Context: an optimization exercise on an open-source flow, tuned for small area, a short achievable clock period and few clock cycles. The choices shown serve that exercise and are no tape-out recipe. Where RTL was checked, it was by simulation tests only, not by an equivalence proof against the original. Some runs may be left out. An edit can pass the tests and still lose a function that they never use. Function not checked in runs 3 to 5: the RTL went through the layout flow alone. Power figures rest on the tool's default switching activity, not on a simulated workload.

File: flow/config.mk
export PLATFORM = sky130hd
export DESIGN_NAME = fpu_add
export DESIGN_NICKNAME = fpu_add
export VERILOG_FILES = /design/flow/design.v
export SDC_FILE = /design/flow/constraint.sdc
export NUM_CORES = 4
export LEC_CHECK = 0
export CAP_MARGIN = 20
export CORE_MARGIN = 2
export CORE_UTILIZATION = 40
export SLEW_MARGIN = 20
File: flow/constraint.sdc
create_clock -name core_clock -period 10.0 [get_ports {CLK}]
set_input_delay 2.0000 -clock core_clock [delete_from_list [all_inputs] [get_ports {CLK}]]
set_output_delay 2.0000 -clock core_clock [all_outputs]
set_load 0.01 [all_outputs]
File: flow/design.v
module adder_24b ( Z, COUT, ACK, A, B, CIN, REQ);
  input [23:0] A,B;
  input CIN, REQ;
  output reg [23:0] Z;
  output reg COUT;
  output reg ACK;
always @(*)
begin
  {COUT,Z} = A + B + {23'd0, CIN};
  ACK = REQ;
end
endmodule
module exceptionChecker ( Data, Data_valid, Exc, ACK);
  input [31:0] Data;
  input Data_valid;
  output reg [2:0] Exc;
  output reg ACK;
always @(*)
begin
  Exc = 3'b000;
  if(Data[30:23]==8'hFF && Data[22:0]==0)
    Exc[2:0] = 3'b011; 
  else if(Data[30:23]==8'hFF && Data[22:0]!=0)
    Exc[2:0] = 3'b100; 
  else if(Data[30:23]==8'h00 && Data[22:0]!=0)
    Exc[2:0] = 3'b001; 
  ACK = Data_valid;
end
endmodule
module Adder_cntrl (
    CLK ,
	RSTn ,
	Datain1 ,
	Datain2 ,
	Data_valid ,
	Dataout ,
	Dataout_valid ,
	Exc ,
    Adder_datain1 ,
	Adder_datain2 ,
	Adder_cin ,
	Adder_valid ,
	Adder_dataout ,
	Adder_carryout ,
	Adder_ack  ,
    ExcCheck_valid ,
	ExcCheck_Datain,
	Exc_value,
	Exc_Ack
 ) ;
    input             CLK           ;
	input             RSTn          ;
	input      [31:0] Datain1       ;
	input      [31:0] Datain2       ;
	input             Data_valid    ;
	output reg [31:0] Dataout       ;
	output reg        Dataout_valid ;
	output reg [2:0]  Exc           ;
    output reg [23:0] Adder_datain1 ;
	output reg [23:0] Adder_datain2 ;
	output reg        Adder_cin     ;
	output reg        Adder_valid     ;
	input      [23:0] Adder_dataout   ;
	input             Adder_carryout  ;
	input             Adder_ack       ;
    output reg ExcCheck_valid ;
	output reg[31:0] ExcCheck_Datain;
	input [2:0] Exc_value;
	input Exc_Ack;
localparam [2:0] Idle = 3'd0, AdderState = 3'd1, EvaluateRes = 3'd2, RoundOff = 3'd3,
                 ExceptionChecker = 3'd4, SetOutput = 3'd5 ;
reg [2:0]  StateMC, next_StateMC ;
reg        Op1_Sign, Op1_Sign_reg, Op2_Sign, Op2_Sign_reg ;
reg [7:0]  Final_Exponent, Final_Exponent_reg ;
reg [23:0] Op1_Mantissa, Op1_Mantissa_reg, Op2_Mantissa, Op2_Mantissa_reg ;
reg [2:0]  exc_val, exc_reg ;
reg [26:0] Final_Mantissa, Final_Mantissa_reg ;
reg Final_Sign, Final_Sign_reg ;
reg carry, carry_reg ;
reg G_val, G_reg, R_val, R_reg, S_val, S_reg ;
reg  [31:0] op_big, op_small ;
reg  [7:0]  exp1, exp2, diff ;
reg         nan1, nan2, inf1, inf2 ;
reg  [53:0] aligned ;
reg  [2:0]  low3 ;
reg  [4:0]  lz, sh ;
reg  [7:0]  lim ;
reg  [24:0] rounded ;
wire EOP = Op1_Sign_reg ^ Op2_Sign_reg ;
   always @(posedge CLK) begin
   	if(RSTn!=1) begin
   		StateMC <= Idle ;
		Op1_Sign_reg         <=     0 ;
		Final_Exponent_reg   <=     0 ;
		Op1_Mantissa_reg     <=     0 ;
		Op2_Sign_reg         <=     0 ;
		Op2_Mantissa_reg     <=     0 ;
		exc_reg              <=     0 ;
		Final_Mantissa_reg   <=     0 ;
		Final_Sign_reg       <=     0 ;
		carry_reg            <=     0 ;
		G_reg                <=     0 ;
		R_reg                <=     0 ;
		S_reg                <=     0 ;
   	end
   	else begin
   		StateMC              <=     next_StateMC   ;
		Op1_Sign_reg         <=     Op1_Sign       ;
		Final_Exponent_reg   <=     Final_Exponent ;
		Op1_Mantissa_reg     <=     Op1_Mantissa   ;
		Op2_Sign_reg         <=     Op2_Sign       ;
		Op2_Mantissa_reg     <=     Op2_Mantissa   ;
		exc_reg              <=     exc_val        ;
		Final_Mantissa_reg   <=     Final_Mantissa ;
		Final_Sign_reg       <=     Final_Sign     ;
		carry_reg            <=     carry          ;
		G_reg                <=     G_val          ;
		R_reg                <=     R_val          ;
		S_reg                <=     S_val          ;
   	end
   end
   always@(*) begin
	    next_StateMC    =   StateMC            ;
		Op1_Sign        =   Op1_Sign_reg       ;
		Final_Exponent  =   Final_Exponent_reg ;
		Op1_Mantissa    =   Op1_Mantissa_reg   ;
		Op2_Sign        =   Op2_Sign_reg       ;
		Op2_Mantissa    =   Op2_Mantissa_reg   ;
		exc_val         =   exc_reg            ;
		Final_Mantissa  =   Final_Mantissa_reg ;
		Final_Sign      =   Final_Sign_reg     ;
		carry           =   carry_reg          ;
		G_val           =   G_reg              ;
		R_val           =   R_reg              ;
		S_val           =   S_reg              ;
		ExcCheck_Datain =   0                  ;
		ExcCheck_valid  =   0                  ;
		Dataout         =   0                  ;
		Dataout_valid   =   0                  ;
		Adder_datain1   =   0                  ;
		Adder_datain2   =   0                  ;
		Adder_cin       =   0                  ;
		Adder_valid     =   0                  ;
		Exc             =   0                  ;
		op_big = 0 ; op_small = 0 ; exp1 = 0 ; exp2 = 0 ; diff = 0 ;
		nan1 = 0 ; nan2 = 0 ; inf1 = 0 ; inf2 = 0 ;
		aligned = 0 ; low3 = 0 ; lz = 0 ; sh = 0 ; lim = 0 ; rounded = 0 ;
   	case(StateMC)
		Idle     :   begin
						exc_val  =  0 ;
						G_val    =  0 ;
						R_val    =  0 ;
						S_val    =  0 ;
						Dataout_valid = 0 ;
						if(Data_valid==1) begin  
							exp1 = (Datain1[30:23] == 0) ? 8'd1 : Datain1[30:23] ;
							exp2 = (Datain2[30:23] == 0) ? 8'd1 : Datain2[30:23] ;
							if(exp1 >= exp2) begin
								op_big = Datain1 ; op_small = Datain2 ;
								diff = exp1 - exp2 ;
								Final_Exponent = exp1 ;
							end
							else begin
								op_big = Datain2 ; op_small = Datain1 ;
								diff = exp2 - exp1 ;
								Final_Exponent = exp2 ;
							end
							Op1_Sign       =   op_big[31] ;
							Op2_Sign       =   op_small[31] ;
							Op1_Mantissa   =   {(op_big[30:23] != 0), op_big[22:0]} ;
							if(diff > 8'd27) diff = 8'd27 ;
							aligned        =   {(op_small[30:23] != 0), op_small[22:0], 3'b000, 27'd0} >> diff ;
							Op2_Mantissa   =   aligned[53:30] ;
							G_val          =   aligned[29] ;
							R_val          =   aligned[28] ;
							S_val          =   aligned[27] | (|aligned[26:0]) ;
							nan1 = (Datain1[30:23] == 8'hFF) && (Datain1[22:0] != 0) ;
							nan2 = (Datain2[30:23] == 8'hFF) && (Datain2[22:0] != 0) ;
							inf1 = (Datain1[30:23] == 8'hFF) && (Datain1[22:0] == 0) ;
							inf2 = (Datain2[30:23] == 8'hFF) && (Datain2[22:0] == 0) ;
							if(nan1 || nan2 || (inf1 && inf2 && (Datain1[31] != Datain2[31]))) begin
								exc_val        =   3'b100 ;
								Final_Sign     =   1'b0 ;
								Final_Exponent =   8'hFF ;
								Final_Mantissa =   {2'b11, 25'd0} ;
							end
							else if(inf1 || inf2) begin
								exc_val        =   3'b011 ;
								Final_Sign     =   inf1 ? Datain1[31] : Datain2[31] ;
								Final_Exponent =   8'hFF ;
								Final_Mantissa =   {1'b1, 26'd0} ;
							end
							next_StateMC = AdderState ;  
						end
						else next_StateMC = Idle ;
					 end
	AdderState   :	begin
						Adder_valid  =  1 ;
						Adder_datain1 = Op1_Mantissa_reg ;
						if(EOP == 1) begin
							Adder_datain2 = ~Op2_Mantissa_reg ;
							Adder_cin     = ({G_reg,R_reg,S_reg} == 3'b000) ;
							low3          = (~{G_reg,R_reg,S_reg}) + 1'b1 ;
						end
						else begin
							Adder_datain2 = Op2_Mantissa_reg ;
							low3          = {G_reg,R_reg,S_reg} ;
						end
						if(Adder_ack == 1) begin
							if ( exc_reg != 0 ) next_StateMC = SetOutput ;
							else begin
								Final_Mantissa = {Adder_dataout[23:0], low3} ;
								carry          = Adder_carryout ;
								next_StateMC   = EvaluateRes ;
							end
						end
						else                    next_StateMC = AdderState ;
					end
  EvaluateRes    :  begin
					   if(EOP == 0 && carry_reg == 1) begin
							Final_Sign     = Op1_Sign_reg ;
							Final_Mantissa = {carry_reg, Final_Mantissa_reg[26:2], Final_Mantissa_reg[1] | Final_Mantissa_reg[0]} ;
							if(Final_Exponent_reg == 8'hFE) begin
								exc_val        = 3'b010 ;
								Final_Exponent = 8'hFF ;
								Final_Mantissa = {1'b1, 26'd0} ;
							end
							else Final_Exponent = Final_Exponent_reg + 1'b1 ;
							next_StateMC = RoundOff ;
					   end
					   else if(EOP == 1 && carry_reg == 0) begin
							Final_Mantissa = ~(Final_Mantissa_reg) + 1'b1 ;
							Op1_Sign       = Op2_Sign_reg ;
							Op2_Sign       = Op1_Sign_reg ;
							carry          = 1'b1 ;
							next_StateMC   = EvaluateRes ;
					   end
					   else begin
							lz  = lzc27(Final_Mantissa_reg) ;
							lim = Final_Exponent_reg - 1'b1 ;
							sh  = ({3'd0, lz} <= lim) ? lz : lim[4:0] ;
							Final_Mantissa = Final_Mantissa_reg << sh ;
							Final_Exponent = Final_Exponent_reg - {3'd0, sh} ;
							if(Final_Mantissa_reg == 0) Final_Sign = Op1_Sign_reg & ~EOP ;
							else                        Final_Sign = Op1_Sign_reg ;
							next_StateMC = RoundOff ;
					   end
                    end
	RoundOff    :  begin
						carry = 0 ;
						Final_Mantissa[2:0] = 3'b000 ;
						if(Final_Mantissa_reg[2] & (Final_Mantissa_reg[3] | Final_Mantissa_reg[1] | Final_Mantissa_reg[0])) begin
							rounded = {1'b0, Final_Mantissa_reg[26:3]} + 1'b1 ;
							if(rounded[24]) begin
								Final_Mantissa = {1'b1, 26'd0} ;
								if(Final_Exponent_reg == 8'hFE) begin
									exc_val        = 3'b010 ;
									Final_Exponent = 8'hFF ;
								end
								else Final_Exponent = Final_Exponent_reg + 1'b1 ;
							end
							else Final_Mantissa = {rounded[23:0], 3'b000} ;
						end
						next_StateMC = ExceptionChecker ;
				   end
   ExceptionChecker : begin
						if(Final_Mantissa_reg[26] == 0) Final_Exponent = 8'h00 ;
   						ExcCheck_valid = 1'b1 ;
						ExcCheck_Datain = {Final_Sign_reg, Final_Exponent, Final_Mantissa_reg[25:3]};
						if(Exc_Ack == 1) begin
							if(exc_reg == 0) exc_val = Exc_value ;
						end
						next_StateMC = SetOutput ;
   					  end
	SetOutput   :  begin
						Exc  =  exc_reg ;
						Dataout = {Final_Sign_reg, Final_Exponent_reg, Final_Mantissa_reg[25:3]} ;
						Dataout_valid = 1'b1 ;
						next_StateMC = Idle ;
				   end
	default     :  next_StateMC = Idle ;
	endcase
   end
function automatic [4:0] lzc27(input [26:0] data);
integer i ;
reg found ;
begin
  lzc27 = 5'd27 ;
  found = 1'b0 ;
  for( i=26; i>=0; i=i-1) begin
  	if(!found && data[i]) begin
		lzc27 = 5'd26 - i[4:0] ;
		found = 1'b1 ;
	end
  end
end
endfunction
endmodule
module fpu_add (
    input             CLK ,
    input             RSTn ,
    input      [31:0] Datain1 ,
    input      [31:0] Datain2 ,
    input             Data_valid ,
    output     [31:0] Dataout ,
    output            Dataout_valid ,
    output     [2:0]  Exc
);
wire [23:0] adder_a, adder_b, adder_z ;
wire        adder_cin, adder_req, adder_cout, adder_ack ;
wire        exc_req, exc_ack ;
wire [31:0] exc_data ;
wire [2:0]  exc_value ;
Adder_cntrl u_cntrl (
    .CLK            (CLK),
    .RSTn           (RSTn),
    .Datain1        (Datain1),
    .Datain2        (Datain2),
    .Data_valid     (Data_valid),
    .Dataout        (Dataout),
    .Dataout_valid  (Dataout_valid),
    .Exc            (Exc),
    .Adder_datain1  (adder_a),
    .Adder_datain2  (adder_b),
    .Adder_cin      (adder_cin),
    .Adder_valid    (adder_req),
    .Adder_dataout  (adder_z),
    .Adder_carryout (adder_cout),
    .Adder_ack      (adder_ack),
    .ExcCheck_valid (exc_req),
    .ExcCheck_Datain(exc_data),
    .Exc_value      (exc_value),
    .Exc_Ack        (exc_ack)
);
adder_24b u_adder (
    .Z    (adder_z),
    .COUT (adder_cout),
    .ACK  (adder_ack),
    .A    (adder_a),
    .B    (adder_b),
    .CIN  (adder_cin),
    .REQ  (adder_req)
);
exceptionChecker u_exc (
    .Data       (exc_data),
    .Data_valid (exc_req),
    .Exc        (exc_value),
    .ACK        (exc_ack)
);
endmodule
File: flow/run.sh
#!/bin/bash
# synth_recipe.tcl (not shown) runs the flow's synth.tcl, then flattens the netlist and writes it again
# the make line also repeats each setting of config.mk as NAME=value (left out here)
make -C /OpenROAD-flow-scripts/flow DESIGN_CONFIG=/design/flow/config.mk WORK_HOME=/design/flow/orfs CLKGATE_MAP_FILE= SYNTH_SCRIPT=/design/flow/synth_recipe.tcl finish
Figure 1. Sequential cells grouped by signal name (run 1).
Scale bar: 50 um. Other sequential cells in the stronger grey, the rest of the logic in the fainter grey.
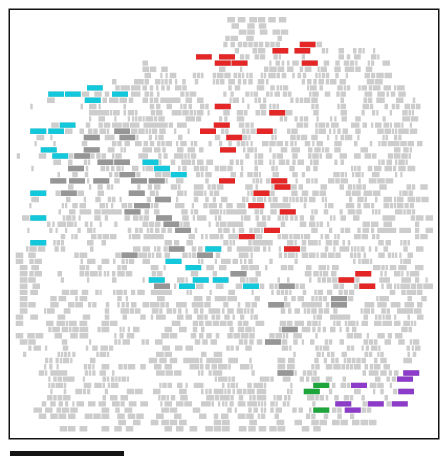
- u_cntrl.Final_Mantissa_reg: red (flops 27)
- u_cntrl.Final_Exponent_reg: purple (flops 8; where south-east)
- u_cntrl.Op1_Mantissa_reg: cyan (flops 24)
- u_cntrl.exc_reg: green (flops 3)

Figure 2. I/O nets highlighted (run 1).
Scale bar: 50 um.
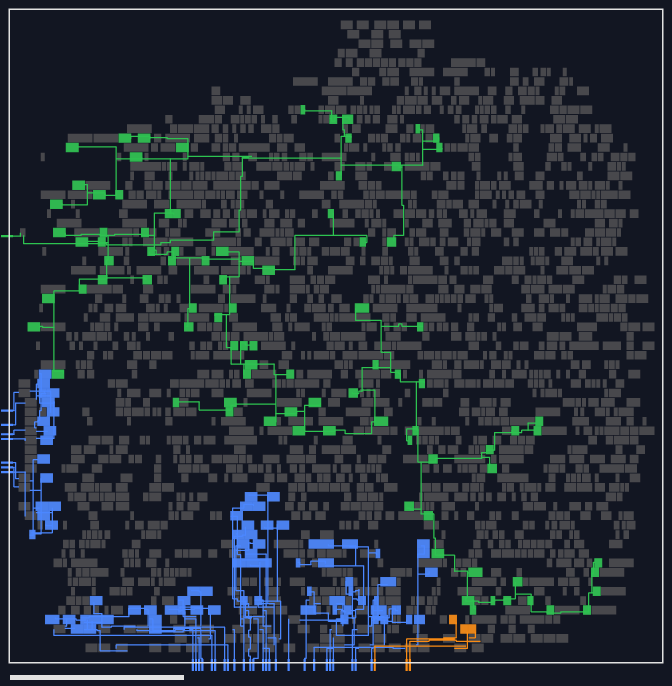
- Exc: orange (direction output; edge south; end cells 3; buffers 3; wire 97.2 um)
- RSTn: green (direction input; edge west; end cells 91; buffers 2; wire 1070 um)
- Datain2: blue (direction input; edge 25 south, 7 west; end cells 79; buffers 32; wire 1370 um)

Figure 3. Clock distribution (run 1).
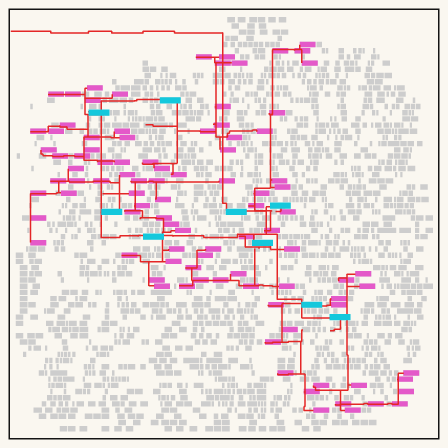
- flip-flops: magenta (count 96)
- clock wires: red (length 1530 um)
- cells driving clock nets: cyan (count 9)
- routed clock nets: 10

-- run 1: path summary, 6_finish.rpt --
kind | start | depth (start not counted) | end
worst min-delay path | u_cntrl.Op1_Mantissa_reg[19] | 1 | u_cntrl.Op1_Mantissa_reg[19]
worst max register to register | u_cntrl.Final_Mantissa_reg[20] | 26 | u_cntrl.Final_Exponent_reg[7]
worst min register to register | u_cntrl.Op1_Mantissa_reg[19] | 1 | u_cntrl.Op1_Mantissa_reg[19]
worst max-delay path | Datain2[24] | 21 | u_cntrl.S_reg
-- run 1: synth_stat cells, types with 32 or more instances --
cell type    n
nand2_1    196
nor2_1     182
clkbuf_1   124
a21oi_1    114
mux2i_1    111
o21ai_0    102
dfxtp_1     96
xnor2_1     68
nor3_1      60
and3_1      58
ha_1        56
inv_1       48
and2_1      43
nor2b_1     42
nand3_1     40
a221oi_1    32
-- run 1: layer usage --
metal / wire length [um] / track usage / vias to the layer above
li1: - / - / 7016
met1: 22800 / 0.388 / 7006
met2: 23900 / 0.469 / 706
met3: 3560 / 0.0339 / 125
met4: 2900 / 0.154 / 0
met5: 0 / 0 / -
==> impl_metrics.yaml, run 1 <==
status:
  status: "finished clean"
yosys:
  ys.flop_type: "dfxtp_1"
  yosysUniqueCellTypes: 101
  yosysWarnings: 3
  muxShareOfSynthArea: 0.102
  synth_top_area_share: 0.142
  ys_seq_area_frac: 0.142
  ys_seq_elements: 96
  syn_area_um2: 13500
  synth-edff-count: 0
  synthCells: 1914
  synth_simple_gate_area_frac: 0.269
  async_reset_ff_frac: 0
  synth_top_family_by_area: "compound AO/OA/AOI/OAI gates"
  avgSynthCellArea_um2: 7.07
  synth_compound_gate_area_share: 0.299
pwr:
  pg_comb_mw: 4.51
  combPwrFrac: 0.814
  p_switching_mw: 3.24
  seqPwrFrac: 0.119
  p_int_mw: 2.30
  seq_power_mw: 0.662
  sw_frac_of_total: 0.584
  total_power_mw: 5.54
  power-top-group: "combinational cells"
  pg_clk_mw: 0.369
  pwr-share-clk: 0.067
worst_setup_path:
  cp_num_buf_inv: 2
  critPathTopFamily: "compound AO/OA/AOI/OAI gates"
  startpoint_type: "primary input"
  path_common_cell: "nand2_1"
  worst-path-max-fanout: 19
  reg2reg_slack_ns: 2.64
  crit_chain: "clkdlybuf4s50_1, nor4_1, nand2_1, nand2b_1, ha_1, inv_1, fa_1, a21o_1, a21oi_2, a211o_1, a311oi_2, a311oi_1, o21a_2, o211a_1, nand2_1, nand2_1, o22ai_1, a221o_1, or4_1, nor4_1, o31ai_1"
  slowest_stage: "o211a_1"
  worstPathRequired_ns: 10.24
routing:
  num_vias: 14900
  drt-initial-drc-count: 1527
  vias_per_cell: 6.34
  drt-total-wl_um: 53100
  dr.pass1.iters: 6
  route.detailed.drc: 0
  wire_per_inst_um: 22.6
layout:
  multi_input_area_share: 0.716
  multi_input_area_um2: 10700
  nFlopsAndLatches: 96
  fin_cells: 2344
  clk_share: 0.0204
  multi_input_gates: 1596
  clock_buffers: 9
  final_common_cell: "nand2_1"
  most-common-layout-cells: "nand2_1, nor2_1, a21oi_1, mux2i_1, o21ai_0"
  ff_latch_area_um2: 1920
  final_layout_size_suffix_gt1_frac: 0.0675
  inv_count: 52
  biggestCellCategory: "multi-input combinational cells"
  stdcell_area_um2: 15000
  largest_reg_flops: 27
  fill_cells: 3424
  fin_util: 0.448
  seq_area_frac: 0.128
  fin_nets: 2019
  non_clock_buffer_area_share: 0.0849
timing:
  slew_viol_final: 0
  slew_headroom: 0.323
  setup_viol: 0
  fin_crit_ns: 7.92
  fin_skew_ns: 0.00951
  max_freq_ghz: 0.126
  grt_setup_unrepaired: "false"
  worst_pin_slew_ns: 1.02
  period_share: 0.792
  setup_tns_ns: 0
  finalHoldViolCount: 0
placement:
  dp_cells: 2328
  numPortBuffers: 102
  place_area_um2: 14700
floorplan:
  core_um2: 33400
  boundaryPins: 103
  die-area_um2: 35300
global_routing:
  grt_pass1_wl_um: 82300
  grt_max_degree: 82
  grt_antenna_before_repair: 1
cts:
  insertion_delay_ns: 0.36
  cts_made_buffers: 9
  cts_htree_levels: 3
  post_cts_buffers: 0
  cts_buffer_depth: 2
  cts_sinks: 96
  cts_hold_buf: 0
  cts_tree: "yes"
Testbench counts for the RTL of run 1, summed over its fixed seeds: cycles 121,904.
## Run 2: files that changed since run 1, shown whole
==> flow/design.v <==
module fp_add_align (
    input  [31:0] a ,
    input  [31:0] b ,
    output [27:0] f ,
    output [7:0]  e ,
    output        s ,
    output        zs ,
    output        nan ,
    output        inf ,
    output        infs
);
wire        a_nz = |a[30:23] ;
wire        b_nz = |b[30:23] ;
wire [7:0]  ea   = {a[30:24], a[23] | ~a_nz} ;
wire [7:0]  eb   = {b[30:24], b[23] | ~b_nz} ;
wire [7:0]  d_ab = ea - eb ;
wire [7:0]  d_ba = eb - ea ;
wire        swap = b[30:0] > a[30:0] ;
wire [23:0] mbig = swap ? {b_nz, b[22:0]} : {a_nz, a[22:0]} ;
wire [23:0] msml = swap ? {a_nz, a[22:0]} : {b_nz, b[22:0]} ;
wire [7:0]  d    = swap ? d_ba : d_ab ;
wire        sub  = a[31] ^ b[31] ;
assign e  = swap ? eb : ea ;
assign s  = swap ? b[31] : a[31] ;
assign zs = a[31] & b[31] ;
wire        dbig = |d[7:5] ;
wire [26:0] y0 = {msml, 3'b000} ;
wire [26:0] y1 = d[0] ? {1'd0,  y0[26:1]}  : y0 ;
wire [26:0] y2 = d[1] ? {2'd0,  y1[26:2]}  : y1 ;
wire [26:0] y3 = d[2] ? {4'd0,  y2[26:4]}  : y2 ;
wire [26:0] y4 = d[3] ? {8'd0,  y3[26:8]}  : y3 ;
wire [26:0] y5 = (d[4] | dbig) ? ((d[4] & ~dbig) ? {16'd0, y4[26:16]} : 27'd0) : y4 ;
reg  [23:0] lmask ;
integer i ;
always @(*)
  for (i = 0; i < 24; i = i + 1) lmask[i] = dbig | (d[4:0] > i + 3) ;
wire        lost = |(msml & lmask) ;
wire [26:0] y  = {y5[26:1], y5[0] | lost} ;
wire [26:0] x  = {mbig, 3'b000} ;
wire [27:0] fs = {1'b0, x} + {1'b0, y ^ {27{sub}}} + {27'd0, sub} ;
assign f = {fs[27] & ~sub, fs[26:0]} ;
wire nan_a = (&a[30:23]) & (|a[22:0]) ;
wire nan_b = (&b[30:23]) & (|b[22:0]) ;
wire inf_a = (&a[30:23]) & ~(|a[22:0]) ;
wire inf_b = (&b[30:23]) & ~(|b[22:0]) ;
assign nan  = nan_a | nan_b | (inf_a & inf_b & sub) ;
assign inf  = inf_a | inf_b ;
assign infs = inf_a ? a[31] : b[31] ;
endmodule
module fp_add_round (
    input      [27:0] f ,
    input      [7:0]  e ,
    input             s ,
    input             zs ,
    input             nan ,
    input             inf ,
    input             infs ,
    output reg [31:0] z ,
    output reg [2:0]  exc
);
wire        fr  = f[27] ;
wire        fl  = ~f[27] & ~f[26] & (e != 8'd1) ;
wire [26:0] m   = fr ? {1'b1, f[26:2], f[1] | f[0]} : fl ? {f[25:0], 1'b0} : f[26:0] ;
wire        rup = m[2] & (m[3] | m[1] | m[0]) ;
wire [24:0] r   = {1'b0, m[26:3]} + {24'd0, rup} ;
wire [8:0]  em1 = {1'b0, e} - 9'd1 ;
wire [8:0]  e0  = {1'b0, e} ;
wire [8:0]  ep1 = {1'b0, e} + 9'd1 ;
wire [8:0]  ep2 = {1'b0, e} + 9'd2 ;
wire [8:0]  fe  = r[24] ? (fr ? ep2 : fl ? e0 : ep1) : (fr ? ep1 : fl ? em1 : e0) ;
wire        fovf  = fe >= 9'd255 ;
wire        fnorm = r[24] | r[23] ;
wire        near = ~f[27] & ~f[26] & ~f[25] ;
reg  [24:0] mark ;
integer i ;
always @(*)
  for (i = 0; i < 25; i = i + 1) mark[i] = (e == 8'd25 - i) ;
wire [24:0] n  = f[26:2] ;
wire [31:0] nm = {n | mark, 7'h7F} ;
wire [4:0]  lz = lzc32(nm) ;
wire [24:0] n1 = lz[4] ? {n[8:0],   16'd0} : n ;
wire [24:0] n2 = lz[3] ? {n1[16:0],  8'd0} : n1 ;
wire [24:0] n3 = lz[2] ? {n2[20:0],  4'd0} : n2 ;
wire [24:0] n4 = lz[1] ? {n3[22:0],  2'd0} : n3 ;
wire [24:0] n5 = lz[0] ? {n4[23:0],  1'd0} : n4 ;
wire [7:0]  ne = e - {3'd0, lz} ;
always @(*) begin
  if (nan) begin
    z = 32'h7FC00000 ; exc = 3'b100 ;
  end
  else if (inf) begin
    z = {infs, 8'hFF, 23'd0} ; exc = 3'b011 ;
  end
  else if (near) begin
    z   = {(|n) ? s : zs, n5[24] ? ne : 8'd0, n5[23:1]} ;
    exc = (~n5[24] & (|n5[23:1])) ? 3'b001 : 3'b000 ;
  end
  else if (fovf) begin
    z = {s, 8'hFF, 23'd0} ; exc = 3'b010 ;
  end
  else begin
    z   = {s, fnorm ? fe[7:0] : 8'd0, r[22:0]} ;
    exc = (~fnorm & (|r[22:0])) ? 3'b001 : 3'b000 ;
  end
end
function automatic [4:0] lzc32(input [31:0] v);
  reg [15:0] h ; reg [7:0] q ; reg [3:0] o ; reg [1:0] t ;
  begin
    lzc32[4] = ~(|v[31:16]) ;
    h = lzc32[4] ? v[15:0] : v[31:16] ;
    lzc32[3] = ~(|h[15:8]) ;
    q = lzc32[3] ? h[7:0] : h[15:8] ;
    lzc32[2] = ~(|q[7:4]) ;
    o = lzc32[2] ? q[3:0] : q[7:4] ;
    lzc32[1] = ~(|o[3:2]) ;
    t = lzc32[1] ? o[1:0] : o[3:2] ;
    lzc32[0] = ~t[1] ;
  end
endfunction
endmodule
module fpu_add (
    input             CLK ,
    input             RSTn ,
    input      [31:0] Datain1 ,
    input      [31:0] Datain2 ,
    input             Data_valid ,
    output     [31:0] Dataout ,
    output            Dataout_valid ,
    output     [2:0]  Exc
);
wire [27:0] f_d ;
wire [7:0]  e_d ;
wire        s_d, zs_d, nan_d, inf_d, infs_d ;
reg  [27:0] f_q ;
reg  [7:0]  e_q ;
reg         s_q, zs_q, nan_q, inf_q, infs_q ;
reg         valid_q ;
fp_add_align u_align (
    .a     (Datain1),
    .b     (Datain2),
    .f     (f_d),
    .e     (e_d),
    .s     (s_d),
    .zs    (zs_d),
    .nan   (nan_d),
    .inf   (inf_d),
    .infs  (infs_d)
);
always @(posedge CLK) begin
  valid_q <= Data_valid & RSTn ;
  f_q     <= f_d ;
  e_q     <= e_d ;
  s_q     <= s_d ;
  zs_q    <= zs_d ;
  nan_q   <= nan_d ;
  inf_q   <= inf_d ;
  infs_q  <= infs_d ;
end
fp_add_round u_round (
    .f     (f_q),
    .e     (e_q),
    .s     (s_q),
    .zs    (zs_q),
    .nan   (nan_q),
    .inf   (inf_q),
    .infs  (infs_q),
    .z     (Dataout),
    .exc   (Exc)
);
assign Dataout_valid = valid_q ;
endmodule
Figure 4. Metal 4 (run 2).
Scale bar: 50 um. Supply wires on this layer in grey.
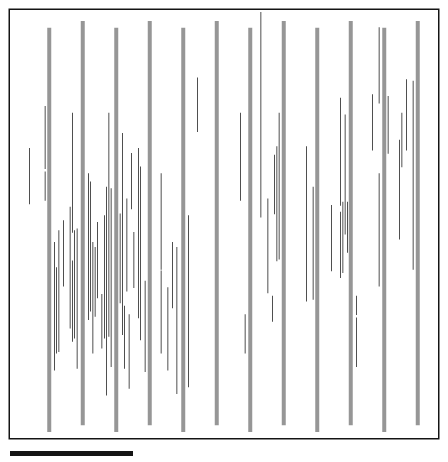
- wire length on this layer: 2630 um
- nets with wire on the layer: 60
- share of all routed wire: 5.7%
- main direction: vertical
DR vias: 13400
final WL: 45900 um

==> impl_metrics.yaml, run 2 <==
status:
  status: "finished clean"
pwr:
  sw_frac_of_total: 0.550
  pg_clk_mw: 0.162
  pg_comb_mw: 2.43
  seq_power_mw: 0.406
  combPwrFrac: 0.811
  p_int_mw: 1.35
  pwr-share-clk: 0.054
  power-top-group: "combinational cells"
  total_power_mw: 3.00
  p_switching_mw: 1.65
cts:
  cts_htree_levels: 2
  cts_sinks: 42
  cts_tree: "yes"
  cts_buffer_depth: 2
  cts_hold_buf: 0
  cts_made_buffers: 5
  post_cts_buffers: 0
timing:
  fin_crit_ns: 9.27
  setup_viol: 0
  slew_headroom: 0.310
  setup_tns_ns: 0
  fin_ws_ns: 0.725
  grt_setup_unrepaired: "false"
  max_freq_ghz: 0.108
  slew_viol_final: 0
  finalHoldViolCount: 0
  worst_pin_slew_ns: 1.03
placement:
  dp_cells: 2107
  place_area_um2: 12800
worst_setup_path:
  crit_chain: "inv_1, ha_1, a31oi_4, buf_4, nand3_1, a211oi_1, or2_1, inv_2, a22oi_1, o31ai_1, a2111o_1, a21bo_2, buf_4, mux2i_1, o21ai_0, a211o_1, nor4_1, o22ai_1, clkdlybuf4s50_1"
  slowest_stage: "a211oi_1"
  worstPathRequired_ns: 8.00
  critPathTopFamily: "compound AO/OA/AOI/OAI gates"
  path_common_cell: "buf_4"
  cp_num_buf_inv: 5
  startpoint_type: "flop"
  crit_start: "e_q[1]"
  worst-path-max-fanout: 27
global_routing:
  grt_pass1_wl_um: 72400
  grt_busiest_layer: "met2"
  met2_usage: 0.510
  use_met3: 0.0200
  grt.met1_usage: 0.371
  grt_antenna_before_repair: 0
yosys:
  synth_compound_gate_area_share: 0.288
  synth-edff-count: 0
  synth_top_family_by_area: "compound AO/OA/AOI/OAI gates"
  async_reset_ff_frac: 0
  synth_simple_gate_area_frac: 0.263
  syn_area_um2: 11500
  synthMostInstantiatedCell: "nand2_1"
  ys.flop_type: "dfxtp_1"
  avgSynthCellArea_um2: 6.70
  yosysWarnings: 3
  synth_commonest_cells: "nand2_1, a21oi_1, o21ai_0, nor2_1, mux2i_1"
  synthCells: 1712
  synth_top_area_share: 0.109
  ys_seq_elements: 42
  muxShareOfSynthArea: 0.138
  ys_seq_area_frac: 0.0733
worst_hold_path:
  hp-start: "RSTn"
routing:
  wire_per_inst_um: 21.7
  vias_per_cell: 6.34
  route.detailed.drc: 0
  drt-initial-drc-count: 1493
layout:
  final_layout_size_suffix_gt1_frac: 0.0645
  fin_util: 0.462
  stdcell_area_um2: 12900
  fin_cells: 2115
  final_common_cell: "nand2_1"
  largest_reg_flops: 28
  fin_nets: 1887
floorplan:
  core_um2: 28000
  die-area_um2: 30100
Testbench counts for the RTL of run 2, summed over its fixed seeds: cycles 40,000.
Figure 5. I/O nets highlighted (run 2).
Scale bar: 50 um.
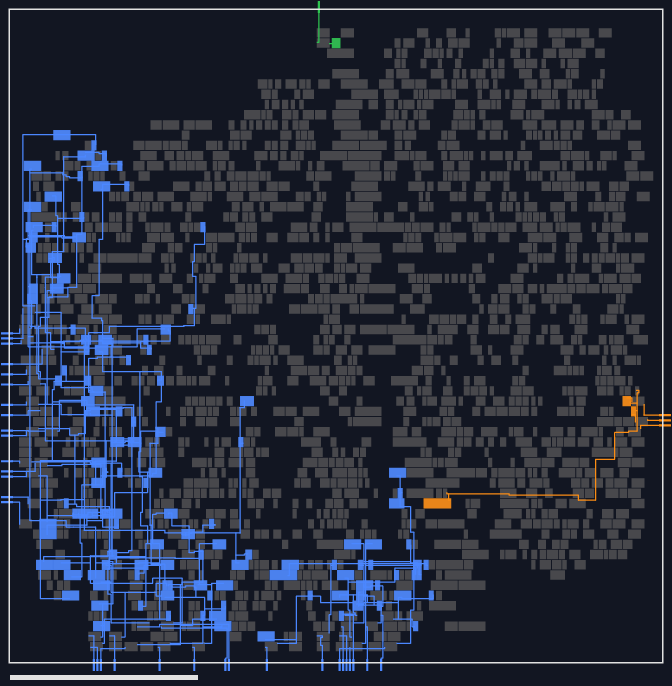
- Datain2: blue (direction input; edge 17 south, 15 west; end cells 125; buffers 32; wire 3140 um)
- RSTn: green (direction input; edge north; end cells 1; buffers 1; wire 9.70 um)
- Exc: orange (direction output; edge east; end cells 3; buffers 3; wire 110 um)
port bufs: 102
# IOs: 103

[run 2: cell types whose count changed after synthesis, sizes merged, moves of 22 or more]
| cell | change |
|---|---|
| ha | +25 |
| nand3 | +25 |
| nor2b | -22 |
| and2 | -23 |
| a21oi | +38 |
| nor3 | -31 |
| a221oi | -24 |
| o211a | -25 |
| dfxtp | -54 |
| a22oi | -24 |
| clkbuf | -46 |
| inv | +29 |
| nor2 | -53 |
| and3 | -33 |
[run 2: routing by layer]
layer / vias up / wire (um)
met5: - / 0
met4: 0 / 2630
met3: 143 / 3060
met2: 693 / 21300
met1: 6240 / 18900
li1: 6328 / -
[run 2: final timing paths]
kind                  endpoint  slack [ns]  cells past startpoint
worst min-delay path   valid_q        2.27                      2
worst max-delay path    Exc[0]        0.73                     19
[run 2: cell type report]
class | instances | area [um2] | share of cell area
clock inverters | 3 | 28.8 | 0.00223
inverters | 81 | 307 | 0.0237
well taps | 378 | 473 | 0.0366
multi-input cells | 1457 | 9780 | 0.756
clock buffers | 5 | 125 | 0.00968
flip-flops and latches | 42 | 842 | 0.0651
repair buffers | 149 | 1370 | 0.106
## Run 3: files that changed since run 2, shown whole
==> flow/design.v <==
module fp_add_align (
    input  [31:0] a ,
    input  [31:0] b ,
    output [27:0] f ,
    output [7:0]  e ,
    output        s ,
    output        nan ,
    output        inf
);
wire        a_z  = ~(|a[30:23]) ;
wire        b_z  = ~(|b[30:23]) ;
wire [23:0] ma   = a_z ? {a[22:0], 1'b0} : {1'b1, a[22:0]} ;
wire [23:0] mb   = b_z ? {b[22:0], 1'b0} : {1'b1, b[22:0]} ;
wire [8:0]  d_ab = {1'b0, a[30:23]} - {1'b0, b[30:23]} ;
wire [7:0]  d_ba = b[30:23] - a[30:23] ;
wire [7:0]  d    = d_ab[8] ? d_ba : d_ab[7:0] ;
wire        swap = b[30:0] > a[30:0] ;
wire        same = a[30:0] == b[30:0] ;
wire [23:0] mbig = swap ? mb : ma ;
wire [23:0] msml = swap ? ma : mb ;
wire        sub  = a[31] ^ b[31] ;
assign e  = swap ? b[30:23] : a[30:23] ;
wire        dbig = |d[7:5] ;
wire [26:0] y0 = {msml, 3'b000} ;
wire [26:0] y1 = d[0] ? {1'd0,  y0[26:1]}  : y0 ;
wire [26:0] y2 = d[1] ? {2'd0,  y1[26:2]}  : y1 ;
wire [26:0] y3 = d[2] ? {4'd0,  y2[26:4]}  : y2 ;
wire [26:0] y4 = d[3] ? {8'd0,  y3[26:8]}  : y3 ;
wire [26:0] y5 = (d[4] | dbig) ? ((d[4] & ~dbig) ? {16'd0, y4[26:16]} : 27'd0) : y4 ;
reg  [23:0] lmask ;
integer i ;
always @(*)
  for (i = 0; i < 24; i = i + 1) lmask[i] = dbig | (d[4:0] > i + 3) ;
wire        lost = |(msml & lmask) ;
wire [26:0] y  = {y5[26:1], y5[0] | lost} ;
wire [26:0] x  = {mbig, 3'b000} ;
wire [28:0] fs = {1'b0, x, 1'b1} + {1'b0, y ^ {27{sub}}, sub} ;
assign f = {fs[28] & ~sub, fs[27:1]} ;
wire nan_a = (&a[30:23]) & (|a[22:0]) ;
wire nan_b = (&b[30:23]) & (|b[22:0]) ;
wire inf_a = (&a[30:23]) & ~(|a[22:0]) ;
wire inf_b = (&b[30:23]) & ~(|b[22:0]) ;
assign nan = nan_a | nan_b | (inf_a & inf_b & sub) ;
assign inf = inf_a | inf_b ;
assign s   = inf ? (inf_a ? a[31] : b[31]) : (sub & same) ? 1'b0 : swap ? b[31] : a[31] ;
endmodule
module fp_add_round (
    input      [27:0] f ,
    input      [7:0]  e ,
    input             s ,
    input             nan ,
    input             inf ,
    output reg [31:0] z ,
    output reg [2:0]  exc
);
wire        ez  = (e == 8'd0) ;
wire        e1  = (e == 8'd1) ;
wire        fr  = f[27] | ez ;
wire        fl  = ~fr & ~f[26] & ~e1 ;
wire [26:0] m   = fr ? {f[27:2], f[1] | f[0]} : fl ? {f[25:0], 1'b0} : f[26:0] ;
wire        rup = m[2] & (m[3] | m[1] | m[0]) ;
wire [24:0] r   = {1'b0, m[26:3]} + {24'd0, rup} ;
wire [7:0]  fb  = fr ? e + 8'd1 : fl ? e - 8'd1 : e ;
wire [7:0]  fe  = r[24] ? fb + 8'd1 : fb ;
wire        fovf  = fr ? ((e >= 8'd254) | (r[24] & (e == 8'd253))) : (~fl & r[24] & (e >= 8'd254)) ;
wire        fnorm = r[24] | r[23] ;
wire        near = ~f[27] & ~f[26] & ~f[25] & ~ez ;
reg  [24:0] mark ;
integer i ;
always @(*)
  for (i = 0; i < 25; i = i + 1) mark[i] = (e == 8'd25 - i) ;
wire [24:0] n  = f[26:2] ;
wire [4:0]  lz = lzc32({n | mark, 7'h7F}) ;
wire [24:0] n1 = lz[4] ? {n[8:0],   16'd0} : n ;
wire [24:0] n2 = lz[3] ? {n1[16:0],  8'd0} : n1 ;
wire [24:0] n3 = lz[2] ? {n2[20:0],  4'd0} : n2 ;
wire [24:0] n4 = lz[1] ? {n3[22:0],  2'd0} : n3 ;
wire [24:0] n5 = lz[0] ? {n4[23:0],  1'd0} : n4 ;
wire [7:0]  ne = e - {3'd0, lz} ;
always @(*) begin
  if (nan) begin
    z = 32'h7FC00000 ; exc = 3'b100 ;
  end
  else if (inf) begin
    z = {s, 8'hFF, 23'd0} ; exc = 3'b011 ;
  end
  else if (near) begin
    z   = {s, n5[24] ? ne : 8'd0, n5[23:1]} ;
    exc = (~n5[24] & (|n5[23:1])) ? 3'b001 : 3'b000 ;
  end
  else if (fovf) begin
    z = {s, 8'hFF, 23'd0} ; exc = 3'b010 ;
  end
  else begin
    z   = {s, fnorm ? fe : 8'd0, r[22:0]} ;
    exc = (~fnorm & (|r[22:0])) ? 3'b001 : 3'b000 ;
  end
end
function automatic [4:0] lzc32(input [31:0] v);
  reg [15:0] v1 ; reg [15:0] c1 ;
  reg [7:0]  v2 ; reg [15:0] c2 ;
  reg [3:0]  v3 ; reg [11:0] c3 ;
  reg [1:0]  v4 ; reg [7:0]  c4 ;
  integer k ;
  begin
    for (k = 0; k < 16; k = k + 1) begin
      v1[k] = v[2*k+1] | v[2*k] ;
      c1[k] = ~v[2*k+1] ;
    end
    for (k = 0; k < 8; k = k + 1) begin
      v2[k] = v1[2*k+1] | v1[2*k] ;
      c2[2*k+:2] = v1[2*k+1] ? {1'b0, c1[2*k+1]} : {1'b1, c1[2*k]} ;
    end
    for (k = 0; k < 4; k = k + 1) begin
      v3[k] = v2[2*k+1] | v2[2*k] ;
      c3[3*k+:3] = v2[2*k+1] ? {1'b0, c2[2*(2*k+1)+:2]} : {1'b1, c2[2*(2*k)+:2]} ;
    end
    for (k = 0; k < 2; k = k + 1) begin
      v4[k] = v3[2*k+1] | v3[2*k] ;
      c4[4*k+:4] = v3[2*k+1] ? {1'b0, c3[3*(2*k+1)+:3]} : {1'b1, c3[3*(2*k)+:3]} ;
    end
    lzc32 = v4[1] ? {1'b0, c4[7:4]} : {1'b1, c4[3:0]} ;
  end
endfunction
endmodule
module fpu_add (
    input             CLK ,
    input             RSTn ,
    input      [31:0] Datain1 ,
    input      [31:0] Datain2 ,
    input             Data_valid ,
    output     [31:0] Dataout ,
    output            Dataout_valid ,
    output     [2:0]  Exc
);
wire [27:0] f_d ;
wire [7:0]  e_d ;
wire        s_d, nan_d, inf_d ;
reg  [27:0] f_q ;
reg  [7:0]  e_q ;
reg         s_q, nan_q, inf_q ;
reg         valid_q ;
fp_add_align u_align (
    .a     (Datain1),
    .b     (Datain2),
    .f     (f_d),
    .e     (e_d),
    .s     (s_d),
    .nan   (nan_d),
    .inf   (inf_d)
);
always @(posedge CLK) begin
  valid_q <= Data_valid & RSTn ;
  f_q     <= f_d ;
  e_q     <= e_d ;
  s_q     <= s_d ;
  nan_q   <= nan_d ;
  inf_q   <= inf_d ;
end
fp_add_round u_round (
    .f     (f_q),
    .e     (e_q),
    .s     (s_q),
    .nan   (nan_q),
    .inf   (inf_q),
    .z     (Dataout),
    .exc   (Exc)
);
assign Dataout_valid = valid_q ;
endmodule
Figure 6. Metal 4 (run 3).
Scale bar: 50 um. Supply wires on this layer in grey.
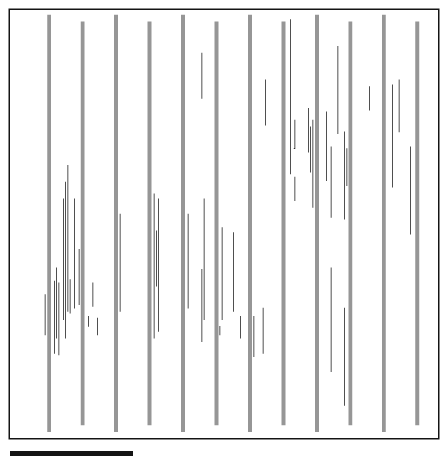
- longest straight run: 63.2 um
- nets with wire on the layer: 42

==> impl_metrics.yaml, run 3 <==
placement:
  place_area_um2: 12700
  dp_cells: 2104
  numPortBuffers: 102
global_routing:
  grt_busiest_layer: "met2"
  grt_pass1_wl_um: 70400
  grt.met1_usage: 0.395
  grt_antenna_before_repair: 0
  use_met3: 0.0627
  met2_usage: 0.450
layout:
  non_clock_buffer_area_share: 0.0983
  clock_buffers: 5
  stdcell_area_um2: 12900
  final_common_cell: "nand2_1"
  multi_input_gates: 1472
  buffers: 133
  multi_input_area_share: 0.770
  fin_util: 0.453
  multi_input_area_um2: 9920
  fin_nets: 1874
  final_layout_size_suffix_gt1_frac: 0.0504
  seq_area_frac: 0.0621
  largest_reg_flops: 28
  biggestCellCategory: "multi-input combinational cells"
  nFlopsAndLatches: 40
  inv_count: 75
  fin_cells: 2111
routing:
  route.detailed.drc: 0
  wire_per_inst_um: 21.0
  vias_per_cell: 6.31
  num_vias: 13300
  drt-total-wl_um: 44400
timing:
  slew_viol_final: 0
  fin_ws_ns: 1.14
  worst_pin_slew_ns: 0.962
  grt_setup_unrepaired: "false"
  fin_crit_ns: 8.86
  max_freq_ghz: 0.113
yosys:
  ys_seq_area_frac: 0.0697
  yosysWarnings: 3
  ys.flop_type: "dfxtp_1"
  synthMostInstantiatedCell: "nand2_1"
  async_reset_ff_frac: 0
  synthCells: 1712
  ys_seq_elements: 40
  synth_commonest_cells: "nand2_1, nor2_1, mux2i_1, a21oi_1, o21ai_0"
  syn_area_um2: 11500
  synth_top_area_share: 0.125
cts:
  cts_sinks: 40
  post_cts_buffers: 0
  cts_hold_buf: 0
  cts_htree_levels: 2
status:
  status: "finished clean"
worst_setup_path:
  startpoint_type: "primary input"
  worst-path-max-fanout: 14
  crit_start: "Datain1[23]"
  slowest_stage: "or4_1"
  worstPathRequired_ns: 10.21
  path_common_cell: "nand3_1"
  cp-endpoint: "f_q[27]"
pwr:
  sw_frac_of_total: 0.557
  total_power_mw: 2.80
  p_switching_mw: 1.56
  seq_power_mw: 0.416
  pg_comb_mw: 2.23
  pg_clk_mw: 0.154
  power-top-group: "combinational cells"
  p_int_mw: 1.24
  pwr-share-clk: 0.055
worst_hold_path:
  hp-start: "RSTn"
  whs_path_depth: 2
  hold_end: "valid_q"
floorplan:
  taps: 384
  core_um2: 28500
  die-area_um2: 30100
  boundaryPins: 103
Figure 7. I/O nets highlighted (run 3).
Scale bar: 50 um.
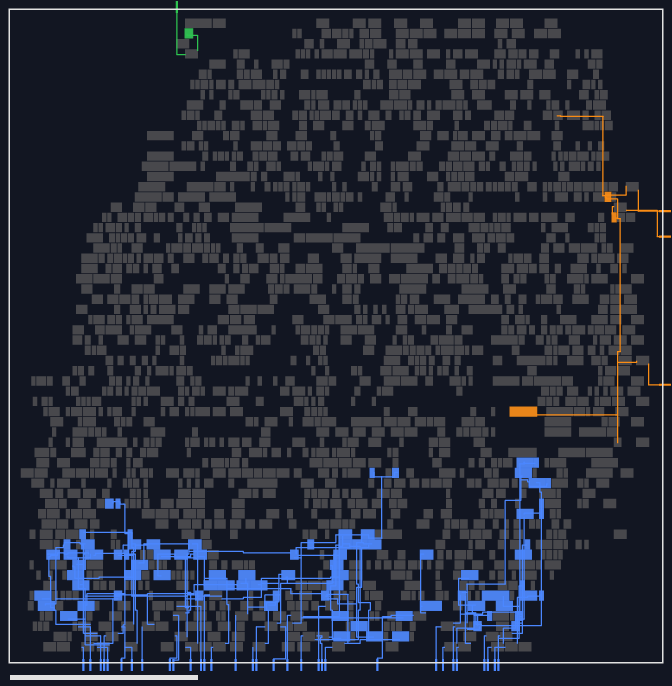
- RSTn: green (direction input; edge north; end cells 1; buffers 1; wire 20.9 um)
- Datain2: blue (direction input; edge south; end cells 83; buffers 32; wire 1830 um)
- Exc: orange (direction output; edge east; end cells 3; buffers 3; wire 179 um)

==> run 3: changes by cell type in the layout (fill, tap and decap cells not counted), sizes merged, moves of 11 or more <==
cell | before | now
and2 | 22 | 9
a21oi | 153 | 133
nor2 | 133 | 177
nor3 | 30 | 41
mux2i | 125 | 144
nand3 | 65 | 51
a31oi | 17 | 36
nand4 | 33 | 22
a21boi | 2 | 15
nand2 | 218 | 188
o21ai | 136 | 117
nor2b | 20 | 9
buf | 47 | 31
==> run 3: metal layers <==
layer,vias up,part of all wire
met5,-,0
met4,0,0.029
met3,95,0.096
met2,647,0.43
met1,6223,0.44
li1,6356,-
==> run 3: cells by family after synthesis <==
logic type,count (synthesis),synth area share
flip-flops,40,0.0697
AND/OR/NAND/NOR,618,0.258
adder cells (fa/ha/maj),80,0.0890
buffers and inverters,200,0.0710
multiplexers,157,0.141
XOR/XNOR,94,0.0716
AO/OA/AOI/OAI,523,0.300
==> run 3: worst max-delay path, delay by kind of cell <==
kind | cells | cell delay [ns]
buffers and inverters | 3 | 0.72
and+or+nand+nor | 11 | 2.82
muxes | 1 | 0.25
adders and majority gates | 3 | 0.83
AOI/OAI and AO/OA | 11 | 2.44
==> inputs of run 4 (changes only) <==
--- a/flow/config.mk
+++ b/flow/config.mk
@@ -8,4 +8,5 @@
 export CAP_MARGIN = 20
 export CORE_MARGIN = 2
 export CORE_UTILIZATION = 40
+export SETUP_SLACK_MARGIN = 1.5
 export SLEW_MARGIN = 20
Figure 8. Sequential cells grouped by signal name (run 4).
Scale bar: 50 um. Other sequential cells in the stronger grey, the rest of the logic in the fainter grey.
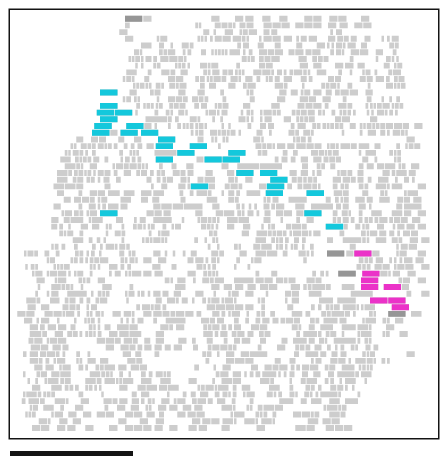
- f_q: cyan (flops 28)
- e_q: magenta (flops 8)
- not coloured: 4
FF/Latch Area: 801 um2
sequential power: 0.414 mW
final core utilization: 0.464
Seq area share: 0.0606

==> impl_metrics.yaml, run 4 <==
status:
  status: "finished clean"
global_routing:
  grt_pass1_wl_um: 70400
  grt_antenna_before_repair: 0
  grt_pass1_vias: 12700
  grtUsageTotal: 0.288
worst_setup_path:
  critPathTopFamily: "simple AND/OR/NAND/NOR gates"
  worst-path-max-fanout: 27
  startpoint_type: "flop"
  slowest_stage: "nor4_1"
yosys:
  synth_top_area_share: 0.125
  muxShareOfSynthArea: 0.141
  synthCells: 1712
  ys_seq_elements: 40
  synthMostInstantiatedCell: "nand2_1"
  syn_area_um2: 11500
  ys.flop_type: "dfxtp_1"
  async_reset_ff_frac: 0
  ys_seq_area_frac: 0.0697
  synthXorXnorAreaFrac: 0.0716
  yosysWarnings: 3
  synth_simple_gate_area_frac: 0.258
  synth_top_family_by_area: "compound AO/OA/AOI/OAI gates"
  synthAdderAreaFrac: 0.0890
  synth_commonest_cells: "nand2_1, nor2_1, mux2i_1, a21oi_1, o21ai_0"
timing:
  fin_crit_ns: 8.17
  worst_pin_slew_ns: 0.884
  fin_ws_ns: 1.83
  max_freq_ghz: 0.122
  grt_setup_unrepaired: "true"
  slew_viol_final: 0
routing:
  num_vias: 13400
  drt-total-wl_um: 44900
  vias_per_cell: 6.32
  wire_per_inst_um: 21.2
  route.detailed.drc: 0
layout:
  inv_count: 75
  syn_to_final_growth_pct: 14.9
  stdcell_area_um2: 13200
  multi_input_area_share: 0.770
  multi_input_gates: 1473
  largest_reg_flops: 28
  clock_buffers: 5
  nFlopsAndLatches: 40
  non_clock_buffer_area_share: 0.101
  buffers: 141
  diodes: 0
  biggestCellCategory: "multi-input combinational cells"
  fin_nets: 1883
  final_layout_size_suffix_gt1_frac: 0.0778
pwr:
  p_int_mw: 1.26
  total_power_mw: 2.84
  p_switching_mw: 1.58
cts:
  cts_htree_levels: 2
  cts_sinks: 40
floorplan:
  boundaryPins: 103
  taps: 384
  die-area_um2: 30100
placement:
  numPortBuffers: 102
  dp_cells: 2104
  place_area_um2: 12700
Figure 9. Clock distribution (run 4).
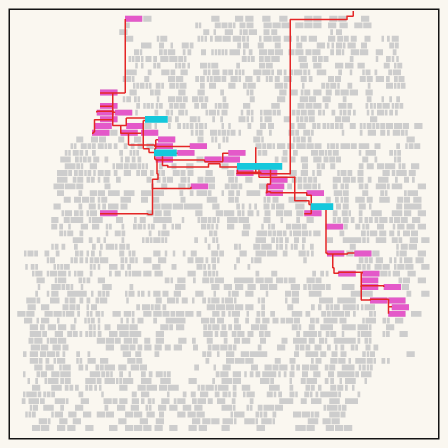
- clock wires: red (length 640 um)
- flip-flops: magenta (count 40)
- cells driving clock nets: cyan (count 5)
- routed clock nets: 6
P_clk: 0.154 mW
clock network power share: 0.054

run 4: cell counts after synthesis:
Identical to the previous run, type by type.
run 4: timing repair:
item | in CTS | in global routing
gates resized for setup | 8 | 52
hold buffers | 0 | 0
pin swaps | 0 | 10
endpoints found under the setup margin | 5 | 43
gates cloned | 0 | 1
buffers inserted | 0 | 8
run 4: final timing paths:
path	start	endpoint	slack (ns)	depth (start not counted)
max	e_q[4]	Exc[0]	1.83	20
min	Datain1[30]	e_q[7]	2.06	3
run 4: power by group through the flow:
stage | combinational [mW] | sequential (mW) | clock [mW]
after CTS | 2.19 | 0.400 | 0.157
after floorplan | 1.58 | 0.268 | 0
after detailed placement | 2.18 | 0.404 | 0
final | 2.27 | 0.414 | 0.154
after global routing | 2.47 | 0.417 | 0.164
after global placement | 2.18 | 0.403 | 0
run 4: routing by layer:
metal,up-vias,global-route usage,wire [um]
li1,6385,-,-
met5,-,0,0
met1,6265,0.396,20000
met2,656,0.451,19600
met3,92,0.0616,4110
met4,0,0.0886,1250
run 4: tightest hold or removal path, cell delays in order:
cell and delay [ns]:
dlymetal6s2s_1 0.18, nand2_1 0.06, o21ai_0 0.06
==> inputs of run 5 (changes only) <==
--- a/flow/config.mk
+++ b/flow/config.mk
@@ -8,5 +8,5 @@
 export CAP_MARGIN = 20
 export CORE_MARGIN = 2
 export CORE_UTILIZATION = 40
-export SETUP_SLACK_MARGIN = 1.5
+export SETUP_SLACK_MARGIN = 3
 export SLEW_MARGIN = 20
Figure 10. Sequential cells grouped by signal name (run 5).
Scale bar: 50 um. Other sequential cells in the stronger grey, the rest of the logic in the fainter grey.
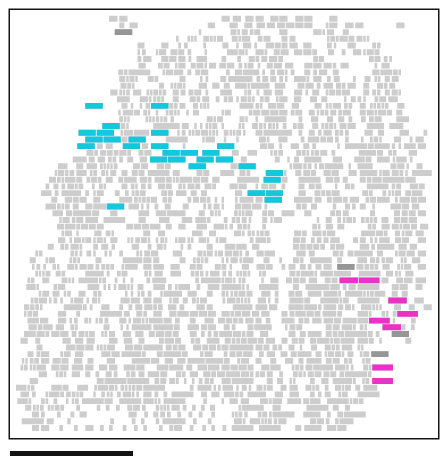
- f_q: cyan (flops 28)
- e_q: magenta (flops 8; where south-east)
- not coloured: 4
sequential power: 0.428 mW
final core utilization: 0.545
Seq area share: 0.0531
FF/Latch Area: 823 um2

==> impl_metrics.yaml, run 5 <==
routing:
  drt-total-wl_um: 48500
  num_vias: 14300
  vias_per_cell: 6.34
  wire_per_inst_um: 21.4
pwr:
  vdd_drop_max_mv: 0.125
  p_switching_mw: 1.76
  pg_clk_mw: 0.194
  pwr-share-clk: 0.059
  p_int_mw: 1.52
  pg_comb_mw: 2.66
  power-top-group: "combinational cells"
  total_power_mw: 3.28
yosys:
  synthAdderAreaFrac: 0.0890
  ys_seq_elements: 40
  synthCells: 1712
  ys_seq_area_frac: 0.0697
  synth-edff-count: 0
  yosysWarnings: 3
  synth_simple_gate_area_frac: 0.258
  muxShareOfSynthArea: 0.141
  synth_commonest_cells: "nand2_1, nor2_1, mux2i_1, a21oi_1, o21ai_0"
  ys.flop_type: "dfxtp_1"
  synthMostInstantiatedCell: "nand2_1"
  synth_top_area_share: 0.125
  synth_top_family_by_area: "compound AO/OA/AOI/OAI gates"
  syn_area_um2: 11500
  synthXorXnorAreaFrac: 0.0716
layout:
  fin_nets: 2023
  largest_reg_flops: 28
  diodes: 0
  final_layout_size_suffix_gt1_frac: 0.263
  syn_to_final_growth_pct: 34.9
cts:
  cts_sinks: 40
  cts_resized: 266
  cts_hold_buf: 0
  cts_htree_levels: 2
  cts_buffer_depth: 2
global_routing:
  grt_pass1_vias: 13300
  grt_antenna_before_repair: 0
  grt_pass1_wl_um: 73200
  grtUsageTotal: 0.299
  grt_max_degree: 44
floorplan:
  boundaryPins: 103
  start_util: 0.404
timing:
  slew_viol_final: 0
  fin_crit_ns: 7.35
  max_freq_ghz: 0.136
  worst_pin_slew_ns: 1.02
  fin_ws_ns: 2.65
  grt_setup_unrepaired: "true"
worst_hold_path:
  hold_end: "e_q[0]"
  hp-start: "Datain1[23]"
  whs_path_depth: 3
placement:
  post-place-ws_ns: 1.14
  dp_cells: 2103
  numPortBuffers: 102
  place_area_um2: 12800
worst_setup_path:
  worst-path-max-fanout: 6
  cp-endpoint: "f_q[23]"
  startpoint_type: "primary input"
  crit_start: "Datain2[23]"
  slowest_stage: "or4_1"
  critPathTopFamily: "simple AND/OR/NAND/NOR gates"
  crit_cells: 29
status:
  status: "finished clean"
Figure 11. I/O nets highlighted (run 5).
Scale bar: 50 um.
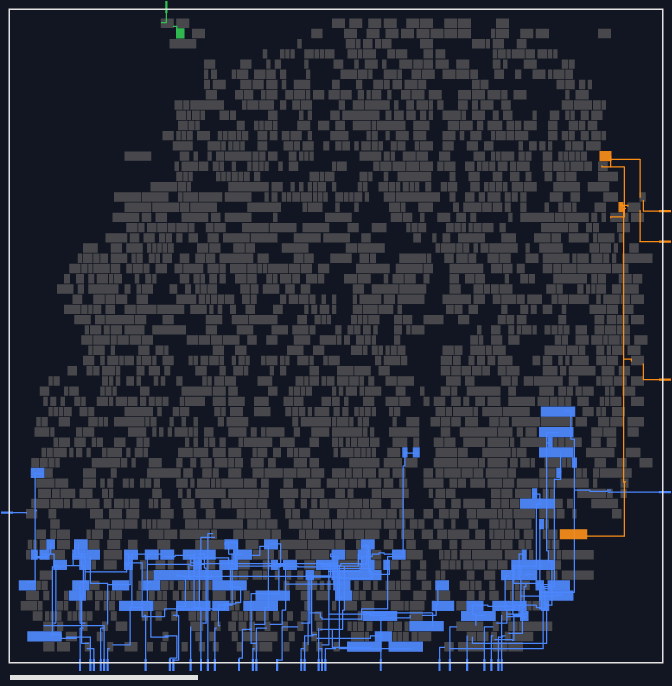
- Exc: orange (direction output; edge east; end cells 3; buffers 3; wire 178 um)
- Datain2: blue (direction input; edge 30 south, 1 west, 1 east; end cells 83; buffers 32; wire 1950 um)
- RSTn: green (direction input; edge north; end cells 1; buffers 1; wire 6.90 um)

-- run 5: cell count changes in the layout (fill, tap and decap cells not counted), moves of 10 or more --
| cell | before | now |
|---|---|---|
| mux2i_2 | 4 | 14 |
| buf_4 | 38 | 153 |
| clkbuf_2 | 0 | 39 |
| inv_1 | 72 | 58 |
| buf_6 | 0 | 14 |
| a21oi_2 | 5 | 15 |
| buf_12 | 1 | 12 |
| clkdlybuf4s50_1 | 98 | 35 |
| ha_4 | 2 | 26 |
| mux2i_1 | 140 | 122 |
| a21oi_1 | 126 | 112 |
| ha_1 | 70 | 45 |
| inv_2 | 2 | 13 |
| o21ai_0 | 98 | 86 |
-- run 5: worst min-delay path, stage by stage --
cell and delay, ns:
buf_12 0.10, nand2_1 0.04, o21ai_0 0.06
-- run 5: cell type report --
cell class,instances,area share
Inverter,75,0.0194
Tap cell,384,0.0310
Clock inverter,3,0.00298
Multi-Input combinational cell,1476,0.731
Clock buffer,5,0.00807
Timing Repair Buffer,278,0.155
Sequential cell,40,0.0531
-- run 5: per-layer routing --
layer	vias to the layer above	wire length (um)	track usage
met3	135	4610	0.0531
met2	746	21800	0.479
met4	0	1750	0.106
met5	-	0	0
met1	6795	20300	0.402
li1	6663	-	-
==> inputs of run 6 (changes only) <==
--- a/flow/design.v
+++ b/flow/design.v
@@ -11,10 +11,13 @@
 wire        b_z  = ~(|b[30:23]) ;
 wire [23:0] ma   = a_z ? {a[22:0], 1'b0} : {1'b1, a[22:0]} ;
 wire [23:0] mb   = b_z ? {b[22:0], 1'b0} : {1'b1, b[22:0]} ;
-wire [8:0]  d_ab = {1'b0, a[30:23]} - {1'b0, b[30:23]} ;
-wire [7:0]  d_ba = b[30:23] - a[30:23] ;
-wire [7:0]  d    = d_ab[8] ? d_ba : d_ab[7:0] ;
-wire        swap = b[30:0] > a[30:0] ;
+wire [7:0]  d_ab, d_ba ;
+wire        a_ge, b_ge, swap ;
+wire [30:0] unused ;
+pfx_add #(8)  u_dab (.a(a[30:23]), .b(~b[30:23]), .cin(1'b1), .s(d_ab), .cout(a_ge)) ;
+pfx_add #(8)  u_dba (.a(b[30:23]), .b(~a[30:23]), .cin(1'b1), .s(d_ba), .cout(b_ge)) ;
+pfx_add #(31) u_cmp (.a(b[30:0]), .b(~a[30:0]), .cin(1'b0), .s(unused), .cout(swap)) ;
+wire [7:0]  d    = a_ge ? d_ab : d_ba ;
 wire        same = a[30:0] == b[30:0] ;
 wire [23:0] mbig = swap ? mb : ma ;
 wire [23:0] msml = swap ? ma : mb ;
@@ -33,9 +36,12 @@
   for (i = 0; i < 24; i = i + 1) lmask[i] = dbig | (d[4:0] > i + 3) ;
 wire        lost = |(msml & lmask) ;
 wire [26:0] y  = {y5[26:1], y5[0] | lost} ;
-wire [26:0] x  = {mbig, 3'b000} ;
-wire [28:0] fs = {1'b0, x, 1'b1} + {1'b0, y ^ {27{sub}}, sub} ;
-assign f = {fs[28] & ~sub, fs[27:1]} ;
+wire [26:0] fsum ;
+wire        fco ;
+wire        cin3 = sub & ~(|y[2:0]) ;
+pfx_add #(24) u_add (.a(mbig), .b(y[26:3] ^ {24{sub}}), .cin(cin3), .s(fsum[26:3]), .cout(fco)) ;
+assign fsum[2:0] = sub ? 3'd0 - y[2:0] : y[2:0] ;
+assign f = {fco & ~sub, fsum} ;
 wire nan_a = (&a[30:23]) & (|a[22:0]) ;
 wire nan_b = (&b[30:23]) & (|b[22:0]) ;
 wire inf_a = (&a[30:23]) & ~(|a[22:0]) ;
@@ -59,7 +65,8 @@
 wire        fl  = ~fr & ~f[26] & ~e1 ;
 wire [26:0] m   = fr ? {f[27:2], f[1] | f[0]} : fl ? {f[25:0], 1'b0} : f[26:0] ;
 wire        rup = m[2] & (m[3] | m[1] | m[0]) ;
-wire [24:0] r   = {1'b0, m[26:3]} + {24'd0, rup} ;
+wire [24:0] r ;
+pfx_add #(24) u_inc (.a(m[26:3]), .b(24'd0), .cin(rup), .s(r[23:0]), .cout(r[24])) ;
 wire [7:0]  fb  = fr ? e + 8'd1 : fl ? e - 8'd1 : e ;
 wire [7:0]  fe  = r[24] ? fb + 8'd1 : fb ;
 wire        fovf  = fr ? ((e >= 8'd254) | (r[24] & (e == 8'd253))) : (~fl & r[24] & (e >= 8'd254)) ;
@@ -123,6 +130,68 @@
   end
 endfunction
 endmodule
+module pfx_add #(parameter W = 8, parameter S = 0) (
+    input  [W-1:0] a ,
+    input  [W-1:0] b ,
+    input          cin ,
+    output [W-1:0] s ,
+    output         cout
+);
+localparam L = (W > 16) ? 5 : (W > 8) ? 4 : (W > 4) ? 3 : (W > 2) ? 2 : 1 ;
+wire [W-1:0] p0 = a ^ b ;
+wire [W-1:0] g0 = a & b ;
+reg  [W-1:0] g, p, gn, pn ;
+integer l, i, j ;
+always @(*) begin
+  g = g0 ; p = p0 ;
+  if (S == 0) begin
+    for (l = 0; l < L; l = l + 1) begin
+      gn = g ; pn = p ;
+      for (i = 0; i < W; i = i + 1)
+        if (i[l]) begin
+          j = ((i >> l) << l) - 1 ;
+          gn[i] = g[i] | (p[i] & g[j]) ;
+          pn[i] = p[i] & p[j] ;
+        end
+      g = gn ; p = pn ;
+    end
+  end
+  else if (S == 1) begin
+    for (l = 0; l < L; l = l + 1) begin
+      gn = g ; pn = p ;
+      for (i = 0; i < W; i = i + 1)
+        if (i >= (1 << l)) begin
+          gn[i] = g[i] | (p[i] & g[i - (1 << l)]) ;
+          pn[i] = p[i] & p[i - (1 << l)] ;
+        end
+      g = gn ; p = pn ;
+    end
+  end
+  else begin
+    for (l = 0; l < L; l = l + 1) begin
+      gn = g ; pn = p ;
+      for (i = 0; i < W; i = i + 1)
+        if (((i + 1) % (2 << l)) == 0) begin
+          gn[i] = g[i] | (p[i] & g[i - (1 << l)]) ;
+          pn[i] = p[i] & p[i - (1 << l)] ;
+        end
+      g = gn ; p = pn ;
+    end
+    for (l = L - 2; l >= 0; l = l - 1) begin
+      gn = g ; pn = p ;
+      for (i = 0; i < W; i = i + 1)
+        if (((i + 1) % (2 << l)) == (1 << l) && i >= (2 << l)) begin
+          gn[i] = g[i] | (p[i] & g[i - (1 << l)]) ;
+          pn[i] = p[i] & p[i - (1 << l)] ;
+        end
+      g = gn ; p = pn ;
+    end
+  end
+end
+wire [W:0] c = {g | (p & {W{cin}}), cin} ;
+assign s    = p0 ^ c[W-1:0] ;
+assign cout = c[W] ;
+endmodule
 module fpu_add (
     input             CLK ,
     input             RSTn ,
--- a/flow/config.mk
+++ b/flow/config.mk
@@ -5,8 +5,9 @@
 export SDC_FILE = /design/flow/constraint.sdc
 export NUM_CORES = 4
 export LEC_CHECK = 0
+export ABC_AREA = 1
 export CAP_MARGIN = 20
 export CORE_MARGIN = 2
 export CORE_UTILIZATION = 40
-export SETUP_SLACK_MARGIN = 3
+export SETUP_SLACK_MARGIN = 3.0
 export SLEW_MARGIN = 20
Figure 12. I/O nets highlighted (run 6).
Scale bar: 50 um.
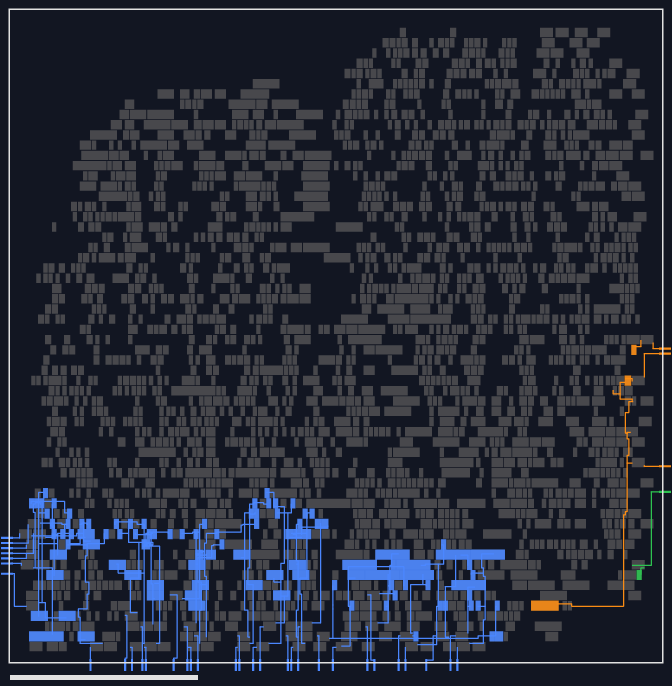
- Datain2: blue (direction input; edge 25 south, 7 west; end cells 100; buffers 32; wire 1400 um)
- Exc: orange (direction output; edge east; end cells 3; buffers 3; wire 115 um)
- RSTn: green (direction input; edge east; end cells 1; buffers 1; wire 29.3 um)

==> impl_metrics.yaml, run 6 <==
layout:
  syn_to_final_growth_pct: 20.8
  fin_nets: 2418
  largest_reg_flops: 28
  buffers: 160
  final_layout_size_suffix_gt1_frac: 0.107
  clk_share: 0.0118
  non_clock_buffer_area_share: 0.118
  clock_buffers: 6
  multi_input_area_share: 0.715
  biggestCellCategory: "multi-input combinational cells"
  multi_input_gates: 1838
  ff_latch_area_um2: 805
  nFlopsAndLatches: 40
  inv_count: 226
  diodes: 0
global_routing:
  grt_antenna_before_repair: 0
  grt_pass1_vias: 13700
  grt_busiest_layer: "met2"
  use_met3: 0.0292
  grtUsageTotal: 0.292
  grt_max_degree: 46
  grt.met1_usage: 0.356
  grt_pass1_wl_um: 71400
  met2_usage: 0.510
worst_setup_path:
  slowest_stage: "clkdlybuf4s50_1"
  startpoint_type: "flop"
  critPathTopFamily: "simple AND/OR/NAND/NOR gates"
  crit_cells: 24
  cp-endpoint: "Dataout[29]"
  worst-path-max-fanout: 30
  crit_start: "e_q[0]"
pwr:
  pg_clk_mw: 0.184
  vdd_drop_max_mv: 0.0988
  pwr-share-clk: 0.060
  power-top-group: "combinational cells"
  p_switching_mw: 1.79
  pg_comb_mw: 2.57
yosys:
  syn_area_um2: 11500
  synth-edff-count: 0
  ys.flop_type: "dfxtp_1"
  synth_top_area_share: 0.246
  yosysWarnings: 6
  synthCells: 2186
  synthMostInstantiatedCell: "nand2_1"
  synth_commonest_cells: "nand2_1, nand3_1, inv_1, nor2_1, o21ai_0"
  ys_seq_area_frac: 0.0699
  ys_seq_elements: 40
routing:
  vias_per_cell: 5.62
  dr_wl_met2_um: 21600
  wire_per_inst_um: 17.4
  wl_met1_um: 18800
  num_vias: 14900
  drt-total-wl_um: 46100
placement:
  dp_cells: 2593
  place_area_um2: 12700
  post-place-ws_ns: 1.80
cts:
  cts_buffer_depth: 2
  cts_tree: "yes"
  cts_htree_levels: 2
  cts_sinks: 40
timing:
  grt_setup_unrepaired: "false"
  worst_pin_slew_ns: 0.791
  slew_viol_final: 0
  fin_ws_ns: 3.31
flow_run:
  drv_cap: 0
floorplan:
  taps: 378
  boundaryPins: 103
worst_hold_path:
  whs_path_depth: 3
status:
  status: "finished clean"
Testbench counts for the RTL of run 6, summed over its fixed seeds: cycles 40,000.
Figure 13. Sequential cells grouped by signal name (run 6).
Scale bar: 50 um. Other sequential cells in the stronger grey, the rest of the logic in the fainter grey.
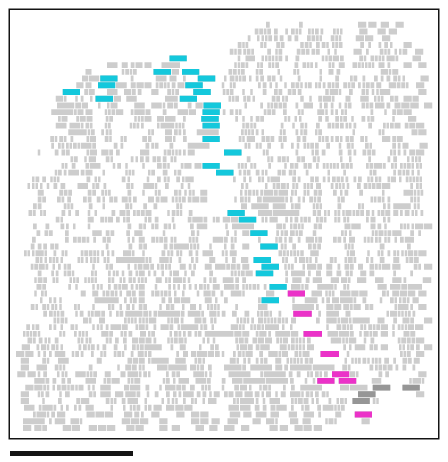
- e_q: magenta (flops 8; where south-east)
- f_q: cyan (flops 28)
Seq area share: 0.0581
final core utilization: 0.494

[run 6: cell count changes in the layout (fill, tap and decap cells not counted), sizes merged, moves of 53 or more]
cell	change
o21ai	+53
mux2i	-144
nand2	+573
clkdlybuf4s50	+65
inv	+143
buf	-133
nand3	+271
xnor2	-61
[run 6: tightest hold or removal path, stage by stage]
cell and delay [ns]:
dlymetal6s2s_1 0.21, nand2_1 0.10, o21ai_0 0.12
[run 6: worst min path at each step]
stage | startpoint | end
floorplan | RSTn | valid_q
global placement | RSTn | valid_q
detailed placement | RSTn | valid_q
CTS | RSTn | valid_q
global route | Datain2[23] | e_q[0]
finish | Datain2[23] | e_q[0]
[run 6: logic make-up after synthesis]
family	count (synthesis)	synth area share
adder cells (fa/ha/maj)	80	0.0886
AO/OA/AOI/OAI	312	0.151
XOR/XNOR	60	0.0458
AND/OR/NAND/NOR	1382	0.532
buffers and inverters	312	0.112
flip-flops	40	0.0699
[run 6: repair_timing]
item,in CTS,in global routing
gates resized for setup,46,98
cloned,6,5
hold buffers,0,0
endpoints found under the setup margin,45,53
setup buffers,15,23
pin swaps,6,19

## separate check: timing with driven ports
The flow's constraints put no driver on any port. The routed layouts listed below were extracted and timed again, unchanged, in two steps. Step 1 assumes that a clkbuf_16 drives the clock port and a buf_2 every other input. Step 2 moves the port delays by t, midway between the first and last clock arrival at a register: inputs arrive t later, outputs are due t later. That takes back most of the time a late clock gives input paths. a / b / c = ideal ports / drivers / drivers and shift; a / b = the first two.
| run | shift t [ns] | slack for setup (ns) | clock arrival spread, ns | worst slew at a driven data input, ns |
|---|---|---|---|---|
| run 1 | 0.407 | 2.084 / 2.109 / 1.702 | 0.009 / 0.010 | 0.06 |
| run 2 | 0.323 | 0.725 / 0.686 / 0.642 | 0.003 / 0.003 | 0.05 |
| run 3 | 0.326 | 1.135 / 1.158 / 0.832 | 0.009 / 0.009 | 0.04 |
| run 4 | 0.326 | 1.826 / 1.781 / 1.560 | 0.008 / 0.008 | 0.04 |
| run 5 | 0.337 | 2.648 / 2.645 / 2.308 | 0.008 / 0.008 | 0.06 |
| run 6 | 0.333 | 3.313 / 3.266 / 3.015 | 0.009 / 0.008 | 0.04 |
After both steps setup and hold are still met in every run listed. The setup slack of run 1, which loses most, moves by +0.025 ns with the drivers and by -0.382 ns with both steps.
